Background: an optimization exercise with open tools, aiming at small area, a short achievable clock period and few clock cycles per item. Do not read the settings as production practice.
In this exercise RTL edits were held to simulation tests only and were not proved equivalent to the original.
Some runs may be left out. An edit can pass the tests and still lose a function that they never use.

### I/O pins on the die edge, run 1

Scale: 1.5 px per um. Pins as bars across the die edge, other pins in grey.
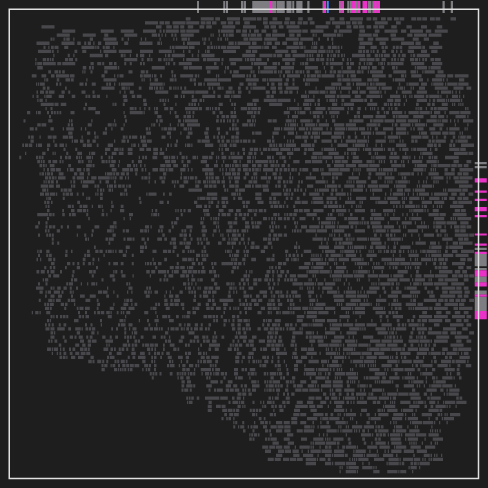
### Metal 4, run 1

Scale: 1 px per um.
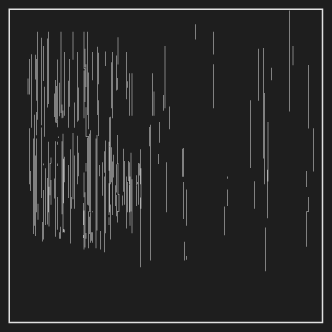
### The metal 3 layer, run 1

Scale: 1.5 px per um.
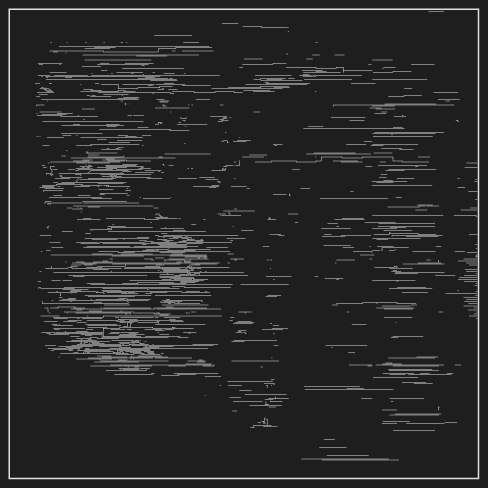
### Signal metal coverage by tile, run 1

Scale: 1 px per um. The die is cut into 31 by 31 equal tiles; black is low, pale yellow is high, scaled to the fullest tile. Values are wire area over tile area, all layers added.
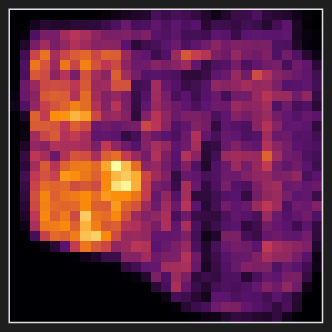
File: flow/design.v
module multiplier32FP (
	input logic clk,		 
	input logic rst_n,		 
	input logic start_i,	 
	input logic [31:0] a_i,  
	input logic [31:0] b_i,  
	output logic done_o,			 
	output logic nan_o,				 
	output logic infinit_o,			 
	output logic overflow_o,		 
	output logic underflow_o,		 
	output logic [31:0] product_o	 
);	
	logic [31:0] a_i_ff, a_i_s;
	logic [31:0] b_i_ff, b_i_s;
	logic a_i_sign, b_i_sign, flagzero_a_ff, flagzero_b_ff, flagzero_a_s, flagzero_b_s, dirty_a, dirty_b, infinit_a, infinit_b;
	logic [7:0] a_i_exponent, b_i_exponent;
	logic signed [9:0] product_o_exponent_ff, product_o_exponent_s;
	logic [23:0] a_i_mantissa, b_i_mantissa;
	logic [47:0] product_o_mantissa_ff, product_o_mantissa_s;
	logic [31:0] product_o_ff;
	logic done_o_ff;
	logic nan_o_ff;
	logic infinit_o_ff;
	logic overflow_o_ff, underflow_o_ff;
	logic product_o_sign_ff, product_o_sign_s;
	logic norm_found;
	logic [4:0] norm_shift;
    typedef enum logic [2:0] {
    	IDLE,
    	EXPONENT,
        CHECK_INPUTS,
        MULTIPLY,
        CHECK_OVERFLOW_UNDERFLOW,
        DONE
    } state;
    state current_state, next_state;
    always_ff @(posedge clk or negedge rst_n) begin
        if (!rst_n) begin
            current_state <= IDLE;
        	product_o_exponent_s <= 9'h0;
        	product_o_mantissa_s <= 48'h0;
        	product_o_sign_s <= 1'b0;
        	product_o <= 32'h0;
        	overflow_o <= 1'b0;
        	done_o <= 1'b0;
        	nan_o <= 1'b0;
        	infinit_o <= 1'b0;
        	underflow_o <= 1'b0;
        	infinit_o <= 1'b0;
        	nan_o <= 1'b0;
        	done_o <= 1'b0;
        	product_o <= 32'h00000000;
        	flagzero_a_s <= 1'b0;
        	flagzero_b_s <= 1'b0;
        	a_i_s <= 32'b0;
        	b_i_s <= 32'b0;
        end else begin
            current_state <= next_state;
        	product_o_exponent_s <= product_o_exponent_ff;
        	product_o_mantissa_s <= product_o_mantissa_ff;
        	product_o_sign_s <= product_o_sign_ff;
        	flagzero_a_s <= flagzero_a_ff;
        	flagzero_b_s <= flagzero_b_ff;
        	product_o <= product_o_ff;
        	overflow_o <= overflow_o_ff;
        	underflow_o  <= underflow_o_ff;
        	done_o <= done_o_ff;
        	nan_o <= nan_o_ff;
        	infinit_o <= infinit_o_ff;  
        	a_i_s <= a_i_ff;
   			b_i_s <= b_i_ff;     	     	
        end
    end
    always_comb begin
        begin
        	next_state = current_state;
        	a_i_ff = a_i_s;
        	b_i_ff = b_i_s;
			a_i_sign = a_i_s[31];		 
			b_i_sign = b_i_s[31];		 
			a_i_exponent = a_i_ff[30:23];  
			b_i_exponent = b_i_ff[30:23];  
			a_i_mantissa = (a_i_exponent == 8'b0) ? {1'b0, a_i_s[22:0]} : {1'b1, a_i_s[22:0]};   
			b_i_mantissa = (b_i_exponent == 8'b0) ? {1'b0, b_i_s[22:0]} : {1'b1, b_i_s[22:0]};   
			done_o_ff = 1'b0;	
			product_o_exponent_ff = product_o_exponent_s;
        	product_o_mantissa_ff = product_o_mantissa_s;
        	product_o_sign_ff = product_o_sign_s ;
        	product_o_ff = product_o;
        	overflow_o_ff = overflow_o;
        	underflow_o_ff = underflow_o;
        	flagzero_a_ff = flagzero_a_s;
        	flagzero_b_ff = flagzero_b_s;
        	nan_o_ff = nan_o;
        	infinit_o_ff = infinit_o; 
        	dirty_a = 1'b0;
        	norm_found = 1'b0;
        	norm_shift = 5'd0;
        	dirty_b = 1'b0;
        	infinit_a = 1'b0;
        	infinit_b = 1'b0;
	        case (current_state)
	        	IDLE: begin
	        		if (start_i) begin
	                    next_state = EXPONENT;
	                    nan_o_ff = 1'b0;
	                    infinit_o_ff = 1'b0;
	                    overflow_o_ff = 1'b0;
	                    underflow_o_ff = 1'b0;
		                a_i_ff = a_i;
	        			b_i_ff = b_i;
	        		end
	            end
	            EXPONENT: begin
	            	dirty_a = (a_i_exponent == 8'b0000000) && (a_i_mantissa != 0);
	            	dirty_b = (b_i_exponent == 8'b0000000) && (b_i_mantissa != 0);
			 		flagzero_a_ff = (a_i_s[30:0] == 0);
			 		flagzero_b_ff = (b_i_s[30:0] == 0);
	            	if (!dirty_a && !dirty_b) begin
	            		product_o_exponent_ff = a_i_exponent + b_i_exponent - 127;  
	            		next_state = MULTIPLY;
	            	end else if (dirty_a && dirty_b) begin
	            		underflow_o_ff = 1'b1;
	            		product_o_ff = 32'h00000000;
	            		next_state = DONE;
	            	end else begin
	            		product_o_exponent_ff = a_i_exponent + b_i_exponent - 126;
	            		next_state = MULTIPLY;
	            	end
	            end
	            MULTIPLY: begin
	            	product_o_sign_ff = a_i_sign ^ b_i_sign;  
	                product_o_mantissa_ff = a_i_mantissa * b_i_mantissa;  
					product_o_exponent_ff = product_o_exponent_s + product_o_mantissa_ff[47];
					product_o_mantissa_ff = product_o_mantissa_ff >> product_o_mantissa_ff[47];
					if (product_o_mantissa_ff == 0) begin
						product_o_exponent_ff = 0;
						product_o_sign_ff = 0;
						next_state = CHECK_INPUTS;
					end else if (product_o_mantissa_ff[46] == '0 && product_o_exponent_ff > 0) begin
						 norm_found = 1'b0;
						 norm_shift = 5'd0;
						 for (int i = 24; i >= 1; i--) begin
			                if (product_o_mantissa_ff[46-i] == 1'b1) begin
			                  norm_found = 1'b1;
			                  norm_shift = i[4:0];
			                end
			             end
			             if (norm_found) begin
			               product_o_mantissa_ff = product_o_mantissa_ff << norm_shift ;
			               product_o_exponent_ff = product_o_exponent_ff - norm_shift ;
			             end
			        end
					if (product_o_exponent_ff >= -22 && product_o_exponent_ff <= 0) begin
						product_o_mantissa_ff = product_o_mantissa_ff >> (-product_o_exponent_ff + 1);
						product_o_exponent_ff = '0;
					end
	                next_state = CHECK_INPUTS;
	            end
	            CHECK_INPUTS: begin
	                nan_o_ff = ((a_i_exponent == 8'hFF && a_i_mantissa[22:0] != 0) ||
			 			(b_i_exponent == 8'hFF && b_i_mantissa[22:0] != 0));
             		infinit_o_ff = (product_o_exponent_s == 8'hFF && product_o_mantissa_s[45:23] == 0);
             		infinit_a = (a_i_exponent == 8'hFF && a_i_mantissa[22:0] == 0);
             		infinit_b = (b_i_exponent == 8'hFF && b_i_mantissa[22:0] == 0);
	                if (nan_o_ff) begin
	                	product_o_ff = 32'h00000000;
	                	next_state = DONE;
	                end else if ((infinit_a && flagzero_b_ff) || (flagzero_a_ff && infinit_b)) begin
	                	product_o_ff = 32'h00000000;
	                	next_state = DONE;
	                end else if ((infinit_a && !infinit_b) || (!infinit_a && infinit_b)) begin
	                	product_o_ff = {product_o_sign_s, 31'h7FFFFFFF};
	                	overflow_o_ff = 1'b1;
	                	next_state =DONE;
	                end else if (infinit_o_ff) begin
	                	product_o_exponent_ff = 8'hFF;
	                	product_o_mantissa_ff = 48'hFFFFFFFFFFFF;
	                	product_o_ff = {product_o_sign_s, product_o_exponent_ff[7:0], product_o_mantissa_ff[45:23]};
	                	next_state = DONE;
	                end else
	                	next_state = CHECK_OVERFLOW_UNDERFLOW;
	            end
	            CHECK_OVERFLOW_UNDERFLOW: begin
		                underflow_o_ff = ((product_o_exponent_s < 0) || ((product_o_exponent_s  == 0) && (product_o_mantissa_s[22:0] != 0) && (product_o_mantissa_s[45:23] == 0)));
		               	overflow_o_ff = ($signed(product_o_exponent_s) > 10'shFE);
		               	if (underflow_o_ff) begin
		               		if (product_o_mantissa_s[45:23] != 0 && product_o_exponent_s == 0) begin
								product_o_ff = {product_o_sign_s, product_o_exponent_s[7:0], product_o_mantissa_s[45:23]};
						 	end else begin
						 		product_o_ff = {product_o_sign_s, 31'h00000000};
		               		end
		               	end else if (overflow_o_ff) begin
		               		product_o_ff = {product_o_sign_s, 31'h7FFFFFFF};
		               	end	else begin
		               		product_o_ff = {product_o_sign_s, product_o_exponent_s[7:0], product_o_mantissa_s[45:23]};
		               	end
		               		next_state = DONE;
	            end            
	            DONE: begin
	                done_o_ff = 1'b1;
	                next_state = IDLE;
	            end
	        endcase
        end
    end
endmodule
File: flow/run.sh
#!/bin/bash
# synth_recipe.tcl (not shown) runs the flow's synth.tcl, then flattens the netlist and writes it again
# the make line also repeats each setting of config.mk as NAME=value (left out here)
make -C /OpenROAD-flow-scripts/flow DESIGN_CONFIG=/design/flow/config.mk WORK_HOME=/design/flow/orfs CLKGATE_MAP_FILE= SYNTH_SCRIPT=/design/flow/synth_recipe.tcl finish
File: flow/config.mk
export PLATFORM = sky130hd
export DESIGN_NAME = multiplier32FP
export DESIGN_NICKNAME = multiplier32FP
export VERILOG_FILES = /design/flow/design.v
export SDC_FILE = /design/flow/constraint.sdc
export NUM_CORES = 4
export LEC_CHECK = 0
export CAP_MARGIN = 20
export CORE_MARGIN = 2
export CORE_UTILIZATION = 40
export PLACE_DENSITY = 0.6
export SLEW_MARGIN = 20
File: flow/constraint.sdc
create_clock -name core_clock -period 15.0 [get_ports {clk}]
set_input_delay 3.0000 -clock core_clock [delete_from_list [all_inputs] [get_ports {clk}]]
set_output_delay 3.0000 -clock core_clock [all_outputs]
set_load 0.01 [all_outputs]
==> impl_metrics.toml, run 1 <==
[floorplan]
die_x_um = 312
die_area_mm2 = 0.0973
core_area_mm2 = 0.0936
start_util = 0.405
ioPinCount = 104
die_h_um = 312
rows = 112

[global_routing]
grt_util_all_layers = 0.315
grt_max_degree = 86
grt.met1_usage = 0.431
grt_use_met3 = 0.0647
use_met2 = 0.483
antenna_found_initial = 3
grt-busiest-layer = "met2"

[final_layout]
buffer_area_frac = 0.0526
top_area_cell_class = "multi-input gates"
fin_area_mm2 = 0.0411
n_fill_cell = 9607
clock_buffers = 17
area_delta_synth_final_pct = 8.32
drive_above_1_share = 0.101
diodes = 0
register_area_mm2 = 0.00412
seq_share = 0.100
multiInputGateArea_mm2 = 0.0305
multi_input_area_share = 0.744
nNetsFinal = 5396
top_register = "product_o_mantissa_s"
inverters_excl_clock = 554
final_cells = 5912
flops_and_latches = 163
clock_area_frac = 0.0144
multi_input_cells = 3657

[logic_synthesis]
yosysSeqAreaShare = 0.108
synthAdderAreaFrac = 0.322
synth_seq_cells = 163
syn-cell-area_mm2 = 0.0379
synth_cell_types = 122
ys_warn_count = 1
synth_edf_count = 0
synth_flop_cell = "dfrtp_1"
synthSimpleGateAreaFrac = 0.204
synth_area_per_cell_um2 = 8.08

[sta]
clock.fmax_mhz = 69.8
hold_viol = 0
worstMarginPinSlew_ns = 1.23
clock-skew-final_ns = 0.0204
rsz0062_at_grt = "true"
setup-violations-final = 0
min_period_ns = 14.33
maxSlewViolCount = 0

[worst_setup_path]
path_common_cell = "fa_1"
cp_num_buf_inv = 5
r2r_slack_ns = 0.67
cp_data_arrival_time_ns = 14.74
path_class = "reg2reg"
cp.required_ns = 15.40
setup.worst_path.start = "b_i_s[25]"
rr_startpoint = "b_i_s[25]"
regToRegEndpoint = "product_o_mantissa_s[9]"
max_stage_delay_ns = 0.55
crit_family = "simple AND/OR/NAND/NOR gates"
start_kind = "flip-flop"
cp-endpoint = "product_o_mantissa_s[9]"
critical_path.max_fanout = 11
reg2reg_depth = 51
crit_cells = 51
cp_slowest_cell = "fa_1"

[cts]
h-tree-depth = 4
clock-sinks = 163
post_cts_buffers = 0
insertion_delay_ns = 0.50
clockBufferDepth = 2
path_clk_slew_ns = 0.07
cts_tree = "yes"
cts_root_buf = "clkbuf_16"
numCtsBuffers = 17

[place]
portBuffers = 103
postPlaceCellArea_mm2 = 0.0403
dpl.cell_count = 5874
place_congestion = 0.999
post-dp-hpwl_um = 121000

[detailed_routing]
drc = 0
drt_iter0_drc = 3901
drt-total-wl_um = 154000
drtPass1Iterations = 6
antenna_left = 0
viasPerCell = 6.18

[hold_path]
worstHoldStart = "nan_o"
holdCritPathClass = "reg2reg"
min_path_cells = 1

[status]
status = "finished clean"
Testbench counts for the RTL of run 1, summed over its fixed seeds: cycles 19,200, ops 3,200.
-- 'I/O pins on the die edge' (at the start) --
b_i -> magenta  # pins 32, direction input, edge 20 right, 12 top
done_o -> blue  # pins 1, direction output, edge top
all pins by edge = 62 top, 42 right

-- 'Metal 4' (at the start) --
main direction = vertical
longest straight run = 135 um
nets with wire on the layer = 151

-- 'The metal 3 layer' (at the start) --
wire length on this layer = 13600 um
main direction = horizontal
share of all routed wire = 8.8%
nets with wire on the layer = 594

-- 'Signal metal coverage by tile' (at the start) --
mean over tiles = 0.27
fullest tile = 0.92
tiles over half the peak = 15%
nearly empty tiles = 15%
densest ninth of the die = middle left
emptiest ninth of the die = lower left

run 1: synthesized netlist by cell type (all sizes together) (19+ instances only):
| cell type | instances | area (um2) |
|---|---|---|
| ha | 200 | 2500 |
| o211ai | 62 | 480 |
| nand4 | 52 | 325 |
| nor4 | 53 | 359 |
| inv | 554 | 2080 |
| a22oi | 25 | 203 |
| xnor2 | 51 | 447 |
| fa | 484 | 9690 |
| and3 | 21 | 131 |
| and2 | 239 | 1500 |
| nand2 | 640 | 2410 |
| buf | 97 | 544 |
| a31oi | 43 | 269 |
| mux2 | 120 | 1350 |
| o21ai | 255 | 1280 |
| o221ai | 30 | 275 |
| a311oi | 19 | 190 |
| o21a | 33 | 249 |
| nor2 | 263 | 995 |
| or3 | 21 | 141 |
| a2111oi | 26 | 298 |
| dfrtp | 163 | 4080 |
| a221oi | 24 | 229 |
| a211oi | 47 | 390 |
| o22ai | 36 | 238 |
| mux2i | 69 | 707 |
| xor2 | 34 | 298 |
| nor3 | 118 | 666 |
| o31ai | 22 | 179 |
| nand3 | 106 | 536 |
| a21oi | 236 | 1200 |
| clkbuf | 223 | 838 |
| nand2b | 28 | 175 |
| a21o | 32 | 240 |
run 1: layout by cell type (no fill, tap or decap), types with 32 or more instances in the layout:
cell type        count
buf_4              147
o22ai_1             34
o21ai_1             52
inv_1              547
nand4_1             52
nor3_1             101
nand2_1            635
dfrtp_1            131
nand3_1            104
a31oi_1             41
ha_1               198
and2_1             237
nor2_1             259
xnor2_1             50
mux2i_1             67
a211oi_1            41
clkdlybuf4s50_1    102
xor2_1              33
o211ai_1            59
nor4_1              46
a21oi_1            228
o21ai_0            198
o21a_1              32
fa_1               484
mux2_2             120
run 1: metal layers:
layer,vias to the layer above,part of all wire
met3,387,0.088
met4,4,0.048
met1,18300,0.42
met2,1826,0.44
li1,16000,-
met5,-,0.00018
run 1: stage by stage:
step | hold slack, ns | util | worst slack [ns] | TNS, ns
finish | 0.487 | 0.439 | 0.667 | 0
global route | 0.507 | 0.439 | -0.0563 | -0.0785
CTS | 0.494 | 0.437 | 0.241 | 0
detailed placement | 0.478 | 0.430 | 0.292 | 0
global placement | 0.464 | 0.430 | 0.193 | 0
floorplan | 0.448 | - | 1.12 | 0
### The routed nets, run 1

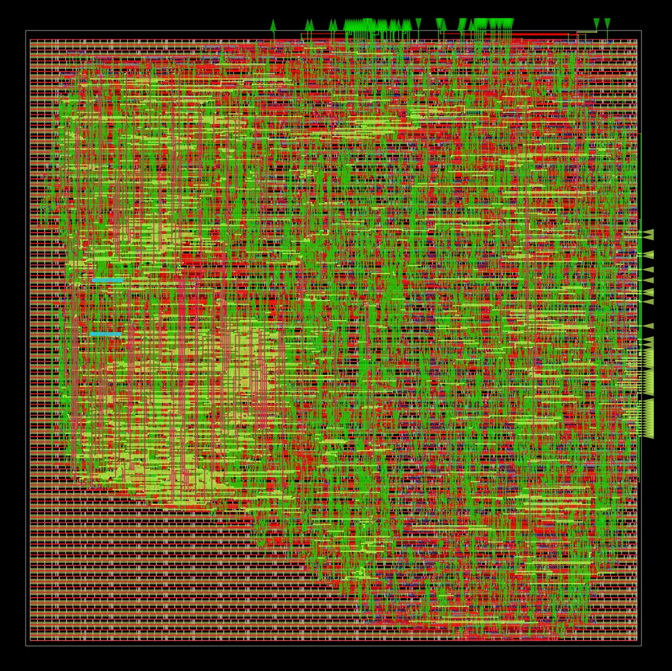

==> run 1 -> run 2 <==
==> flow/design.v (replaced) <==
module multiplier32FP (
	input  logic        clk,
	input  logic        rst_n,
	input  logic        start_i,
	input  logic [31:0] a_i,
	input  logic [31:0] b_i,
	output logic        done_o,
	output logic        nan_o,
	output logic        infinit_o,
	output logic        overflow_o,
	output logic        underflow_o,
	output logic [31:0] product_o
);
	logic [7:0]  ea, eb;
	logic [22:0] fa, fb;
	logic        ea_nz, eb_nz, fa_nz, fb_nz, ea_max, eb_max;
	logic [23:0] ma, mb;
	logic        da, db;
	logic [22:0] fsub;
	logic [4:0]  t;
	logic signed [10:0] exp0, e0;
	logic [5:0]  v1;
	assign ea = a_i[30:23];
	assign eb = b_i[30:23];
	assign fa = a_i[22:0];
	assign fb = b_i[22:0];
	assign ea_nz = |ea;
	assign eb_nz = |eb;
	assign fa_nz = |fa;
	assign fb_nz = |fb;
	assign ea_max = &ea;
	assign eb_max = &eb;
	assign ma = {ea_nz, fa};
	assign mb = {eb_nz, fb};
	assign da = !ea_nz && fa_nz;
	assign db = !eb_nz && fb_nz;
	assign fsub = da ? fa : fb;
	always_comb begin
		t = 5'd0;
		if (da || db) begin
			t = 5'd23;
			for (int i = 0; i < 23; i++)
				if (fsub[i]) t = 5'(23 - i);
		end
	end
	assign exp0 = $signed({3'b0, ea}) + $signed({3'b0, eb}) - 11'sd127 + $signed({10'b0, da | db});
	assign e0   = exp0 - $signed({6'b0, t});
	logic low0;
	logic signed [10:0] vlow;
	assign low0 = (e0 <= 0);
	assign vlow = 11'sd24 - exp0;
	always_comb begin
		if (!low0)            v1 = 6'(5'd23 - t);
		else if (vlow > 11'sd63) v1 = 6'd63;
		else                  v1 = vlow[5:0];
	end
	logic [35:0] pl_r, ph_r;
	logic [5:0]  v_r;
	logic [7:0]  ef_r;
	logic        low0_r, sign_r, bd_r, nan_r, z_r, inf_op_r;
	logic        ge254_r, ge255_r, eq254_r, eq255_r;
	always_ff @(posedge clk) begin
		pl_r     <= ma * mb[11:0];
		ph_r     <= ma * mb[23:12];
		v_r      <= v1;
		low0_r   <= low0;
		ef_r     <= low0 ? 8'd0 : e0[7:0];
		sign_r   <= a_i[31] ^ b_i[31];
		bd_r     <= da && db;
		nan_r    <= (ea_max && fa_nz) || (eb_max && fb_nz);
		z_r      <= (!ea_nz && !fa_nz) || (!eb_nz && !fb_nz);
		inf_op_r <= (ea_max && !fa_nz) || (eb_max && !fb_nz);
		ge254_r  <= (e0 >= 11'sd254);
		ge255_r  <= (e0 >= 11'sd255);
		eq254_r  <= (e0 == 11'sd254);
		eq255_r  <= (e0 == 11'sd255);
	end
	always_ff @(posedge clk or negedge rst_n) begin
		if (!rst_n) done_o <= 1'b0;
		else        done_o <= start_i;
	end
	logic [47:0] p;
	logic [72:0] x;
	logic [24:0] q;
	logic        sel, wz, inf_f, ovf_n, unf_n;
	logic [22:0] w;
	logic [7:0]  e_field;
	assign p = {ph_r, 12'b0} + {12'b0, pl_r};
	assign x = {25'b0, p};
	assign q = 25'(x >> v_r);
	assign sel = q[24] && !low0_r;
	assign w = sel ? q[23:1] : q[22:0];
	assign e_field = low0_r ? {7'b0, q[23]} : ef_r + {7'b0, q[24]};
	assign wz = (w == 23'd0);
	assign inf_f = (q[24] ? eq254_r : eq255_r) && wz && !z_r;
	assign ovf_n = q[24] ? ge254_r : ge255_r;
	assign unf_n = low0_r && !q[23] && wz;
	always_comb begin
		product_o   = {sign_r, e_field, w};
		nan_o       = 1'b0;
		infinit_o   = 1'b0;
		overflow_o  = 1'b0;
		underflow_o = 1'b0;
		if (bd_r) begin
			product_o   = 32'h0;
			underflow_o = 1'b1;
		end else if (nan_r) begin
			product_o   = 32'h0;
			nan_o       = 1'b1;
			infinit_o   = inf_f;
		end else if (z_r) begin
			product_o   = 32'h0;
		end else if (inf_op_r || ovf_n) begin
			product_o   = {sign_r, 31'h7FFFFFFF};
			infinit_o   = inf_f;
			overflow_o  = inf_op_r || !inf_f;
		end else begin
			underflow_o = unf_n;
		end
	end
endmodule
### The routed nets, run 2

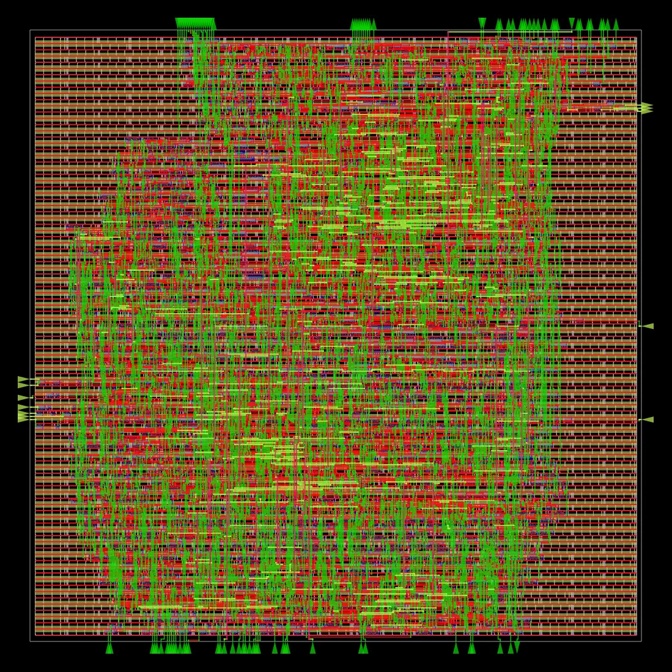
wl on met1: 36500 um
Vias: 24000
All-Layer GR Usage: 0.240
WL per Instance: 19.1 um

### The metal 3 layer, run 2

Scale: 2 px per um.
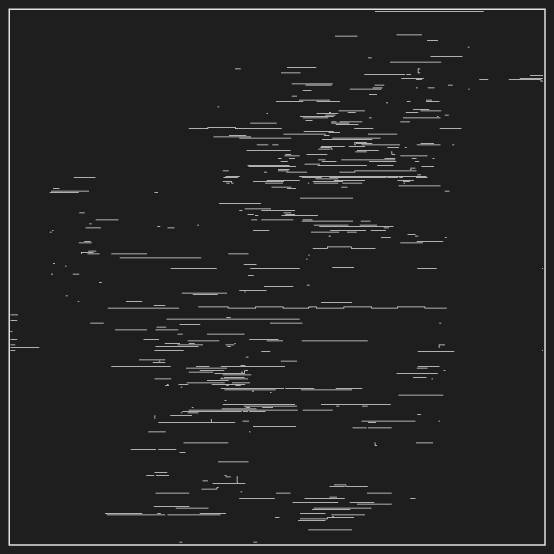
main direction = horizontal
longest straight run = 66.2 um

==> impl_metrics.toml, run 2 <==
[logic_synthesis]
yosysTopAreaCell = "fa_1"
synth_flop_cell = "dfxtp_1"
synth_cell_types = 106
synth_edf_count = 0
yosysSeqAreaShare = 0.0703
synth_top_family_by_area = "adder cells"
synth_top_cell_area_share = 0.320
ys_top_cells_by_area = "fa_1 (32%), ha_1 (9.0%), nand2_1 (7.2%), dfxtp_1 (6.9%), inv_1 (6.8%)"
syn-cell-area_mm2 = 0.0277
synthMostInstantiatedCell = "nand2_1"
synthSimpleGateAreaFrac = 0.204
synth_compound_area_frac = 0.154
synth_cells = 3426
synth_mux_area_frac = 0.0309
ys_async_sr_fraction = 0.0103
netlist_top_cells_count = "nand2_1 (529), inv_1 (502), fa_1 (443)"
ys_warn_count = 1
synth_area_per_cell_um2 = 8.08
synthAdderAreaFrac = 0.410
synth_seq_cells = 97
synth_xor_area_frac = 0.0329

[floorplan]
die_x_um = 267
core_area_mm2 = 0.0686
ioPinCount = 104
die_area_mm2 = 0.0713
rows = 96
start_util = 0.404

[final_layout]
postLayoutCoreUtil = 0.435
final_common_cell = "nand2_1"
nNetsFinal = 4103
n_fill_cell = 6908
reg_top3 = "ph_r (36), pl_r (36), ef_r (8)"
drive_above_1_share = 0.0468
fin_area_mm2 = 0.0298
area_delta_synth_final_pct = 7.79
final_cell_mix = "nand2_1 (529), inv_1 (502), fa_1 (443), and2_1 (201), ha_1 (199)"

[cts]
cts_tree = "yes"
numCtsBuffers = 9
h-tree-depth = 3
cts_root_buf = "clkbuf_16"
path_clk_slew_ns = 0.07
cts_resized = 0
ctsHoldBuffers = 0
post_cts_buffers = 0
clock-sinks = 97
clockBufferDepth = 2

[worst_setup_path]
cp_data_arrival_time_ns = 10.10
path_class = "in2reg"
crit_family = "compound AO/OA/AOI/OAI gates"
cp_num_buf_inv = 4
crit_path_end_kind = "flip-flop"
critical_path.max_fanout = 26
cp.required_ns = 15.31
cp_slowest_cell = "clkdlybuf4s50_1"
path_common_cell = "fa_1"
max_stage_delay_ns = 1.17
start_kind = "input pin"
worstPathCellList = "clkdlybuf4s50_1 -> nand2_1 -> fa_1 -> inv_1 -> ha_1 -> fa_1 -> inv_1 -> fa_1 -> fa_1 -> inv_1 -> ha_1 -> o21ai_0 -> a21boi_0 -> o21ai_0 -> a21oi_1 -> o2111ai_1 -> a21boi_0 -> o21ai_0 -> a311oi_1 -> o31ai_1 -> a31oi_1 -> nand2_1 -> o221ai_1 -> xor2_1"

[detailed_routing]
viasPerCell = 5.54
drt-total-wl_um = 82600
drc = 0
drtPass1Iterations = 5
drt_iter0_drc = 1715
antenna_left = 0

[flow_run]
drv_cap = 0

[global_routing]
grt_pass1_wl_um = 135000
grt_max_degree = 62
antenna_found_initial = 4
grt_pass1_vias = 24500

[sta]
min_period_ns = 9.79
slew_headroom = 0.289
setup-violations-final = 0
worstMarginPinSlew_ns = 1.06
maxSlewViolCount = 0
clock.fmax_mhz = 102
rsz0062_at_grt = "false"
setup_tns_ns = 0
worst_slack_ns = 5.21
hold_viol = 0

[hold_path]
holdCritPathClass = "in2async"

[place]
post-place-ws_ns = 4.88
postPlaceCellArea_mm2 = 0.0295
place_congestion = 0.924
post-dp-hpwl_um = 63800

[status]
status = "finished clean"
Testbench counts for the RTL of run 2, summed over its fixed seeds: cycles 3,200, ops 3,200.
### I/O pins on the die edge, run 2

Scale: 2 px per um. Pins as bars across the die edge, other pins in grey.
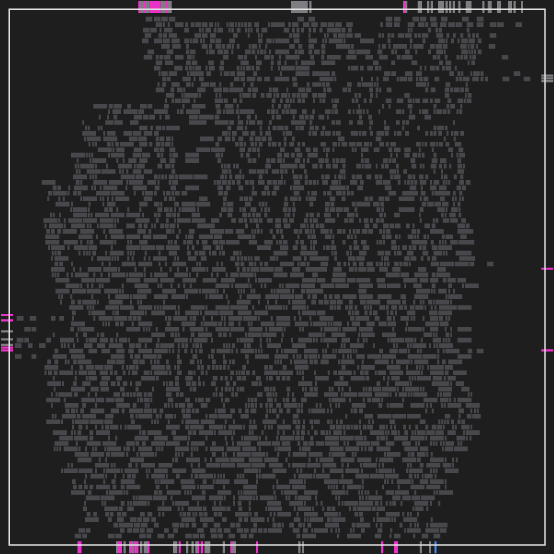
Die Height: 267 um
Port Buffer Count: 103

[run 2: changes by cell type in the layout (fill, tap and decap cells not counted), moves of 89 or more]
cell	previous run	this run
dfrtp_1	131	1
o21ai_0	198	87
nand2_1	635	529
mux2_2	120	15
dfxtp_1	0	93
buf_4	147	58
[run 2: area by class of cell]
class | instances | area, um2 | area share
antenna | 2 | 5.00 | 0.000168
clock buffer | 13 | 270 | 0.00906
clock inverter | 3 | 46.3 | 0.00155
inverter | 504 | 1890 | 0.0634
multi-input combinational | 2620 | 23000 | 0.772
sequential | 97 | 1950 | 0.0654
tap | 931 | 1160 | 0.0390
timing repair buffer | 162 | 1470 | 0.0491
[run 2: routing by layer]
metal  vias to the layer above  GRT usage  part of all wire
li1                      11100          -                 -
met1                     12000      0.321              0.44
met2                       714      0.410              0.48
met3                       116     0.0220             0.048
met4                         0     0.0746             0.028
met5                         -          0                 0
[run 2: stage by stage]
step	hold slack, ns	instances
3_3_place_gp	3.15	4313
4_1_cts	2.73	4330
5_1_grt	2.75	4332
2_1_floorplan	2.70	3426
3_5_place_dp	3.15	4314
6_report	2.75	4332
[run 2: kinds of logic after synthesis]
family          after synthesis
simple gates               1183
buf+inv                     709
fa+ha+maj                   642
compound gates              622
xor+xnor                    103
flops                        97
mux                          70
[run 2: worst max-delay path by stage]
stage / start / to / slack [ns] / depth (start not counted)
finish: b_i[3] / pl_r[34] / 5.21 / 24
global placement: a_i[30] / pl_r[35] / 4.69 / 22
floorplan: b_i[15] / ph_r[34] / 6.19 / 26
global route: b_i[3] / pl_r[35] / 4.70 / 24
detailed placement: b_i[3] / pl_r[35] / 4.88 / 24
CTS: b_i[3] / pl_r[35] / 5.27 / 24
### Metal 4, run 2

Scale: 1.5 px per um.
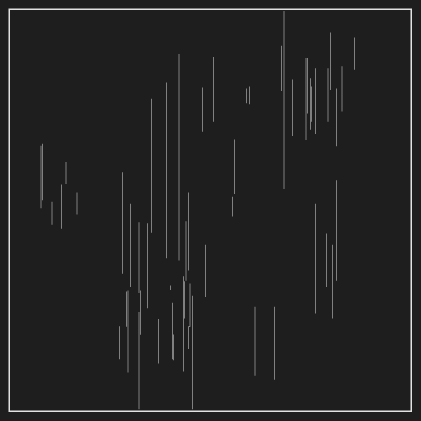

==> run 2 -> run 3 <==
--- a/flow/config.mk
+++ b/flow/config.mk
@@ -5,6 +5,7 @@
 export SDC_FILE = /design/flow/constraint.sdc
 export NUM_CORES = 4
 export LEC_CHECK = 0
+export ABC_AREA = 1
 export CAP_MARGIN = 20
 export CORE_MARGIN = 2
 export CORE_UTILIZATION = 40
### Metal 4, run 3

Scale: 1.5 px per um.
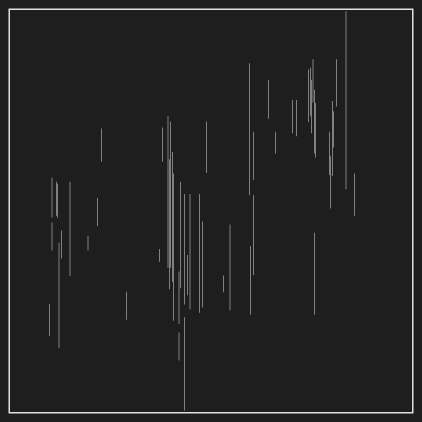
nets with wire on the layer = 44
longest straight run = 118 um
main direction = vertical
wire length on this layer = 2310 um
share of all routed wire = 3.0%

### The metal 3 layer, run 3

Scale: 2 px per um.
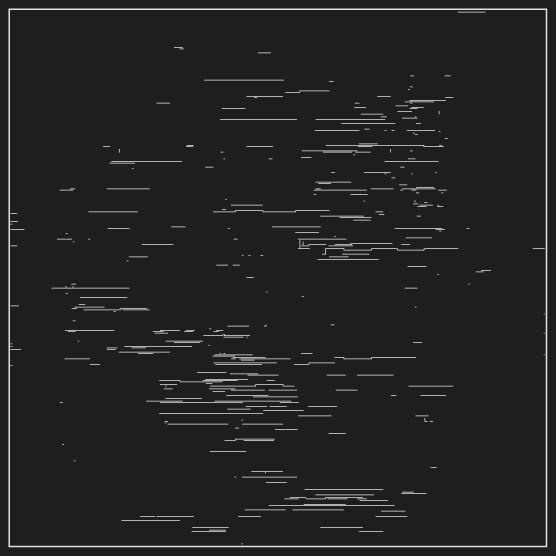
wire length on this layer = 3210 um
main direction = horizontal
longest straight run = 62.6 um
nets with wire on the layer = 181
Vias: 24700
drt total wl: 77200 um
met3 Use GR: 0.0201

### The routed nets, run 3

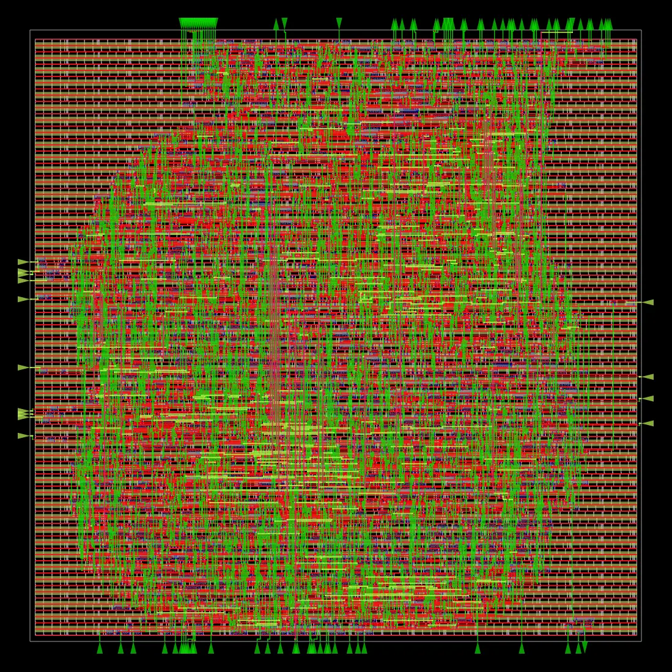
max layer used: met4
DR WL met2: 36500 um
WL per Instance: 15.4 um
met3 routed WL: 3210 um
All-Layer GR Usage: 0.226

==> impl_metrics.toml, run 3 <==
[sta]
rsz0062_at_grt = "false"
worstMarginPinSlew_ns = 1.14
min_period_ns = 9.26
maxSlewViolCount = 0
setup-violations-final = 0
clock.fmax_mhz = 108
hold_viol = 0
slew_headroom = 0.235
hold_slack_ns = 2.74
setup_tns_ns = 0

[cts]
ctsHoldBuffers = 0
h-tree-depth = 3
cts_resized = 0
cts_root_buf = "clkbuf_16"
clock-sinks = 97
path_clk_slew_ns = 0.08
clockBufferDepth = 2
numCtsBuffers = 9
post_cts_buffers = 0
cts_tree = "yes"

[floorplan]
die_x_um = 268
ioPinCount = 104
start_util = 0.405
rows = 96
die_h_um = 268
die_area_mm2 = 0.0718
core_area_mm2 = 0.0688

[logic_synthesis]
yosysTopAreaCell = "fa_1"
syn-cell-area_mm2 = 0.0279
ys_warn_count = 1
synth_area_per_cell_um2 = 6.80
synth_top_cell_area_share = 0.318
synth_cell_types = 55
ys_async_sr_fraction = 0.0103
ys_top_cells_by_area = "fa_1 (32%), nand2_1 (17%), inv_1 (12%), ha_1 (8.9%), dfxtp_1 (6.9%)"
synth_edf_count = 0
synth_seq_cells = 97
synth_flop_cell = "dfxtp_1"
synth_cells = 4097
netlist_top_cells_count = "nand2_1 (1257), inv_1 (888), fa_1 (443)"
yosysSeqAreaShare = 0.0699
synthMostInstantiatedCell = "nand2_1"

[place]
portBuffers = 103
place_congestion = 0.904
post-dp-hpwl_um = 61500
postPlaceCellArea_mm2 = 0.0297

[worst_setup_path]
path_class = "in2reg"
cp_data_arrival_time_ns = 9.54
cp_slowest_cell = "clkdlybuf4s50_1"
critical_path.max_fanout = 25
max_stage_delay_ns = 1.23
crit_path_end_kind = "flip-flop"
cp.required_ns = 15.28
path_common_cell = "nand2_1"
start_kind = "input pin"
cp_num_buf_inv = 5
crit_family = "adder cells"

[hold_path]
holdCritPathClass = "in2async"

[global_routing]
use_met2 = 0.384
grt_pass1_vias = 24800
grt_pass1_wl_um = 129000
grt-busiest-layer = "met2"
antenna_found_initial = 1
grt_max_degree = 57

[final_layout]
reg_top3 = "ph_r (36), pl_r (36), ef_r (8)"
fin_area_mm2 = 0.0300
final_cell_mix = "nand2_1 (1257), inv_1 (888), fa_1 (443), nand3_1 (354), ha_1 (199)"
final_common_cell = "nand2_1"
area_delta_synth_final_pct = 7.54
drive_above_1_share = 0.0388
nNetsFinal = 4776

[detailed_routing]
drc = 0
viasPerCell = 4.93
drtPass1Iterations = 6
drt_iter0_drc = 1767
antenna_left = 0

[flow_run]
drv_cap = 0

[status]
status = "finished clean"
[run 3: layout make-up]
class                           instances  area, um2
Antenna cell                            1       2.50
Clock buffer                           11        253
Clock inverter                          5       38.8
Fill cell                            7208      38900
Inverter                              898       3370
Multi-Input combinational cell       2901      21700
Sequential cell                        97       1950
Tap cell                              931       1160
Timing Repair Buffer                  160       1450
[run 3: kinds of logic after synthesis]
kind of cell | after synthesis | synth area share
compound gates | 257 | 0.0503
xor+xnor | 92 | 0.0289
fa+ha+maj | 642 | 0.408
buf+inv | 1099 | 0.150
flops | 97 | 0.0699
mux | 7 | 0.00251
simple gates | 1903 | 0.291
[run 3: path summary, 6_finish.rpt]
| check | from | endpoint | slack (ns) | depth (start not counted) |
|---|---|---|---|---|
| setup / recovery | b_i[4] | pl_r[32] | 5.74 | 30 |
| hold / removal | rst_n | done_o | 2.74 | 1 |
| max in group asynchronous | rst_n | done_o | 12.17 | 1 |
| min in group core_clock | start_i | done_o | 3.04 | 1 |
[run 3: metrics by stage]
step | setup WS (ns) | utilization | cells
floorplan | 6.60 | - | 4097
global placement | 5.45 | 0.431 | 4987
detailed placement | 5.31 | 0.431 | 4987
CTS | 5.75 | 0.435 | 5003
global route | 5.28 | 0.435 | 5004
finish | 5.74 | 0.435 | 5004
[run 3: routing by layer]
layer | routed length, um | vias to the layer above
li1 | - | 12200
met1 | 35100 | 11800
met2 | 36500 | 563
met3 | 3210 | 112
met4 | 2310 | 0
met5 | 0 | -
### Signal metal coverage by tile, run 3

Scale: 1.5 px per um. The die is cut into 27 by 27 equal tiles; black is low, pale yellow is high, scaled to the fullest tile. Values are wire area over tile area, all layers added.
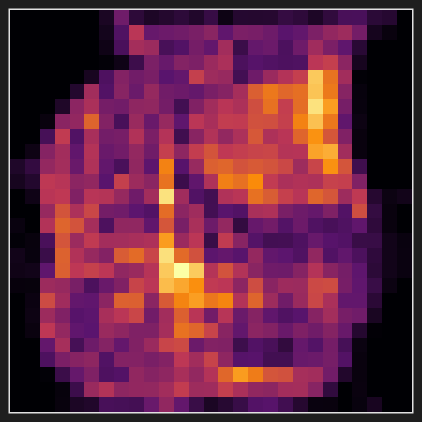

==> run 4: too many edits to list; what changed since run 3 <==
flow/design.v: 121 -> 2802 lines; modules unchanged: 0
  multiplier32FP: edited, 121 -> 123 lines
  mul24_cs: new, 2679 lines
==> module multiplier32FP as of run 4 <==
module multiplier32FP (
	input  logic        clk,
	input  logic        rst_n,
	input  logic        start_i,
	input  logic [31:0] a_i,
	input  logic [31:0] b_i,
	output logic        done_o,
	output logic        nan_o,
	output logic        infinit_o,
	output logic        overflow_o,
	output logic        underflow_o,
	output logic [31:0] product_o
);
	logic [7:0]  ea, eb;
	logic [22:0] fa, fb;
	logic        ea_nz, eb_nz, fa_nz, fb_nz, ea_max, eb_max;
	logic [23:0] ma, mb;
	logic        da, db;
	logic [22:0] fsub;
	logic [4:0]  t;
	logic signed [10:0] exp0;
	assign ea = a_i[30:23];
	assign eb = b_i[30:23];
	assign fa = a_i[22:0];
	assign fb = b_i[22:0];
	assign ea_nz = |ea;
	assign eb_nz = |eb;
	assign fa_nz = |fa;
	assign fb_nz = |fb;
	assign ea_max = &ea;
	assign eb_max = &eb;
	assign ma = {ea_nz, fa};
	assign mb = {eb_nz, fb};
	assign da = !ea_nz && fa_nz;
	assign db = !eb_nz && fb_nz;
	assign fsub = da ? fa : fb;
	always_comb begin
		t = 5'd0;
		if (da || db) begin
			t = 5'd23;
			for (int i = 0; i < 23; i++)
				if (fsub[i]) t = 5'(23 - i);
		end
	end
	assign exp0 = $signed({3'b0, ea}) + $signed({3'b0, eb}) - 11'sd127 + $signed({10'b0, da | db});
	logic [47:0] ms, mc, s_r, c_r;
	mul24_cs u_mul (.a(ma), .b(mb), .s(ms), .c(mc));
	logic signed [10:0] exp0_r;
	logic [4:0]  t_r;
	logic        sign_r, bd_r, nan_r, z_r, inf_op_r;
	always_ff @(posedge clk) begin
		s_r      <= ms;
		c_r      <= mc;
		exp0_r   <= exp0;
		t_r      <= t;
		sign_r   <= a_i[31] ^ b_i[31];
		bd_r     <= da && db;
		nan_r    <= (ea_max && fa_nz) || (eb_max && fb_nz);
		z_r      <= (!ea_nz && !fa_nz) || (!eb_nz && !fb_nz);
		inf_op_r <= (ea_max && !fa_nz) || (eb_max && !fb_nz);
	end
	always_ff @(posedge clk or negedge rst_n) begin
		if (!rst_n) done_o <= 1'b0;
		else        done_o <= start_i;
	end
	logic signed [10:0] e0, vlow;
	logic        low0;
	logic [5:0]  vsh;
	logic [7:0]  ef;
	logic        ge254, ge255, eq254, eq255;
	assign e0     = exp0_r - $signed({6'b0, t_r});
	assign low0   = (e0 <= 0);
	assign vlow   = 11'sd24 - exp0_r;
	always_comb begin
		if (!low0)               vsh = 6'(5'd23 - t_r);
		else if (vlow > 11'sd63) vsh = 6'd63;
		else                     vsh = vlow[5:0];
	end
	assign ef    = low0 ? 8'd0 : e0[7:0];
	assign ge254 = (e0 >= 11'sd254);
	assign ge255 = (e0 >= 11'sd255);
	assign eq254 = (e0 == 11'sd254);
	assign eq255 = (e0 == 11'sd255);
	logic [47:0] p;
	logic [72:0] x;
	logic [24:0] q;
	logic        sel, wz, inf_f, ovf_n, unf_n;
	logic [22:0] w;
	logic [7:0]  e_field;
	assign p = s_r + c_r;
	assign x = {25'b0, p};
	assign q = 25'(x >> vsh);
	assign sel = q[24] && !low0;
	assign w = sel ? q[23:1] : q[22:0];
	assign e_field = low0 ? {7'b0, q[23]} : ef + {7'b0, q[24]};
	assign wz = (w == 23'd0);
	assign inf_f = (q[24] ? eq254 : eq255) && wz && !z_r;
	assign ovf_n = q[24] ? ge254 : ge255;
	assign unf_n = low0 && !q[23] && wz;
	always_comb begin
		product_o   = {sign_r, e_field, w};
		nan_o       = 1'b0;
		infinit_o   = 1'b0;
		overflow_o  = 1'b0;
		underflow_o = 1'b0;
		if (bd_r) begin
			product_o   = 32'h0;
			underflow_o = 1'b1;
		end else if (nan_r) begin
			product_o   = 32'h0;
			nan_o       = 1'b1;
			infinit_o   = inf_f;
		end else if (z_r) begin
			product_o   = 32'h0;
		end else if (inf_op_r || ovf_n) begin
			product_o   = {sign_r, 31'h7FFFFFFF};
			infinit_o   = inf_f;
			overflow_o  = inf_op_r || !inf_f;
		end else begin
			underflow_o = unf_n;
		end
	end
endmodule
--- a/flow/config.mk
+++ b/flow/config.mk
@@ -6,5 +6,4 @@
 export NUM_CORES = 4
 export LEC_CHECK = 0
-export ABC_AREA = 1
 export CAP_MARGIN = 20
 export CORE_MARGIN = 2
### Signal metal coverage by tile, run 4

Scale: 1.5 px per um. The die is cut into 26 by 26 equal tiles; black is low, pale yellow is high, scaled to the fullest tile. Values are wire area over tile area, all layers added.
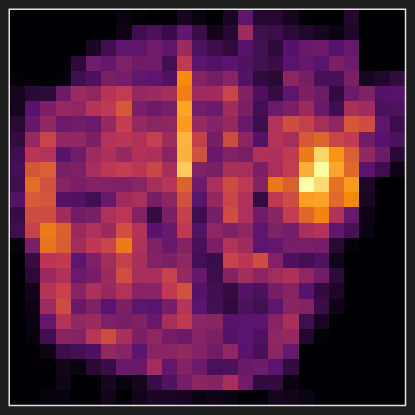
emptiest ninth of the die = lower right
mean over tiles = 0.20
fullest tile = 0.76
tiles over half the peak = 13%
nearly empty tiles = 20%

### Metal 4, run 4

Scale: 1.5 px per um.
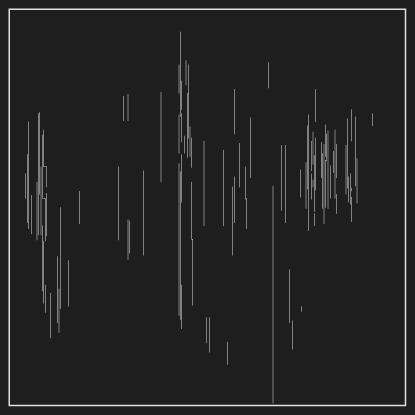
share of all routed wire = 3.8%
wire length on this layer = 3360 um

==> impl_metrics.toml, run 4 <==
[logic_synthesis]
netlist_top_cells_count = "inv_1 (545), and2_1 (536), fa_1 (486)"
yosysTopAreaCell = "fa_1"
ys_async_sr_fraction = 0.00870
synth_top_cell_area_share = 0.362
synthMostInstantiatedCell = "inv_1"
synth_area_per_cell_um2 = 8.46
synth_edf_count = 0
synth_cells = 3176
syn-cell-area_mm2 = 0.0269

[detailed_routing]
wire_per_inst_um = 21.4
viasPerCell = 5.54
antenna_left = 0
drtPass1Iterations = 7

[floorplan]
die_area_mm2 = 0.0693
rows = 95
die_h_um = 263
die_x_um = 263

[place]
post-dp-hpwl_um = 62400

[global_routing]
grt_pass1_vias = 23800
grt_use_met3 = 0.0350
grt_util_all_layers = 0.256
antenna_found_initial = 4
grt_pass1_wl_um = 137000
use_met2 = 0.427
grt-busiest-layer = "met2"

[worst_setup_path]
cp_slowest_cell = "mux2_4"
cp_num_buf_inv = 3
critical_path.max_fanout = 61
crit_family = "simple AND/OR/NAND/NOR gates"
start_kind = "flip-flop"
max_stage_delay_ns = 0.76

[status]
status = "finished clean"

[cts]
cts_resized = 0
path_clk_slew_ns = 0.06
clockBufferDepth = 2
cts_tree = "yes"

[sta]
maxSlewViolCount = 0
hold_viol = 0
setup-violations-final = 0
worstMarginPinSlew_ns = 1.12
clock.fmax_mhz = 96.7
min_period_ns = 10.34

[flow_run]
drv_cap = 0

[final_layout]
n_fill_cell = 6782
final_common_cell = "inv_1"

[hold_path]
holdCritPathClass = "in2async"
Testbench counts for the RTL of run 4, summed over its fixed seeds: cycles 3,200, ops 3,200.
### The metal 3 layer, run 4

Scale: 2 px per um.
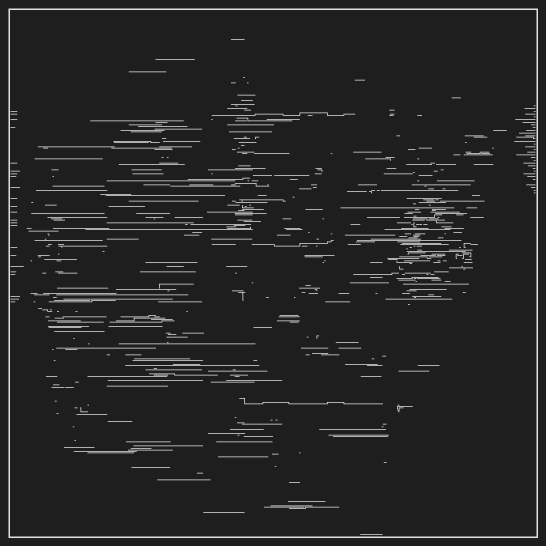
share of all routed wire = 6.4%
wire length on this layer = 5550 um

run 4: changes by cell type after synthesis, moves of 20 or more:
cell | before | now
fa_1 | 443 | 486
mux2i_1 | 7 | 49
nand3_1 | 354 | 64
nand2_1 | 1257 | 235
clkbuf_1 | 165 | 131
ha_1 | 199 | 96
inv_1 | 888 | 545
nand2_2 | 24 | 1
and2_1 | 4 | 536
xor2_1 | 61 | 30
a211oi_1 | 5 | 25
nor2_1 | 154 | 127
nor3_1 | 11 | 49
a21oi_1 | 122 | 153
run 4: logic make-up (layout without fill, tap and decap cells):
kind of cell / after synthesis / after routing / synth area share
AO/OA/AOI/OAI: 480 / 480 / 0.117
adder cells (fa/ha/maj): 582 / 582 / 0.407
flip-flops: 115 / 115 / 0.0859
other: 0 / 1 / 0
multiplexers: 73 / 73 / 0.0321
AND/OR/NAND/NOR: 1156 / 1156 / 0.235
XOR/XNOR: 62 / 62 / 0.0202
buffers and inverters: 708 / 733 / 0.104
run 4: worst max path at each step:
stage	endpoint	slack, ns	startpoint
after floorplan	infinit_o	7.23	exp0_r[0]
after global placement	infinit_o	5.44	exp0_r[0]
after detailed placement	infinit_o	5.20	exp0_r[0]
after CTS	infinit_o	4.69	exp0_r[0]
after global routing	infinit_o	4.11	exp0_r[0]
final	infinit_o	4.66	exp0_r[0]
run 4: cell type report:
type                    instances  area, um2  area share
diodes                          1       2.50   0.0000855
flip-flops and latches        115       2310      0.0788
inverters                     545       2050      0.0699
clock buffers                  18        439      0.0150
well taps                     873       1090      0.0373
repair buffers                156       1380      0.0471
clock inverters                14        201     0.00688
multi-input cells            2353      21800       0.745
run 4: layer usage:
layer  part of all wire  wire length, um
met1               0.43            37400
met2               0.47            41000
met3              0.064             5550
met4              0.038             3360
met5                  0                0
run 4: stage by stage:
step | hold slack (ns) | std cells | instance area [um2] | worst slack (ns)
6_report | 2.69 | 4075 | 29300 | 4.66
5_1_grt | 2.68 | 4075 | 29300 | 4.11
4_1_cts | 2.66 | 4074 | 29300 | 4.69
3_5_place_dp | 3.15 | 4042 | 28600 | 5.20
3_3_place_gp | 3.15 | 4042 | 28600 | 5.44
2_1_floorplan | 2.70 | 3176 | 26900 | 7.23
### The routed nets, run 4

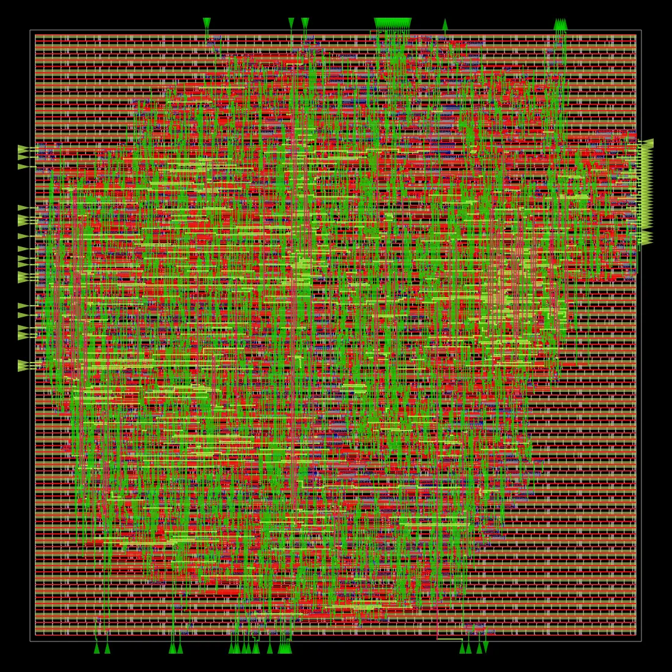

==> run 4 -> run 5 <==
--- a/flow/config.mk
+++ b/flow/config.mk
@@ -5,6 +5,7 @@
 export SDC_FILE = /design/flow/constraint.sdc
 export NUM_CORES = 4
 export LEC_CHECK = 0
+export ABC_AREA = 1
 export CAP_MARGIN = 20
 export CORE_MARGIN = 2
 export CORE_UTILIZATION = 40
### The routed nets, run 5

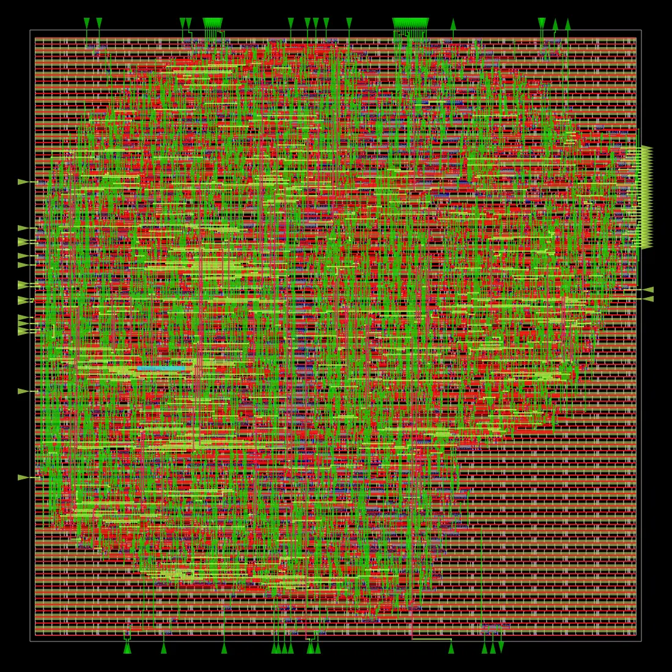
All-Layer GR Usage: 0.251
DR WL met2: 42300 um
Vias: 25700

### Signal metal coverage by tile, run 5

Scale: 1.5 px per um. The die is cut into 27 by 27 equal tiles; black is low, pale yellow is high, scaled to the fullest tile. Values are wire area over tile area, all layers added.
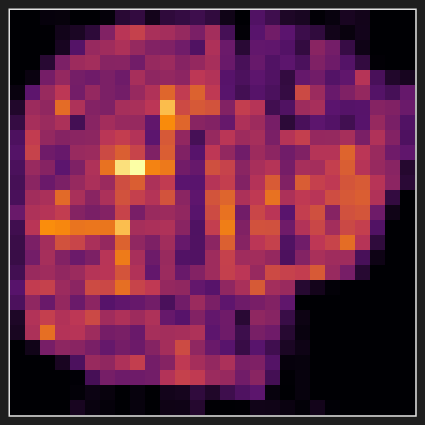
drt total wl: 89300 um
WL per Instance: 16.9 um

### Metal 4, run 5

Scale: 1.5 px per um.
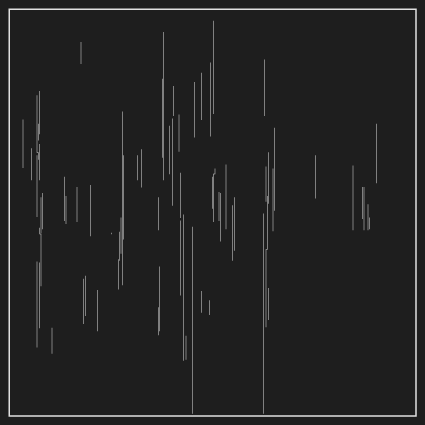

==> impl_metrics.toml, run 5 <==
[status]
status = "finished clean"

[place]
post-dp-hpwl_um = 66900
place_congestion = 0.929
dpl.cell_count = 5234
portBuffers = 103
post-place-ws_ns = 5.95

[logic_synthesis]
synth_edf_count = 0
yosysTopAreaCell = "fa_1"
ys_top_cells_by_area = "fa_1 (34%), nand2_1 (17%), inv_1 (17%), dfxtp_1 (8.1%), nand3_1 (6.4%)"
synth_top_cell_area_share = 0.344
netlist_top_cells_count = "nand2_1 (1299), inv_1 (1258), fa_1 (486)"
synthMostInstantiatedCell = "nand2_1"
synth_flop_cell = "dfxtp_1"
synth_seq_cells = 115
synth_cells = 4339
yosysSeqAreaShare = 0.0815
ys_warn_count = 1
syn-cell-area_mm2 = 0.0283
synth_area_per_cell_um2 = 6.53
synth_cell_types = 50
ys_async_sr_fraction = 0.00870

[sta]
rsz0062_at_grt = "false"
period_share = 0.634
clock.fmax_mhz = 105
setup_tns_ns = 0
slew_headroom = 0.349
min_period_ns = 9.52
setup-violations-final = 0
maxSlewViolCount = 0
hold_viol = 0
worst_slack_ns = 5.48
worstMarginPinSlew_ns = 0.976

[floorplan]
core_area_mm2 = 0.0700
rows = 97
die_x_um = 270
start_util = 0.404
die_area_mm2 = 0.0729
die_h_um = 270
ioPinCount = 104

[final_layout]
final_common_cell = "nand2_1"
nNetsFinal = 4962
area_delta_synth_final_pct = 7.75
register_area_mm2 = 0.00231
final_cell_mix = "nand2_1 (1299), inv_1 (1258), fa_1 (486), nand3_1 (365), nor2_1 (198)"
multiInputGateArea_mm2 = 0.0205
top_register = "s_r"
reg_top3 = "s_r (47), c_r (46), exp0_r (11)"
drive_above_1_share = 0.0287
largest_reg_flops = 47
n_fill_cell = 7407
final_cells = 5268

[worst_setup_path]
cp_data_arrival_time_ns = 6.52
cp.required_ns = 12.00
max_stage_delay_ns = 0.58
setup.worst_path.start = "exp0_r[0]"
crit_family = "simple AND/OR/NAND/NOR gates"
start_kind = "flip-flop"
critical_path.max_fanout = 55
crit_path_end_kind = "output pin"
cp_num_buf_inv = 7
path_class = "reg2out"
cp_slowest_cell = "clkdlybuf4s50_1"
path_common_cell = "nand3_1"

[cts]
numCtsBuffers = 17
path_clk_slew_ns = 0.06
post_cts_buffers = 0
cts_tree = "yes"
cts_root_buf = "clkbuf_16"
clock-sinks = 115
h-tree-depth = 4
cts_resized = 0
clockBufferDepth = 2
ctsHoldBuffers = 0

[global_routing]
grt_max_degree = 56
antenna_found_initial = 6
grt_overflow = 0
grt_pass1_wl_um = 143000
grt_pass1_vias = 26200

[flow_run]
drv_cap = 0

[detailed_routing]
antenna_left = 0
drc = 0
drtPass1Iterations = 5
viasPerCell = 4.87
drt_iter0_drc = 1993

[hold_path]
holdCritPathClass = "in2async"
-- run 5: cell types whose count changed after synthesis, moves of 16 or more --
cell / change
nand3_1: +301
nor2_1: +73
a21oi_1: -82
inv_1: +713
or3_1: -16
nand2_1: +1064
a22oi_1: -17
clkbuf_1: +24
mux2i_1: -49
and2_1: -531
a211oi_1: -25
nor3_1: -43
o21a_1: -17
-- run 5: routing by layer --
metal,wire length [um],GRT usage,share of wire,vias up
met5,19,0,0.00021,-
met4,2610,0.0788,0.029,2
met3,6090,0.0319,0.068,157
met2,42300,0.426,0.47,860
met1,38300,0.331,0.43,12300
li1,-,-,-,12300
-- run 5: metrics by stage --
step / area (um2) / hold slack (ns) / utilization
after floorplan: 28300 / 2.70 / -
after global placement: 29900 / 3.15 / 0.428
after detailed placement: 29900 / 3.15 / 0.428
after CTS: 30500 / 2.66 / 0.436
after global routing: 30500 / 2.68 / 0.436
final: 30500 / 2.69 / 0.436
-- run 5: logic make-up (layout without fill, tap and decap cells) --
logic type | Yosys count | count (layout) | share of synthesized area
xor+xnor | 44 | 44 | 0.0136
other cells | 0 | 3 | 0
flops | 115 | 115 | 0.0815
compound gates | 177 | 177 | 0.0349
buf+inv | 1453 | 1439 | 0.196
fa+ha+maj | 582 | 582 | 0.386
simple gates | 1968 | 1968 | 0.288
-- run 5: final cells by class --
cell class | count | share of cell area
timing repair buffer | 141 | 0.0402
multi-input combinational | 2771 | 0.671
sequential | 115 | 0.0756
clock inverter | 10 | 0.00353
antenna | 3 | 0.000246
clock buffer | 21 | 0.0151
tap | 940 | 0.0385
inverter | 1267 | 0.156
-- run 5: final timing paths --
| path | slack (ns) | cells after the start | to |
|---|---|---|---|
| max | 5.48 | 33 | product_o[30] |
| min | 2.69 | 1 | done_o |
| max in group asynchronous | 12.22 | 1 | done_o |
| min in group core_clock | 2.99 | 1 | done_o |
### The metal 3 layer, run 5

Scale: 1.5 px per um.
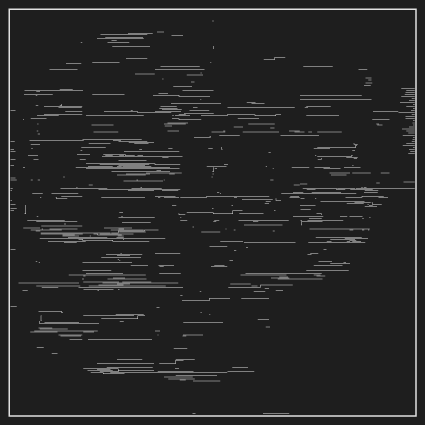

==> run 6: too many edits to list; what changed since run 5 <==
flow/design.v: 2802 -> 1767 lines; modules unchanged: 0
  multiplier32FP: edited, 123 -> 121 lines
  mul24_cs: edited, 2679 -> 1635 lines
  fa_cell: new, 4 lines
  booth_sel: new, 3 lines
  ha_cell: new, 4 lines
==> module multiplier32FP as of run 6 <==
module multiplier32FP (
	input  logic        clk,
	input  logic        rst_n,
	input  logic        start_i,
	input  logic [31:0] a_i,
	input  logic [31:0] b_i,
	output logic        done_o,
	output logic        nan_o,
	output logic        infinit_o,
	output logic        overflow_o,
	output logic        underflow_o,
	output logic [31:0] product_o
);
	logic [7:0]  ea, eb;
	logic [22:0] fa, fb;
	logic        ea_nz, eb_nz, fa_nz, fb_nz, ea_max, eb_max;
	logic [23:0] ma, mb;
	logic        da, db;
	logic [22:0] fsub;
	logic [4:0]  msb, k;
	logic [9:0]  sum3;
	logic [8:0]  esum;
	logic        low0;
	logic [5:0]  vsh;
	assign ea = a_i[30:23];
	assign eb = b_i[30:23];
	assign fa = a_i[22:0];
	assign fb = b_i[22:0];
	assign ea_nz = |ea;
	assign eb_nz = |eb;
	assign fa_nz = |fa;
	assign fb_nz = |fb;
	assign ea_max = &ea;
	assign eb_max = &eb;
	assign ma = {ea_nz, fa};
	assign mb = {eb_nz, fb};
	assign da = !ea_nz && fa_nz;
	assign db = !eb_nz && fb_nz;
	assign fsub = da ? fa : fb;
	always_comb begin
		msb = 5'd0;
		for (int i = 0; i < 23; i++)
			if (fsub[i]) msb = 5'(i);
	end
	assign k    = (da || db) ? msb : 5'd22;
	assign sum3 = {2'b0, ea} + {2'b0, eb} + {5'b0, k};
	assign low0 = (sum3 <= 10'd149);
	assign esum = {1'b0, ea} + {1'b0, eb} + {8'b0, da | db};
	always_comb begin
		if (!low0)              vsh = (da || db) ? {1'b0, msb} : 6'd23;
		else if (esum <= 9'd88) vsh = 6'd63;
		else                    vsh = 6'(9'd151 - esum);
	end
	logic [47:0] ms, mc, s_r, c_r;
	mul24_cs u_mul (.a(ma), .b(mb), .s(ms), .c(mc));
	logic [9:0]  sum3_r;
	logic [5:0]  vsh_r;
	logic        low0_r, sign_r, bd_r, nan_r, z_r, inf_op_r;
	always_ff @(posedge clk) begin
		s_r      <= ms;
		c_r      <= mc;
		sum3_r   <= sum3;
		vsh_r    <= vsh;
		low0_r   <= low0;
		sign_r   <= a_i[31] ^ b_i[31];
		bd_r     <= da && db;
		nan_r    <= (ea_max && fa_nz) || (eb_max && fb_nz);
		z_r      <= (!ea_nz && !fa_nz) || (!eb_nz && !fb_nz);
		inf_op_r <= (ea_max && !fa_nz) || (eb_max && !fb_nz);
	end
	always_ff @(posedge clk or negedge rst_n) begin
		if (!rst_n) done_o <= 1'b0;
		else        done_o <= start_i;
	end
	logic [7:0]  ef;
	logic        ge254, ge255, eq254, eq255;
	assign ef    = 8'(sum3_r - 10'd149);
	assign ge254 = (sum3_r >= 10'd403);
	assign ge255 = (sum3_r >= 10'd404);
	assign eq254 = (sum3_r == 10'd403);
	assign eq255 = (sum3_r == 10'd404);
	logic [47:0] p;
	logic [72:0] x;
	logic [24:0] q;
	logic        sel, wz, inf_f, ovf_n, unf_n;
	logic [22:0] w;
	logic [7:0]  e_field;
	assign p = s_r + c_r;
	assign x = {25'b0, p};
	assign q = 25'(x >> vsh_r);
	assign sel = q[24] && !low0_r;
	assign w = sel ? q[23:1] : q[22:0];
	assign e_field = low0_r ? {7'b0, q[23]} : ef + {7'b0, q[24]};
	assign wz = (w == 23'd0);
	assign inf_f = (q[24] ? eq254 : eq255) && wz && !z_r;
	assign ovf_n = q[24] ? ge254 : ge255;
	assign unf_n = low0_r && !q[23] && wz;
	always_comb begin
		product_o   = {sign_r, e_field, w};
		nan_o       = 1'b0;
		infinit_o   = 1'b0;
		overflow_o  = 1'b0;
		underflow_o = 1'b0;
		if (bd_r) begin
			product_o   = 32'h0;
			underflow_o = 1'b1;
		end else if (nan_r) begin
			product_o   = 32'h0;
			nan_o       = 1'b1;
			infinit_o   = inf_f;
		end else if (z_r) begin
			product_o   = 32'h0;
		end else if (inf_op_r || ovf_n) begin
			product_o   = {sign_r, 31'h7FFFFFFF};
			infinit_o   = inf_f;
			overflow_o  = inf_op_r || !inf_f;
		end else begin
			underflow_o = unf_n;
		end
	end
endmodule
==> module booth_sel as of run 6 <==
module booth_sel (input logic one, two, neg, a0, a1, output logic pp);
	assign pp = ((one & a0) | (two & a1)) ^ neg;
endmodule
==> module ha_cell as of run 6 <==
module ha_cell (input logic a, b, output logic s, co);
	assign s  = a ^ b;
	assign co = a & b;
endmodule
==> module fa_cell as of run 6 <==
module fa_cell (input logic a, b, ci, output logic s, co);
	assign s  = a ^ b ^ ci;
	assign co = (a & b) | (a & ci) | (b & ci);
endmodule
--- a/flow/config.mk
+++ b/flow/config.mk
@@ -6,5 +6,4 @@
 export NUM_CORES = 4
 export LEC_CHECK = 0
-export ABC_AREA = 1
 export CAP_MARGIN = 20
 export CORE_MARGIN = 2
@@ -12,2 +11,3 @@
 export PLACE_DENSITY = 0.6
 export SLEW_MARGIN = 20
+export SYNTH_HIERARCHICAL = 1
### The metal 3 layer, run 6

Scale: 2 px per um.
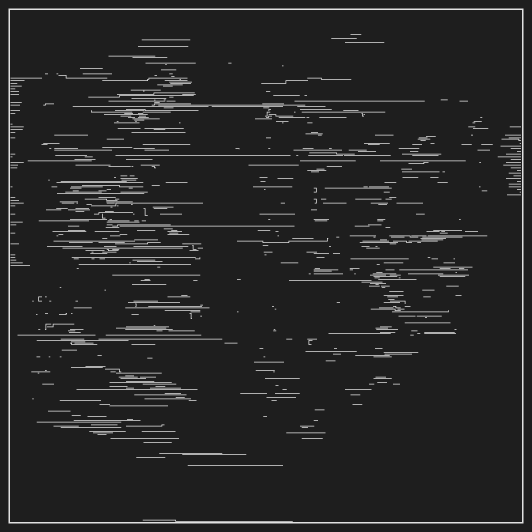
Vias: 22400
drt total wl: 88600 um

### Metal 4, run 6

Scale: 1.5 px per um.
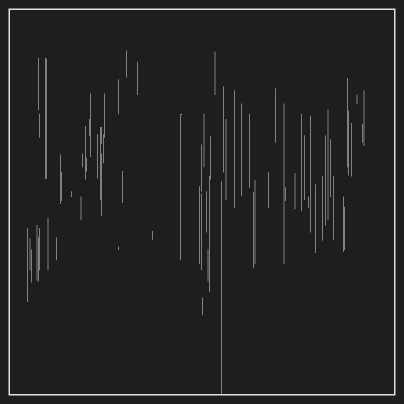
longest straight run = 141 um
wire length on this layer = 2850 um
nets with wire on the layer = 69
main direction = vertical
share of all routed wire = 3.2%

==> impl_metrics.toml, run 6 <==
[worst_setup_path]
cp_num_buf_inv = 2
cp.required_ns = 15.27
cp_slowest_cell = "o32ai_1"
cp_data_arrival_time_ns = 9.91
critical_path.max_fanout = 28
start_kind = "input pin"
path_class = "in2reg"
crit_path_end_kind = "flip-flop"

[logic_synthesis]
yosysSeqAreaShare = 0.0940
synth_mux_area_frac = 0.0309
yosysTopAreaCell = "fa_1"
synth_cells = 2691
syn-cell-area_mm2 = 0.0254
synth_top_family_by_area = "compound AO/OA/AOI/OAI gates"
synth_compound_area_frac = 0.313
synthAdderAreaFrac = 0.260
synth_seq_cells = 119
ys_warn_count = 7
synth_cell_types = 114
netlist_top_cells_count = "xnor2_1 (328), a22oi_2 (301), fa_1 (275)"
synth_top_cell_area_share = 0.217
synthMostInstantiatedCell = "xnor2_1"
synth_edf_count = 0
synth_area_per_cell_um2 = 9.44
synthSimpleGateAreaFrac = 0.120
ys_top_cells_by_area = "fa_1 (22%), a22oi_2 (15%), xnor2_1 (11%), dfxtp_1 (9.3%), ha_1 (4.3%)"
synth_xor_area_frac = 0.125
ys_async_sr_fraction = 0.00840
synth_flop_cell = "dfxtp_1"

[sta]
setup_tns_ns = 0
hold_viol = 0
setup-violations-final = 0
clock.fmax_mhz = 104
maxSlewViolCount = 0
min_period_ns = 9.64
rsz0062_at_grt = "false"
period_share = 0.643
hold_slack_ns = 2.70
worstMarginPinSlew_ns = 1.16

[cts]
post_cts_buffers = 0
clockBufferDepth = 2
cts_resized = 0
ctsHoldBuffers = 0
cts_tree = "yes"
numCtsBuffers = 17
h-tree-depth = 4
cts_root_buf = "clkbuf_16"
clock-sinks = 119

[global_routing]
grt_pass1_vias = 22700
grt_util_all_layers = 0.265
antenna_found_initial = 1
grt_max_degree = 55
grt_pass1_wl_um = 137000
grt_overflow = 0

[detailed_routing]
drt_iter0_drc = 2252
viasPerCell = 6.26
drtPass1Iterations = 6
wire_per_inst_um = 24.8
drc = 0
antenna_left = 0

[floorplan]
die_x_um = 256
ioPinCount = 104
die_area_mm2 = 0.0655
start_util = 0.404
rows = 92

[place]
place_congestion = 0.963
dpl.cell_count = 3543
post-dp-hpwl_um = 66700
postPlaceCellArea_mm2 = 0.0272

[final_layout]
final_cells = 3578
reg_top3 = "c_r (48), s_r (48), sum3_r (10)"
n_fill_cell = 6038
area_delta_synth_final_pct = 9.50
final_common_cell = "xnor2_1"
nNetsFinal = 3148
drive_above_1_share = 0.195
fin_area_mm2 = 0.0278

[flow_run]
drv_cap = 0

[hold_path]
holdCritPathClass = "in2async"

[status]
status = "finished clean"
Testbench counts for the RTL of run 6, summed over its fixed seeds: cycles 3,200, ops 3,200.
### I/O pins on the die edge, run 6

Scale: 2 px per um. Pins as bars across the die edge, other pins in grey.
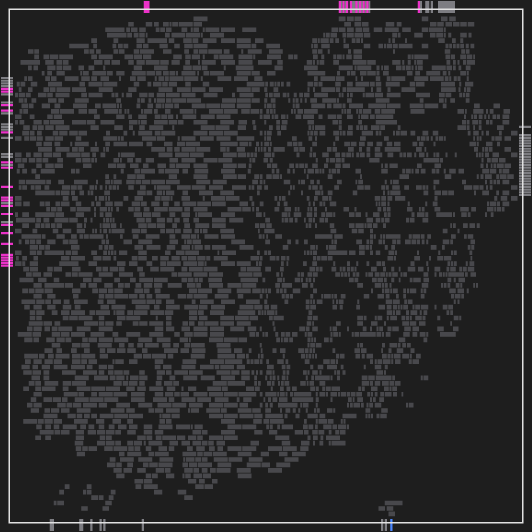
done_o -> blue  # pins 1, direction output, edge bottom
b_i -> magenta  # pins 32, direction input, edge 20 left, 12 top
all pins by edge = 36 left, 33 top, 24 right, 11 bottom

-- run 6: cell count changes in the layout (fill, tap and decap cells not counted), sizes merged, moves of 95 or more --
cell   change
inv     -1184
nand2   -1146
nand3    -336
a22oi    +315
xnor2    +311
fa       -211
a21oi     +95
-- run 6: logic make-up after synthesis --
logic type      after synthesis
fa+ha+maj                   362
other cells                   1
mux                          68
buf+inv                     277
compound gates              900
xor+xnor                    361
simple gates                603
flops                       119
-- run 6: routing by layer --
| metal | up-vias | global-route usage | part of all wire |
|---|---|---|---|
| li1 | 9931 | - | - |
| met1 | 11200 | 0.357 | 0.43 |
| met2 | 1123 | 0.433 | 0.47 |
| met3 | 163 | 0.0389 | 0.071 |
| met4 | 0 | 0.0952 | 0.032 |
| met5 | - | 0 | 0 |
-- run 6: stage by stage --
step / utilization / worst slack [ns]
floorplan: - / 5.52
global placement: 0.431 / 4.42
detailed placement: 0.431 / 4.86
CTS: 0.440 / 5.29
global route: 0.442 / 4.84
finish: 0.442 / 5.36
-- run 6: area by class of cell --
class	instances	area (um2)	share of cell area
inverter	82	308	0.0111
clock inverter	14	153	0.00549
clock buffer	17	425	0.0153
timing repair buffer	180	1580	0.0568
tap	846	1060	0.0380
sequential	119	2390	0.0859
antenna	1	2.50	0.0000899
multi-input combinational	2319	21900	0.787
-- run 6: modules after synthesis, one instance, submodules excluded --
module	cells	area, um2	flip-flops and latches
multiplier32FP	1614	12200	119
booth_sel	2	21.3	0
mul24_cs	191	1300	0
fa_cell	1	20.0	0
ha_cell	1	12.5	0
-- run 6: worst max path at each step --
stage	start	depth (start not counted)	slack, ns	endpoint
final	a_i[14]	28	5.36	vsh_r[0]
after global routing	a_i[16]	28	4.84	vsh_r[0]
after CTS	a_i[16]	28	5.29	vsh_r[0]
after detailed placement	a_i[16]	28	4.86	vsh_r[0]
after global placement	a_i[16]	28	4.42	vsh_r[0]
after floorplan	b_i[26]	12	5.52	c_r[27]
### Signal metal coverage by tile, run 6

Scale: 1.5 px per um. The die is cut into 26 by 26 equal tiles; black is low, pale yellow is high, scaled to the fullest tile. Values are wire area over tile area, all layers added.
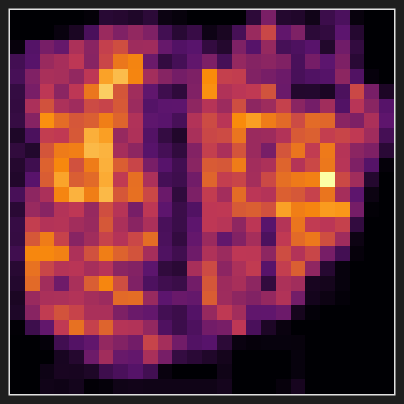

==> run 6 -> run 7 <==
==> flow/flow/run.sh (new file) <==
#!/bin/bash
# Own layout flow: the standard ORFS flow (standard.sh), unchanged except
# that the input and output ports are buffered with buf_4 cells instead of the
# default port-buffer choice. Each make step writes its own log under
# orfs/logs; the make output as a whole goes to standard.log.
set -euo pipefail
export BUFFER_PORTS_ARGS="-buffer_cell sky130_fd_sc_hd__buf_4"
bash standard.sh > standard.log 2>&1
==> flow/standard.sh (new file) <==
#!/bin/bash
# synth_recipe.tcl (not shown) runs the flow's synth.tcl, then flattens the netlist and writes it again
# the make line also repeats each setting of config.mk as NAME=value (left out here)
make -C /OpenROAD-flow-scripts/flow DESIGN_CONFIG=/design/flow/config.mk WORK_HOME=/design/flow/orfs CLKGATE_MAP_FILE= SYNTH_SCRIPT=/design/flow/synth_recipe.tcl "${@:-finish}"
removed: flow/run.sh
### Signal metal coverage by tile, run 7

Scale: 1.5 px per um. The die is cut into 26 by 26 equal tiles; black is low, pale yellow is high, scaled to the fullest tile. Values are wire area over tile area, all layers added.
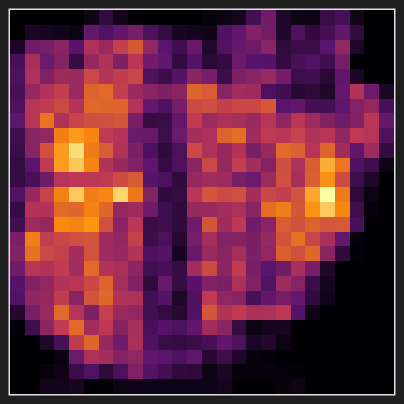
WL per Instance: 25.2 um
Vias: 22300

### Metal 4, run 7

Scale: 1.5 px per um.
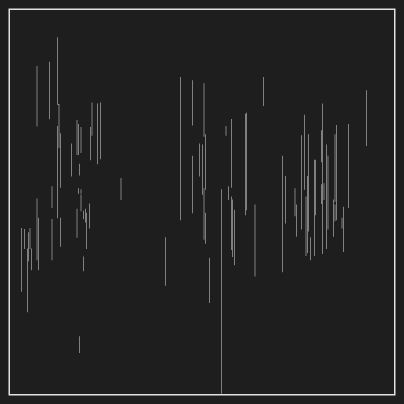
main direction = vertical
wire length on this layer = 2840 um
longest straight run = 136 um
drt total wl: 89300 um

==> impl_metrics.toml, run 7 <==
[flow_run]
drv_cap = 0

[floorplan]
start_util = 0.404
rows = 92

[detailed_routing]
drt_iter0_drc = 2320
viasPerCell = 6.30
drtPass1Iterations = 6
antenna_left = 0
drc = 0

[final_layout]
diodes = 0
fin_area_mm2 = 0.0274
area_delta_synth_final_pct = 7.82
postLayoutCoreUtil = 0.435
reg_top3 = "c_r (48), s_r (48), sum3_r (10)"
nNetsFinal = 3114
drive_above_1_share = 0.218
n_fill_cell = 6105
final_common_cell = "xnor2_1"

[sta]
worst_slack_ns = 5.69
worstMarginPinSlew_ns = 1.08
clock.fmax_mhz = 107
setup-violations-final = 0
period_share = 0.621
maxSlewViolCount = 0
setup_tns_ns = 0
hold_slack_ns = 2.33
rsz0062_at_grt = "false"
min_period_ns = 9.31

[logic_synthesis]
ys_async_sr_fraction = 0.00840
netlist_top_cells_count = "xnor2_1 (328), a22oi_2 (301), fa_1 (275)"
synth_top_cell_area_share = 0.217
syn-cell-area_mm2 = 0.0254
synthAdderAreaFrac = 0.260
synth_flop_cell = "dfxtp_1"
synth_mux_area_frac = 0.0309
synth_cells = 2691
synth_seq_cells = 119
synth_top_family_by_area = "compound AO/OA/AOI/OAI gates"
synthMostInstantiatedCell = "xnor2_1"
synth_compound_area_frac = 0.313
ys_top_cells_by_area = "fa_1 (22%), a22oi_2 (15%), xnor2_1 (11%), dfxtp_1 (9.3%), ha_1 (4.3%)"

[global_routing]
grt_pass1_vias = 22600
grt_pass1_wl_um = 138000
grt_overflow = 0
grt_max_degree = 56

[cts]
cts_tree = "yes"
cts_root_buf = "clkbuf_16"
post_cts_buffers = 0
h-tree-depth = 4
ctsHoldBuffers = 0
clock-sinks = 119
clockBufferDepth = 2
numCtsBuffers = 17

[worst_setup_path]
crit_path_end_kind = "flip-flop"
start_kind = "input pin"
cp.required_ns = 15.28
path_class = "in2reg"

[place]
postPlaceCellArea_mm2 = 0.0267
place_congestion = 0.960
post-place-ws_ns = 5.45
dpl.cell_count = 3509
post-dp-hpwl_um = 67700

[status]
status = "finished clean"

[hold_path]
holdCritPathClass = "in2async"
### The routed nets, run 7

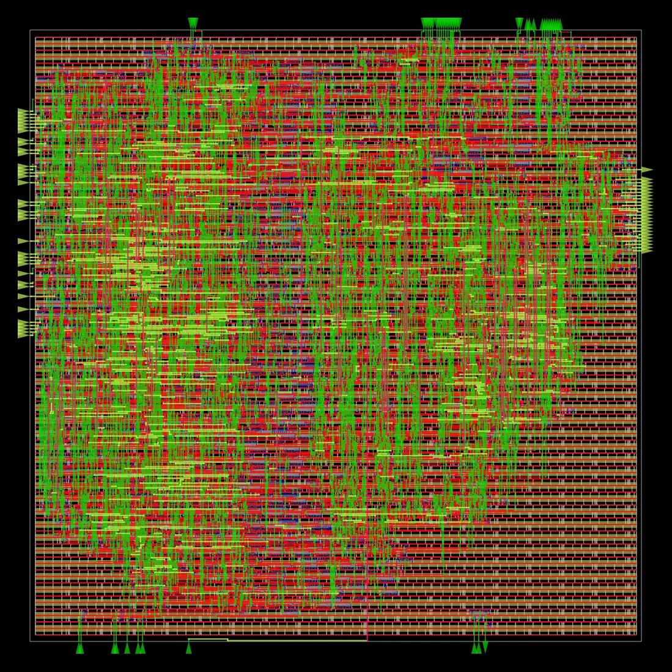
wl on met1: 39400 um
met3 routed WL: 5990 um
DR WL met2: 41100 um
All-Layer GR Usage: 0.267

[run 7: logic make-up after synthesis]
family,Yosys count
flip-flops,119
adder cells (fa/ha/maj),362
XOR/XNOR,361
buffers and inverters,277
AND/OR/NAND/NOR,603
other,1
multiplexers,68
AO/OA/AOI/OAI,900
[run 7: final timing paths]
| path | to | cells after the start | startpoint | slack (ns) |
|---|---|---|---|---|
| worst max-delay path | vsh_r[0] | 28 | a_i[14] | 5.69 |
| worst min-delay path | done_o | 1 | rst_n | 2.33 |
| max in group asynchronous | done_o | 1 | rst_n | 12.59 |
| min in group core_clock | done_o | 1 | start_i | 2.67 |
[run 7: worst max-delay path, cell delays in order]
cell,delay (ns)
buf_4,0.26
nor4_1,0.39
nand4_1,0.20
o21bai_2,0.88
o311ai_0,0.25
a21oi_1,0.19
o21bai_1,0.08
a21oi_1,0.17
o21bai_1,0.09
a21oi_1,0.19
nor2_1,0.05
nor2_1,0.12
nor2_1,0.05
o32ai_1,0.70
nor2_1,0.17
fa_1,0.42
ha_1,0.22
fa_1,0.40
a21o_1,0.19
a21oi_1,0.21
o21bai_1,0.09
a21oi_1,0.25
nor2_1,0.07
o21a_1,0.19
nor3b_1,0.24
buf_4,0.24
nand2b_1,0.13
o221ai_1,0.12
[run 7: cell type report]
type | instances | area, um2 | share of cell area
Sequential cell | 119 | 2390 | 0.0872
Timing Repair Buffer | 146 | 1140 | 0.0416
Multi-Input combinational cell | 2319 | 21900 | 0.799
Clock inverter | 15 | 176 | 0.00644
Tap cell | 846 | 1060 | 0.0386
Clock buffer | 17 | 425 | 0.0155
Inverter | 82 | 308 | 0.0112
[run 7: Yosys stat by module (local to each module, per instance)]
module	cells inside	area, um2	flops+latches	copies in the design
booth_sel	2	21.3	0	300
multiplier32FP	1614	12200	119	1
ha_cell	1	12.5	0	22
fa_cell	1	20.0	0	264
mul24_cs	191	1300	0	1
[run 7: per-layer routing]
metal	global-route usage	part of all wire
met5	0	0
met4	0.0811	0.032
met3	0.0268	0.067
met2	0.437	0.46
met1	0.373	0.44
### The metal 3 layer, run 7

Scale: 2 px per um.
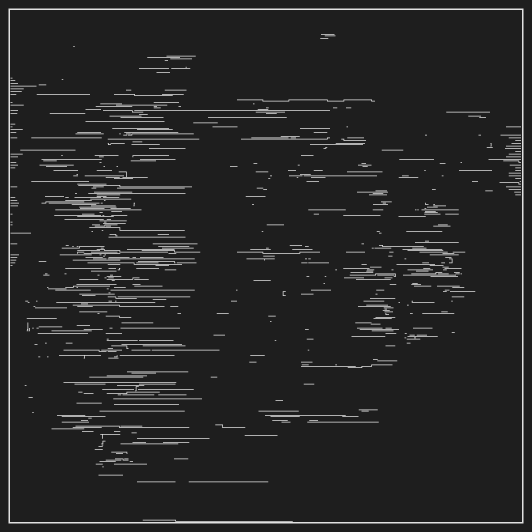

--- run 8: outline of the changes from run 7 ---
flow/design.v: 1767 -> 2426 lines; modules unchanged: 2
  multiplier32FP: edited, 121 -> 177 lines
  mul24_cs: edited, 1635 -> 2235 lines
  ao22_cell: new, 3 lines
  xor_cell: new, 3 lines
  removed: booth_sel
==> module xor_cell as of run 8 <==
module xor_cell (input logic a, b, output logic y);
	assign y = a ^ b;
endmodule
==> module multiplier32FP as of run 8 <==
module multiplier32FP (
	input  logic        clk,
	input  logic        rst_n,
	input  logic        start_i,
	input  logic [31:0] a_i,
	input  logic [31:0] b_i,
	output logic        done_o,
	output logic        nan_o,
	output logic        infinit_o,
	output logic        overflow_o,
	output logic        underflow_o,
	output logic [31:0] product_o
);
	logic [7:0]  ea, eb;
	logic [22:0] fa, fb;
	logic        ea_nz, eb_nz, fa_nz, fb_nz, ea_max, eb_max;
	logic [23:0] ma, mb;
	logic        da, db, z, nan, inf_op, bd, rare;
	logic [22:0] fsub;
	logic [4:0]  msb;
	logic [8:0]  esum;
	assign ea = a_i[30:23];
	assign eb = b_i[30:23];
	assign fa = a_i[22:0];
	assign fb = b_i[22:0];
	assign ea_nz = |ea;
	assign eb_nz = |eb;
	assign fa_nz = |fa;
	assign fb_nz = |fb;
	assign ea_max = &ea;
	assign eb_max = &eb;
	assign ma = {ea_nz, fa};
	assign mb = {eb_nz, fb};
	assign da = !ea_nz && fa_nz;
	assign db = !eb_nz && fb_nz;
	assign z      = (!ea_nz && !fa_nz) || (!eb_nz && !fb_nz);
	assign nan    = (ea_max && fa_nz) || (eb_max && fb_nz);
	assign inf_op = (ea_max && !fa_nz) || (eb_max && !fb_nz);
	assign bd     = da && db;
	assign esum   = {1'b0, ea} + {1'b0, eb};
	assign fsub = da ? fa : fb;
	always_comb begin
		msb = 5'd0;
		for (int i = 0; i < 23; i++)
			if (fsub[i]) msb = 5'(i);
	end
	assign rare = !z && !bd &&
	              ((((da || db) || esum <= 9'd127) && !nan && !inf_op) ||
	               esum == 9'd381 || esum == 9'd382);
	logic [47:0] ms, mc, s_r, c_r;
	mul24_cs u_mul (.a(ma), .b(mb), .s(ms), .c(mc));
	logic [8:0]  esum_r;
	logic [4:0]  msb_r;
	logic        d_r, sign_r, bd_r, nan_r, z_r, inf_op_r;
	always_ff @(posedge clk) begin
		s_r      <= ms;
		c_r      <= mc;
		esum_r   <= esum;
		msb_r    <= msb;
		d_r      <= da || db;
		sign_r   <= a_i[31] ^ b_i[31];
		bd_r     <= bd;
		nan_r    <= nan;
		z_r      <= z;
		inf_op_r <= inf_op;
	end
	logic pend, rsel;
	always_ff @(posedge clk or negedge rst_n) begin
		if (!rst_n) begin
			pend   <= 1'b0;
			done_o <= 1'b0;
		end else begin
			pend   <= !pend && start_i && rare;
			done_o <= (!pend && start_i && !rare) || pend;
		end
	end
	always_ff @(posedge clk) rsel <= pend;
	logic [47:0] p;
	assign p = s_r + c_r;
	logic [7:0]  fe;
	logic [22:0] fw;
	logic [31:0] f_prod;
	logic        f_nan, f_ovf, f_unf;
	assign fe = p[47] ? 8'(esum_r - 9'd126) : 8'(esum_r - 9'd127);
	assign fw = p[47] ? p[46:24] : p[45:23];
	always_comb begin
		f_prod = {sign_r, fe, fw};
		f_nan  = 1'b0;
		f_ovf  = 1'b0;
		f_unf  = 1'b0;
		if (bd_r) begin
			f_prod = 32'h0;
			f_unf  = 1'b1;
		end else if (nan_r) begin
			f_prod = 32'h0;
			f_nan  = 1'b1;
		end else if (z_r) begin
			f_prod = 32'h0;
		end else if (inf_op_r || esum_r >= 9'd383) begin
			f_prod = {sign_r, 31'h7FFFFFFF};
			f_ovf  = 1'b1;
		end
	end
	logic [4:0]  k;
	logic [9:0]  sum3, esum1;
	logic        low0;
	logic [5:0]  vsh;
	logic [7:0]  ef;
	logic        ge254, ge255, eq254, eq255;
	assign k     = d_r ? msb_r : 5'd22;
	assign sum3  = {1'b0, esum_r} + {5'b0, k};
	assign low0  = (sum3 <= 10'd149);
	assign esum1 = {1'b0, esum_r} + {9'b0, d_r};
	always_comb begin
		if (!low0)                vsh = d_r ? {1'b0, msb_r} : 6'd23;
		else if (esum1 <= 10'd88) vsh = 6'd63;
		else                      vsh = 6'(10'd151 - esum1);
	end
	assign ef    = 8'(sum3 - 10'd149);
	assign ge254 = (sum3 >= 10'd403);
	assign ge255 = (sum3 >= 10'd404);
	assign eq254 = (sum3 == 10'd403);
	assign eq255 = (sum3 == 10'd404);
	logic [72:0] x;
	logic [24:0] q;
	logic        sel, wz, inf_f, ovf_n, unf_n;
	logic [22:0] w;
	logic [7:0]  e_field;
	logic [31:0] g_prod;
	logic        g_nan, g_inf, g_ovf, g_unf;
	assign x = {25'b0, p};
	assign q = 25'(x >> vsh);
	assign sel = q[24] && !low0;
	assign w = sel ? q[23:1] : q[22:0];
	assign e_field = low0 ? {7'b0, q[23]} : ef + {7'b0, q[24]};
	assign wz = (w == 23'd0);
	assign inf_f = (q[24] ? eq254 : eq255) && wz && !z_r;
	assign ovf_n = q[24] ? ge254 : ge255;
	assign unf_n = low0 && !q[23] && wz;
	always_comb begin
		g_prod = {sign_r, e_field, w};
		g_nan  = 1'b0;
		g_inf  = 1'b0;
		g_ovf  = 1'b0;
		g_unf  = 1'b0;
		if (bd_r) begin
			g_prod = 32'h0;
			g_unf  = 1'b1;
		end else if (nan_r) begin
			g_prod = 32'h0;
			g_nan  = 1'b1;
			g_inf  = inf_f;
		end else if (z_r) begin
			g_prod = 32'h0;
		end else if (inf_op_r || ovf_n) begin
			g_prod = {sign_r, 31'h7FFFFFFF};
			g_inf  = inf_f;
			g_ovf  = inf_op_r || !inf_f;
		end else begin
			g_unf  = unf_n;
		end
	end
	logic [31:0] r_prod;
	logic        r_nan, r_inf, r_ovf, r_unf;
	always_ff @(posedge clk) begin
		r_prod <= g_prod;
		r_nan  <= g_nan;
		r_inf  <= g_inf;
		r_ovf  <= g_ovf;
		r_unf  <= g_unf;
	end
	assign product_o   = rsel ? r_prod : f_prod;
	assign nan_o       = rsel ? r_nan  : f_nan;
	assign infinit_o   = rsel && r_inf;
	assign overflow_o  = rsel ? r_ovf  : f_ovf;
	assign underflow_o = rsel ? r_unf  : f_unf;
endmodule
==> module ao22_cell as of run 8 <==
module ao22_cell (input logic a, b, c, d, output logic y);
	assign y = (a & b) | (c & d);
endmodule
### The metal 3 layer, run 8

Scale: 2 px per um.
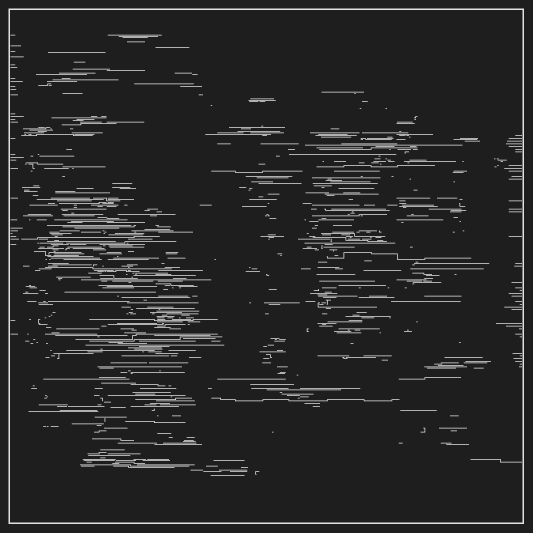
nets with wire on the layer = 411
longest straight run = 78.4 um
share of all routed wire = 8.4%
drt total wl: 93500 um
Vias: 23700

### Metal 4, run 8

Scale: 1.5 px per um.
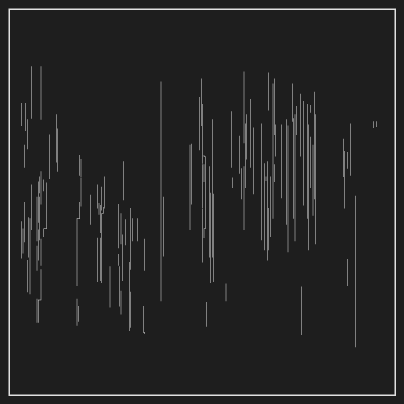
wire length on this layer = 4210 um
share of all routed wire = 4.5%

### I/O pins on the die edge, run 8

Scale: 2 px per um. Pins as bars across the die edge, other pins in grey.
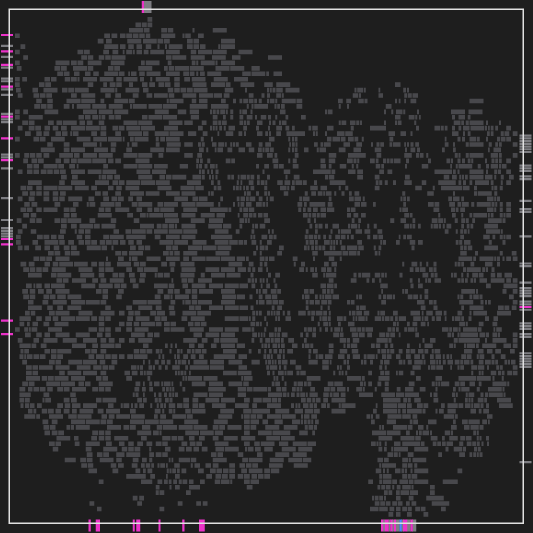
done_o -> blue  # pins 1, direction output, edge bottom
b_i -> magenta  # pins 32, direction input, edge 19 bottom, 11 left, 1 top, 1 right

==> impl_metrics.toml, run 8 <==
[worst_setup_path]
rr_startpoint = "d_r"
cp.required_ns = 12.00
path_class = "reg2out"
reg2reg_depth = 20
critical_path.max_fanout = 49
regToRegEndpoint = "r_unf"
crit_path_end_kind = "output pin"
r2r_slack_ns = 7.61
start_kind = "flip-flop"

[place]
portBuffers = 103
post-place-ws_ns = 7.41
place_congestion = 1.01
post-dp-hpwl_um = 67600

[detailed_routing]
wire_per_inst_um = 25.0
drt_iter0_drc = 2142
drt-met1-wl_um = 38700
viasPerCell = 6.34
route.top_layer_used = "met4"
wl_met2_um = 42700
antenna_left = 0
drtPass1Iterations = 9
dr_wl_met3_um = 7890
drc = 0

[global_routing]
grt-busiest-layer = "met2"
antenna_found_initial = 0
grt_util_all_layers = 0.278
use_met2 = 0.450
grt_pass1_vias = 24000
grt.met1_usage = 0.361
grt_use_met3 = 0.0458
grt_max_degree = 68
grt_pass1_wl_um = 143000
grt_overflow = 0

[sta]
setup-violations-final = 0
clock-skew-final_ns = 0.0165
setup_tns_ns = 0
min_period_ns = 7.76
worstMarginPinSlew_ns = 1.12
maxSlewViolCount = 0
period_share = 0.517
clock.fmax_mhz = 129
slew_headroom = 0.249
hold_slack_ns = 0.407
rsz0062_at_grt = "false"
hold_viol = 0
worst_slack_ns = 7.24

[logic_synthesis]
yosysTopAreaCell = "fa_1"
syn-cell-area_mm2 = 0.0255
synth_cell_types = 103
synth_seq_cells = 155
yosysSeqAreaShare = 0.122
ys_warn_count = 7
synth_cells = 2893
synth_area_per_cell_um2 = 8.80
synth_edf_count = 0
synth_top_cell_area_share = 0.210
ys_async_sr_fraction = 0.0129
netlist_top_cells_count = "xor2_1 (333), a22o_1 (307), fa_1 (267)"
ys_top_cells_by_area = "fa_1 (21%), dfxtp_1 (12%), xor2_1 (11%), a22o_1 (11%), ha_1 (4.4%)"
synth_flop_cell = "dfxtp_1"
synthMostInstantiatedCell = "xor2_1"

[final_layout]
final_common_cell = "xor2_1"
nNetsFinal = 3305
drive_above_1_share = 0.0971
final_cell_mix = "xor2_1 (322), a22o_1 (307), fa_1 (267), nand2_1 (209), a21oi_1 (187)"
reg_top3 = "c_r (48), s_r (48), r_prod (32)"
area_delta_synth_final_pct = 7.41
diodes = 0

[cts]
clockBufferDepth = 2
post_cts_buffers = 0
numCtsBuffers = 17
cts_resized = 0
cts_root_buf = "clkbuf_16"
cts_tree = "yes"
clock-sinks = 155
h-tree-depth = 4
ctsHoldBuffers = 0

[floorplan]
start_util = 0.404
rows = 92
die_area_mm2 = 0.0657
ioPinCount = 104

[flow_run]
drv_cap = 0

[hold_path]
holdCritPathClass = "reg2reg"
min_path_cells = 0
min_to = "rsel"
worstHoldStart = "pend"

[status]
status = "finished clean"
Testbench counts for the RTL of run 8, summed over its fixed seeds: cycles 3,216, ops 3,200.
[run 8: cell count changes in the layout (fill, tap and decap cells not counted), sizes merged, moves of 35 or more]
cell   previous run  this run
nand2           167       212
dfxtp           118       153
xnor2           330        49
a22o              9       307
o21ai           107       168
a22oi           316        17
xor2             31       333
[run 8: logic make-up (layout without fill, tap and decap cells)]
logic type               after synthesis  in the layout  share of synthesized area
AO/OA/AOI/OAI                        957            957                      0.271
buffers and inverters                269            247                     0.0570
other                                  1             25                   0.000147
multiplexers                          78             78                     0.0335
XOR/XNOR                             382            382                      0.132
flip-flops                           155            155                      0.122
adder cells (fa/ha/maj)              356            356                      0.254
AND/OR/NAND/NOR                      695            695                      0.131
[run 8: worst max-delay path by stage]
stage                       start       endpoint  slack, ns  cells past startpoint
after CTS                 s_r[14]  product_o[27]       7.35                     15
after global placement    b_i[24]        c_r[26]       7.48                     14
after global routing      s_r[14]  product_o[28]       7.01                     15
final                     s_r[14]  product_o[27]       7.24                     15
after floorplan           b_i[28]        c_r[26]       6.55                     12
after detailed placement  b_i[24]        c_r[28]       7.41                     14
[run 8: cell type report]
class,instances,area (um2)
timing repair buffer,152,1140
multi-input combinational,2493,21100
clock inverter,11,181
fill,6227,35600
clock buffer,21,470
inverter,63,236
tap,846,1060
sequential,155,3110
[run 8: worst max-delay path, stage by stage, from the launching register on]
cell	delay (ns)
dfxtp_1	0.30
ha_1	0.39
a21oi_1	0.30
o21ai_0	0.18
a21oi_1	0.47
o221ai_1	0.29
nor2_1	0.45
a21oi_1	0.19
o311ai_4	0.09
buf_4	0.50
mux2i_1	0.19
nor3b_1	0.29
xnor2_1	0.17
nand2_1	0.08
a22o_1	0.21
buf_4	0.14
[run 8: metrics by stage]
stage	cells	utilization	instance area (um2)
floorplan	2917	-	25600
global placement	3709	0.424	26700
detailed placement	3709	0.424	26700
CTS	3741	0.434	27300
global route	3741	0.434	27300
finish	3741	0.434	27300
### The routed nets, run 8

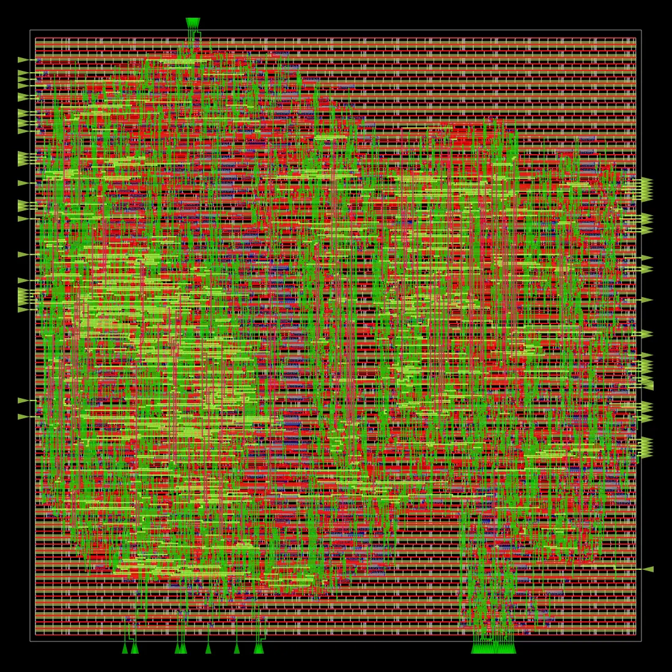

==> run 8 -> run 9 <==
==> flow/run.sh (new file) <==
#!/bin/bash
# synth_recipe.tcl (not shown) runs the flow's synth.tcl, then flattens the netlist and writes it again
# the make line also repeats each setting of config.mk as NAME=value (left out here)
make -C /OpenROAD-flow-scripts/flow DESIGN_CONFIG=/design/flow/config.mk WORK_HOME=/design/flow/orfs CLKGATE_MAP_FILE= SYNTH_SCRIPT=/design/flow/synth_recipe.tcl finish
removed: flow/flow/run.sh
removed: flow/standard.sh
### The routed nets, run 9

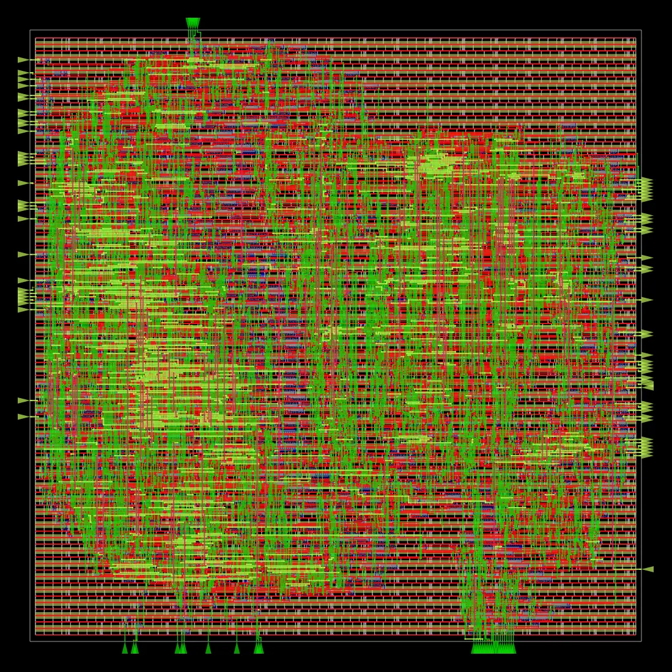
Vias: 23700
met3 routed WL: 7810 um
wl on met1: 39300 um
DR WL met2: 43600 um
WL per Instance: 25.0 um

### The metal 3 layer, run 9

Scale: 2 px per um.
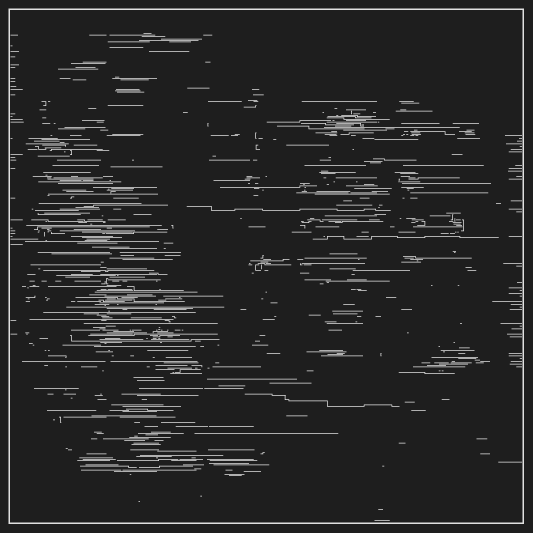
met3 Use GR: 0.0519
drt total wl: 94300 um

==> impl_metrics.toml, run 9 <==
[global_routing]
antenna_found_initial = 1
grt_pass1_vias = 24400
grt_pass1_wl_um = 145000
grt_util_all_layers = 0.283
grt_overflow = 0
grt_max_degree = 68

[worst_setup_path]
critical_path.max_fanout = 49
crit_family = "compound AO/OA/AOI/OAI gates"
max_stage_delay_ns = 0.56
cp_slowest_cell = "clkdlybuf4s50_1"
path_class = "reg2out"
cp.required_ns = 12.00
start_kind = "flip-flop"
path_common_cell = "o21ai_0"

[logic_synthesis]
ys_async_sr_fraction = 0.0129
netlist_top_cells_count = "xor2_1 (333), a22o_1 (307), fa_1 (267)"
synth_edf_count = 0
synth_area_per_cell_um2 = 8.80
yosysSeqAreaShare = 0.122
syn-cell-area_mm2 = 0.0255
ys_warn_count = 7
synth_flop_cell = "dfxtp_1"
ys_top_cells_by_area = "fa_1 (21%), dfxtp_1 (12%), xor2_1 (11%), a22o_1 (11%), ha_1 (4.4%)"
synth_cell_types = 103
synth_top_cell_area_share = 0.210
synthMostInstantiatedCell = "xor2_1"

[final_layout]
area_delta_synth_final_pct = 8.71
multiInputGateArea_mm2 = 0.0212
final_cell_mix = "xor2_1 (322), a22o_1 (307), fa_1 (267), nand2_1 (209), a21oi_1 (187)"
reg_top3 = "c_r (48), s_r (48), r_prod (32)"
drive_above_1_share = 0.0753
n_fill_cell = 6229
final_common_cell = "xor2_1"
register_area_mm2 = 0.00312

[detailed_routing]
drc = 0
viasPerCell = 6.29
drtPass1Iterations = 7
drt_iter0_drc = 2280

[flow_run]
drv_cap = 0

[sta]
slew_headroom = 0.285
maxSlewViolCount = 0
clock.fmax_mhz = 124
worstMarginPinSlew_ns = 1.06
hold_viol = 0
setup_tns_ns = 0
min_period_ns = 8.09
setup-violations-final = 0

[floorplan]
rows = 92
die_area_mm2 = 0.0657
ioPinCount = 104

[cts]
post_cts_buffers = 0
h-tree-depth = 4
cts_tree = "yes"
numCtsBuffers = 17
ctsHoldBuffers = 0
clock-sinks = 155

[status]
status = "finished clean"

[place]
portBuffers = 103

[hold_path]
holdCritPathClass = "reg2reg"
### Metal 4, run 9

Scale: 1.5 px per um.
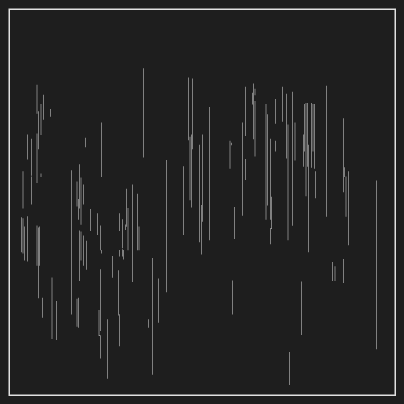

[run 9: cell counts after synthesis]
No cell type changed its count.
[run 9: cells by family (layout without fill, tap and decap cells)]
kind of cell / count (synthesis) / count (layout) / synth area share
adder cells (fa/ha/maj): 356 / 356 / 0.254
AND/OR/NAND/NOR: 695 / 695 / 0.131
buffers and inverters: 269 / 275 / 0.0570
AO/OA/AOI/OAI: 957 / 957 / 0.271
multiplexers: 78 / 78 / 0.0335
other: 1 / 26 / 0.000147
flip-flops: 155 / 155 / 0.122
XOR/XNOR: 382 / 382 / 0.132
[run 9: metrics by stage]
step	worst slack, ns	util	cells	hold slack (ns)	cell area (um2)
floorplan	6.55	-	2917	0.370	25600
global placement	7.18	0.431	3739	0.385	27100
detailed placement	7.06	0.431	3739	0.390	27100
CTS	6.97	0.440	3769	0.404	27700
global route	6.65	0.440	3769	0.420	27700
finish	6.91	0.440	3770	0.398	27700
[run 9: metal layers]
layer,routed length (um),vias up,GRT usage
li1,-,10500,-
met1,39300,11700,0.365
met2,43600,1275,0.460
met3,7810,244,0.0519
met4,3570,0,0.128
met5,0,-,0
[run 9: path summary, 6_finish.rpt]
| path | startpoint | to | slack [ns] | cells after the start |
|---|---|---|---|---|
| max | s_r[14] | product_o[28] | 6.91 | 15 |
| min | pend | rsel | 0.40 | 0 |
| max reg2reg | d_r | r_ovf | 7.26 | 20 |
| min reg2reg | pend | rsel | 0.40 | 0 |
| max in group asynchronous | rst_n | done_o | 12.19 | 1 |
| min in group asynchronous | rst_n | pend | 2.70 | 1 |
[run 9: cell type report]
type                    count  share of cell area
diodes                      1           0.0000904
inverters                  63             0.00854
multi-input cells        2493               0.764
well taps                 846              0.0382
repair buffers            182              0.0567
clock buffers              19              0.0160
flip-flops and latches    155               0.113
clock inverters            11             0.00353
### I/O pins on the die edge, run 9

Scale: 2 px per um. Pins as bars across the die edge, other pins in grey.
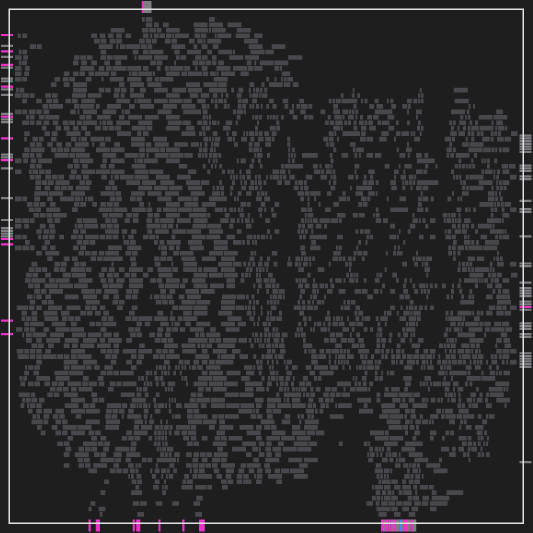

==> run 9 -> run 10 <==
==> flow/flow/run.sh (new file) <==
#!/bin/bash
# Own layout flow: the standard ORFS flow (standard.sh) with two changes:
#  - the input and output ports are buffered with buf_4 cells instead of the
#    default port-buffer choice;
#  - timing repair aims for 8 ns of setup slack (the clock period and the
#    constraints are unchanged; this only makes repair work on paths that
#    already meet them).
# Each make step writes its own log under orfs/logs; the make output as a
# whole goes to standard.log.
set -euo pipefail
export BUFFER_PORTS_ARGS="-buffer_cell sky130_fd_sc_hd__buf_4"
export SETUP_SLACK_MARGIN=8
bash standard.sh > standard.log 2>&1
==> flow/standard.sh (new file) <==
#!/bin/bash
# synth_recipe.tcl (not shown) runs the flow's synth.tcl, then flattens the netlist and writes it again
# the make line also repeats each setting of config.mk as NAME=value (left out here)
make -C /OpenROAD-flow-scripts/flow DESIGN_CONFIG=/design/flow/config.mk WORK_HOME=/design/flow/orfs CLKGATE_MAP_FILE= SYNTH_SCRIPT=/design/flow/synth_recipe.tcl "${@:-finish}"
removed: flow/run.sh
### I/O pins on the die edge, run 10

Scale: 2 px per um. Pins as bars across the die edge, other pins in grey.
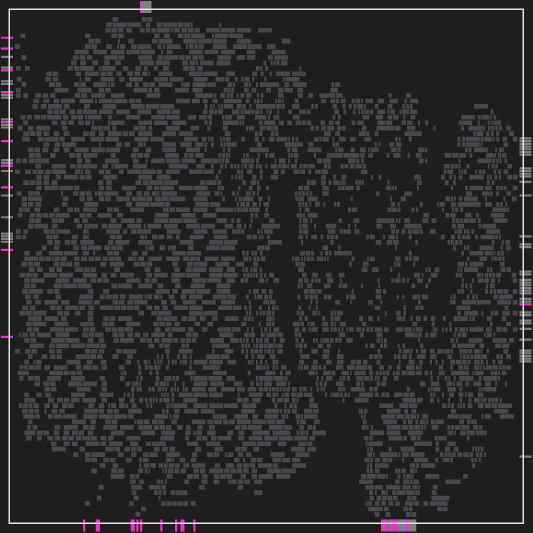
b_i -> magenta  # pins 32, direction input, edge 20 bottom, 10 left, 1 top, 1 right
done_o -> blue  # pins 1, direction output, edge bottom
all pins by edge = 39 right, 31 bottom, 28 left, 6 top
Die W: 256 um
Die Height: 256 um

### Signal metal coverage by tile, run 10

Scale: 1.5 px per um. The die is cut into 26 by 26 equal tiles; black is low, pale yellow is high, scaled to the fullest tile. Values are wire area over tile area, all layers added.
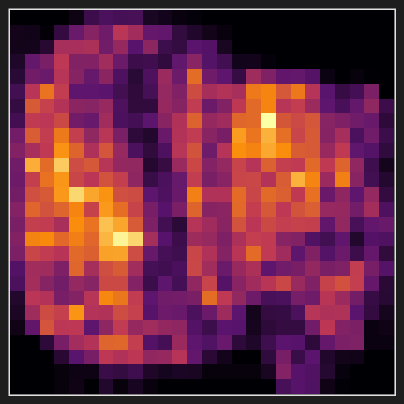
densest ninth of the die = middle left
emptiest ninth of the die = upper right
nearly empty tiles = 14%
mean over tiles = 0.25
fullest tile = 0.76
drt total wl: 97700 um
All-Layer GR Usage: 0.290
Vias: 23900

### The metal 3 layer, run 10

Scale: 2 px per um.
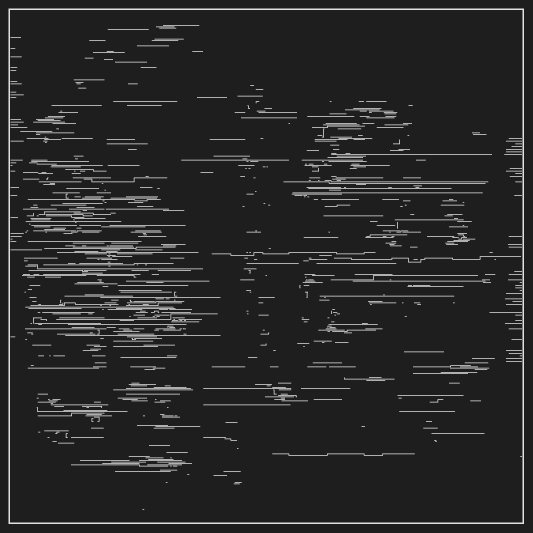
main direction = horizontal
share of all routed wire = 8.0%
nets with wire on the layer = 409
met3 Use GR: 0.0573

==> impl_metrics.toml, run 10 <==
[status]
status = "finished clean"

[logic_synthesis]
synth_flop_cell = "dfxtp_1"
ys_top_cells_by_area = "fa_1 (21%), dfxtp_1 (12%), xor2_1 (11%), a22o_1 (11%), ha_1 (4.4%)"
syn-cell-area_mm2 = 0.0255
netlist_top_cells_count = "xor2_1 (333), a22o_1 (307), fa_1 (267)"
synth_edf_count = 0
synth_top_cell_area_share = 0.210
synth_area_per_cell_um2 = 8.80
ys_async_sr_fraction = 0.0129
synth_cell_types = 103
synthMostInstantiatedCell = "xor2_1"
yosysSeqAreaShare = 0.122
ys_warn_count = 7

[sta]
min_period_ns = 6.89
hold_slack_ns = 0.408
setup-violations-final = 0
slew_headroom = 0.337
setup_tns_ns = 0
worstMarginPinSlew_ns = 0.990
maxSlewViolCount = 0
clock.fmax_mhz = 145

[worst_setup_path]
rr_startpoint = "d_r"
r2r_slack_ns = 8.25
crit_family = "compound AO/OA/AOI/OAI gates"
worstPathCellList = "ha_1 -> a21oi_1 -> o21ai_0 -> a21oi_2 -> o221ai_4 -> nor2_4 -> a21oi_2 -> o311ai_4 -> buf_12 -> mux2i_1 -> nor3b_1 -> xnor2_1 -> nand2_1 -> a22o_1 -> buf_4"
regToRegEndpoint = "r_unf"
path_class = "reg2out"
reg2reg_depth = 21
critical_path.max_fanout = 25
cp.required_ns = 12.00
path_common_cell = "a21oi_2"
cp_slowest_cell = "ha_1"

[cts]
h-tree-depth = 4
clock-sinks = 155
cts_tree = "yes"
path_clk_slew_ns = 0.07
post_cts_buffers = 8
numCtsBuffers = 17
ctsHoldBuffers = 0

[flow_run]
drv_cap = 0

[detailed_routing]
route.top_layer_used = "met5"
dr_wl_met3_um = 7820
drc = 0
drt_iter0_drc = 2188
viasPerCell = 6.35
drt-met1-wl_um = 40000
wire_per_inst_um = 26.0
drtPass1Iterations = 7

[global_routing]
grt_max_degree = 68
grt-busiest-layer = "met2"
grt_pass1_vias = 24300
grt.met1_usage = 0.370
antenna_found_initial = 3
grt_pass1_wl_um = 149000
grt_overflow = 0
use_met2 = 0.482

[floorplan]
ioPinCount = 104
die_area_mm2 = 0.0657
rows = 92

[place]
post-place-ws_ns = 7.44
portBuffers = 103
postPlaceCellArea_mm2 = 0.0267
dpl.cell_count = 3703
place_congestion = 0.958

[final_layout]
fin_area_mm2 = 0.0278
area_delta_synth_final_pct = 9.22
n_fill_cell = 6226
reg_top3 = "c_r (48), s_r (48), r_prod (32)"
postLayoutCoreUtil = 0.442
final_cells = 3763
drive_above_1_share = 0.124
final_cell_mix = "xor2_1 (320), a22o_1 (307), fa_1 (265), nand2_1 (209), a21oi_1 (184)"

[hold_path]
worstHoldStart = "pend"
min_to = "rsel"
min_path_cells = 0
## run 10: cell counts after synthesis
Identical to the previous run, type by type.
## run 10: worst reg2reg max path: cells and delay by family (launching register included)
kind,cells,cell delay (ns)
adders and majority gates,1,0.46
and+or+nand+nor,5,0.86
buffers and inverters,3,0.72
DFF,1,0.48
xor gates and xnor gates,1,0.29
AOI/OAI and AO/OA,9,3.06
muxes,2,0.79
## run 10: cell type report
cell class	instances	area [um2]	share of cell area
inverters	63	236	0.00850
repair buffers	169	1310	0.0472
flip-flops and latches	155	3120	0.112
clock buffers	18	439	0.0158
well taps	846	1060	0.0381
clock inverters	14	108	0.00387
multi-input cells	2496	21500	0.774
diodes	2	5.00	0.000180
## run 10: worst max-delay path by stage
| stage | slack [ns] | to | startpoint | cells past startpoint |
|---|---|---|---|---|
| 2_1_floorplan | 7.98 | c_r[26] | b_i[26] | 12 |
| 3_3_place_gp | 7.57 | c_r[26] | b_i[28] | 12 |
| 3_5_place_dp | 7.44 | c_r[28] | b_i[26] | 12 |
| 4_1_cts | 7.97 | product_o[27] | s_r[28] | 14 |
| 5_1_grt | 7.91 | product_o[4] | s_r[0] | 13 |
| 6_report | 8.11 | product_o[27] | s_r[14] | 15 |
## run 10: logic make-up (layout without fill, tap and decap cells)
| logic type | Yosys count | after routing | share of synthesized area |
|---|---|---|---|
| multiplexers | 78 | 78 | 0.0335 |
| AO/OA/AOI/OAI | 957 | 958 | 0.271 |
| XOR/XNOR | 382 | 382 | 0.132 |
| buffers and inverters | 269 | 264 | 0.0570 |
| AND/OR/NAND/NOR | 695 | 697 | 0.131 |
| flip-flops | 155 | 155 | 0.122 |
| other | 1 | 27 | 0.000147 |
| adder cells (fa/ha/maj) | 356 | 356 | 0.254 |
## run 10: modules after synthesis (local to each module, per instance)
module | cells | cell area, um2
ha_cell | 1 | 12.5
xor_cell | 1 | 8.76
multiplier32FP | 1816 | 13300
ao22_cell | 1 | 8.76
mul24_cs | 191 | 1300
fa_cell | 1 | 20.0
### Metal 4, run 10

Scale: 1.5 px per um.
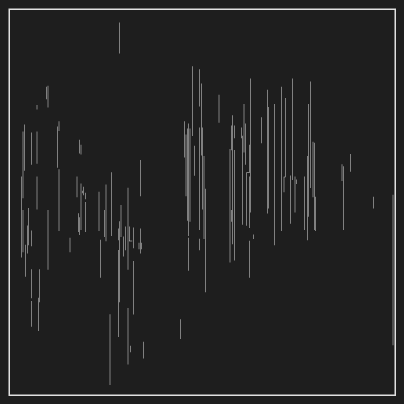

==> run 10 -> run 11 <==
==> flow/flow/run.sh (replaced) <==
#!/bin/bash
# Own layout flow: the standard ORFS flow (standard.sh) with two changes:
#  - the input and output ports are buffered with buf_4 cells instead of the
#    default port-buffer choice;
#  - timing repair aims for 9 ns of setup slack (the clock period and the
#    constraints are unchanged; this only makes repair work on paths that
#    already meet them).
# Each make step writes its own log under orfs/logs; the make output as a
# whole goes to standard.log.
set -euo pipefail
export BUFFER_PORTS_ARGS="-buffer_cell sky130_fd_sc_hd__buf_4"
export SETUP_SLACK_MARGIN=9
bash standard.sh > standard.log 2>&1
### Metal 4, run 11

Scale: 1.5 px per um.
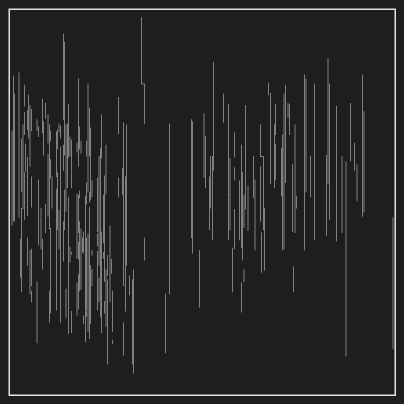
main direction = vertical
longest straight run = 130 um
share of all routed wire = 6.6%
wire length on this layer = 7530 um

### Signal metal coverage by tile, run 11

Scale: 1.5 px per um. The die is cut into 26 by 26 equal tiles; black is low, pale yellow is high, scaled to the fullest tile. Values are wire area over tile area, all layers added.
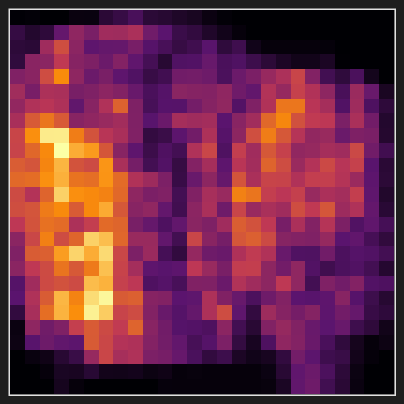
tiles over half the peak = 23%
fullest tile = 0.90
mean over tiles = 0.30
nearly empty tiles = 11%
densest ninth of the die = middle left

### I/O pins on the die edge, run 11

Scale: 2 px per um. Pins as bars across the die edge, other pins in grey.
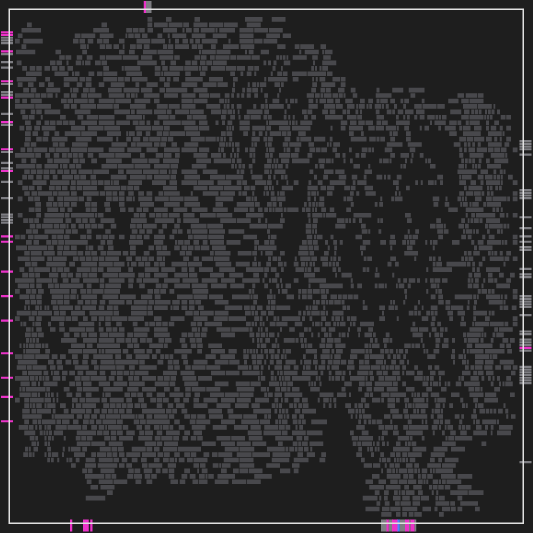
done_o -> blue  # pins 1, direction output, edge bottom
b_i -> magenta  # pins 32, direction input, edge 17 left, 13 bottom, 1 top, 1 right
all pins by edge = 39 right, 37 left, 24 bottom, 4 top

==> impl_metrics.toml, run 11 <==
[detailed_routing]
drtPass1Iterations = 8
wire_per_inst_um = 28.6
drt_iter0_drc = 2727
drt-total-wl_um = 115000
viasPerCell = 6.43
vias = 25800
drc = 0
antenna_left = 0

[hold_path]
holdCritPathClass = "reg2reg"
worstHoldStart = "pend"
min_path_cells = 0
min_to = "rsel"

[place]
post-dp-hpwl_um = 70000
portBuffers = 103
place_congestion = 0.961
post-place-ws_ns = 7.56

[cts]
ctsHoldBuffers = 0
cts_tree = "yes"
h-tree-depth = 4
insertion_delay_ns = 0.51
clock-sinks = 155
clockBufferDepth = 2
numCtsBuffers = 17
cts_root_buf = "clkbuf_16"
path_clk_slew_ns = 0.07

[logic_synthesis]
synth_top_cell_area_share = 0.210
synth_xor_area_frac = 0.132
synth_area_per_cell_um2 = 8.80
synth_flop_cell = "dfxtp_1"
yosysTopAreaCell = "fa_1"
ys_top_cells_by_area = "fa_1 (21%), dfxtp_1 (12%), xor2_1 (11%), a22o_1 (11%), ha_1 (4.4%)"
synthSimpleGateAreaFrac = 0.131
synthAdderAreaFrac = 0.254
synth_cells = 2893
synthMostInstantiatedCell = "xor2_1"
synth_edf_count = 0
synth_seq_cells = 155
synth_cell_types = 103
ys_warn_count = 7
synth_mux_area_frac = 0.0335
synth_top_family_by_area = "compound AO/OA/AOI/OAI gates"
yosysSeqAreaShare = 0.122
ys_async_sr_fraction = 0.0129
synth_compound_area_frac = 0.271
netlist_top_cells_count = "xor2_1 (333), a22o_1 (307), fa_1 (267)"
syn-cell-area_mm2 = 0.0255

[sta]
clock-skew-final_ns = 0.0297
worst_slack_ns = 8.25
hold_viol = 0
setup-violations-final = 0
clock.fmax_mhz = 148
period_share = 0.450
worstMarginPinSlew_ns = 1.02
rsz0062_at_grt = "true"
min_period_ns = 6.75
setup_tns_ns = 0
maxSlewViolCount = 0
slew_headroom = 0.323

[status]
status = "finished clean"

[floorplan]
die_area_mm2 = 0.0657
core_area_mm2 = 0.0630
rows = 92
ioPinCount = 104
die_x_um = 256
die_h_um = 256
start_util = 0.404

[final_layout]
area_delta_synth_final_pct = 30.4
nNetsFinal = 3570
drive_above_1_share = 0.304
final_cell_mix = "a22o_1 (304), xor2_1 (299), buf_4 (282), nand2_1 (197), nor2_1 (161)"
n_fill_cell = 5704
final_common_cell = "a22o_1"
reg_top3 = "c_r (48), s_r (48), r_prod (32)"

[worst_setup_path]
path_common_cell = "buf_4"
cp.required_ns = 12.00
max_stage_delay_ns = 0.56
crit_path_end_kind = "output pin"
reg2reg_depth = 21
rr_startpoint = "msb_r[0]"
start_kind = "flip-flop"
critical_path.max_fanout = 6
regToRegEndpoint = "r_ovf"
cp_slowest_cell = "or4_4"
cp_data_arrival_time_ns = 3.75
path_class = "reg2out"
r2r_slack_ns = 9.05
worstPathCellList = "ha_4 -> nand4_1 -> or4_4 -> a211oi_4 -> buf_6 -> nor2_4 -> a21oi_2 -> o311ai_4 -> buf_4 -> buf_12 -> buf_12 -> buf_4 -> o21ai_2 -> a211oi_1 -> a21o_1 -> buf_4"

[flow_run]
drv_cap = 0

[global_routing]
grt_pass1_wl_um = 166000
grt_pass1_vias = 25300
grt_max_degree = 68
grt_overflow = 0
grt_util_all_layers = 0.335
antenna_found_initial = 3
-- run 11: per-stage QoR --
stage | instance area, um2 | hold WS (ns) | std cells | utilization
global placement | 27100 | 0.386 | 3687 | 0.430
finish | 33200 | 0.393 | 4008 | 0.527
floorplan | 26300 | 0.370 | 2917 | -
global route | 33200 | 0.420 | 4006 | 0.527
detailed placement | 27100 | 0.388 | 3687 | 0.430
CTS | 31700 | 0.397 | 3932 | 0.503
-- run 11: modules after synthesis (local to each module, per instance) --
module          cell area (um2)  flops+latches
ao22_cell                  8.76              0
multiplier32FP            13300            155
mul24_cs                   1300              0
xor_cell                   8.76              0
fa_cell                    20.0              0
ha_cell                    12.5              0
-- run 11: what timing repair did --
| action | CTS | global route |
|---|---|---|
| resized for setup | 402 | 198 |
| buffers inserted | 169 | 67 |
| cloned | 44 | 7 |
| pin swaps | 182 | 118 |
| setup endpoints to repair | 133 | 107 |
-- run 11: final cells by class --
type                            instances  area, um2  area share
Clock inverter                         14        154     0.00464
Multi-Input combinational cell       2525      24100       0.725
Timing Repair Buffer                  385       4100       0.124
Clock buffer                           18        429      0.0129
Antenna cell                            2       5.00    0.000151
Sequential cell                       155       3140      0.0945
Inverter                               63        240     0.00724
Tap cell                              846       1060      0.0319
-- run 11: per-layer routing --
metal | up-vias | wire, um | global-route usage
met5 | - | 13 | 0
met4 | 2 | 7530 | 0.184
met3 | 424 | 10700 | 0.0718
met2 | 1653 | 52900 | 0.545
met1 | 12700 | 43700 | 0.412
li1 | 11000 | - | -
-- run 11: how the worst max path moves through the flow --
stage	end	from	slack [ns]
after floorplan	c_r[25]	b_i[26]	8.05
after global placement	c_r[19]	b_i[1]	7.61
after detailed placement	c_r[25]	b_i[26]	7.56
after CTS	product_o[27]	c_r[30]	8.20
after global routing	product_o[27]	s_r[27]	8.14
final	product_o[2]	c_r[27]	8.25
-- run 11: worst max-delay path, delay by kind of cell (launching register included) --
family | cells | cell delay [ns]
AO/OA/AOI/OAI | 6 | 1.02
buffers and inverters | 6 | 0.85
AND/OR/NAND/NOR | 3 | 0.76
flip-flops | 1 | 0.33
adder cells (fa/ha/maj) | 1 | 0.26

[port drivers added, routing unchanged]
Ports are ideal in the flow. The routed layouts listed here were re-timed in OpenROAD.
Step 1 (the two cells are an assumption about what drives the block):
set clk [get_ports {clk}]
set_driving_cell -lib_cell sky130_fd_sc_hd__clkbuf_16 $clk
set_driving_cell -lib_cell sky130_fd_sc_hd__buf_2 [delete_from_list [all_inputs] $clk]
Step 2 adds t to the input delays and takes it off the output delays; t is the mean of the earliest and latest rising clock arrival at the registers after step 1. Input paths then give back, and output paths get back, about the clock's delay inside the block.
a / b / c = ideal ports / drivers / drivers and shift; a / b = the first two.
| run | shift t [ns] | setup WS [ns] | latest minus earliest clock arrival (ns) | pins driven straight from the clock port |
|---|---|---|---|---|
| run 1 | 0.549 | 0.667 / 0.667 / 0.667 | 0.021 / 0.020 | 1 |
| run 2 | 0.432 | 5.212 / 5.248 / 4.816 | 0.018 / 0.018 | 1 |
| run 3 | 0.450 | 5.741 / 5.770 / 5.320 | 0.014 / 0.014 | 1 |
| run 4 | 0.500 | 4.657 / 4.602 / 5.102 | 0.015 / 0.016 | 1 |
| run 5 | 0.492 | 5.483 / 5.430 / 5.922 | 0.016 / 0.016 | 1 |
| run 6 | 0.478 | 5.359 / 5.390 / 4.912 | 0.018 / 0.018 | 1 |
| run 7 | 0.481 | 5.691 / 5.726 / 5.245 | 0.014 / 0.014 | 1 |
| run 8 | 0.518 | 7.244 / 7.185 / 7.364 | 0.017 / 0.017 | 1 |
| run 9 | 0.526 | 6.909 / 6.847 / 6.976 | 0.023 / 0.023 | 1 |
| run 10 | 0.511 | 8.110 / 8.057 / 7.634 | 0.024 / 0.024 | 1 |
| run 11 | 0.554 | 8.248 / 8.194 / 8.059 | 0.029 / 0.030 | 1 |
After both steps every run listed still meets setup and hold. For run 10, which loses most, drivers alone change the setup slack by -0.053 ns; drivers and shift together by -0.476 ns.
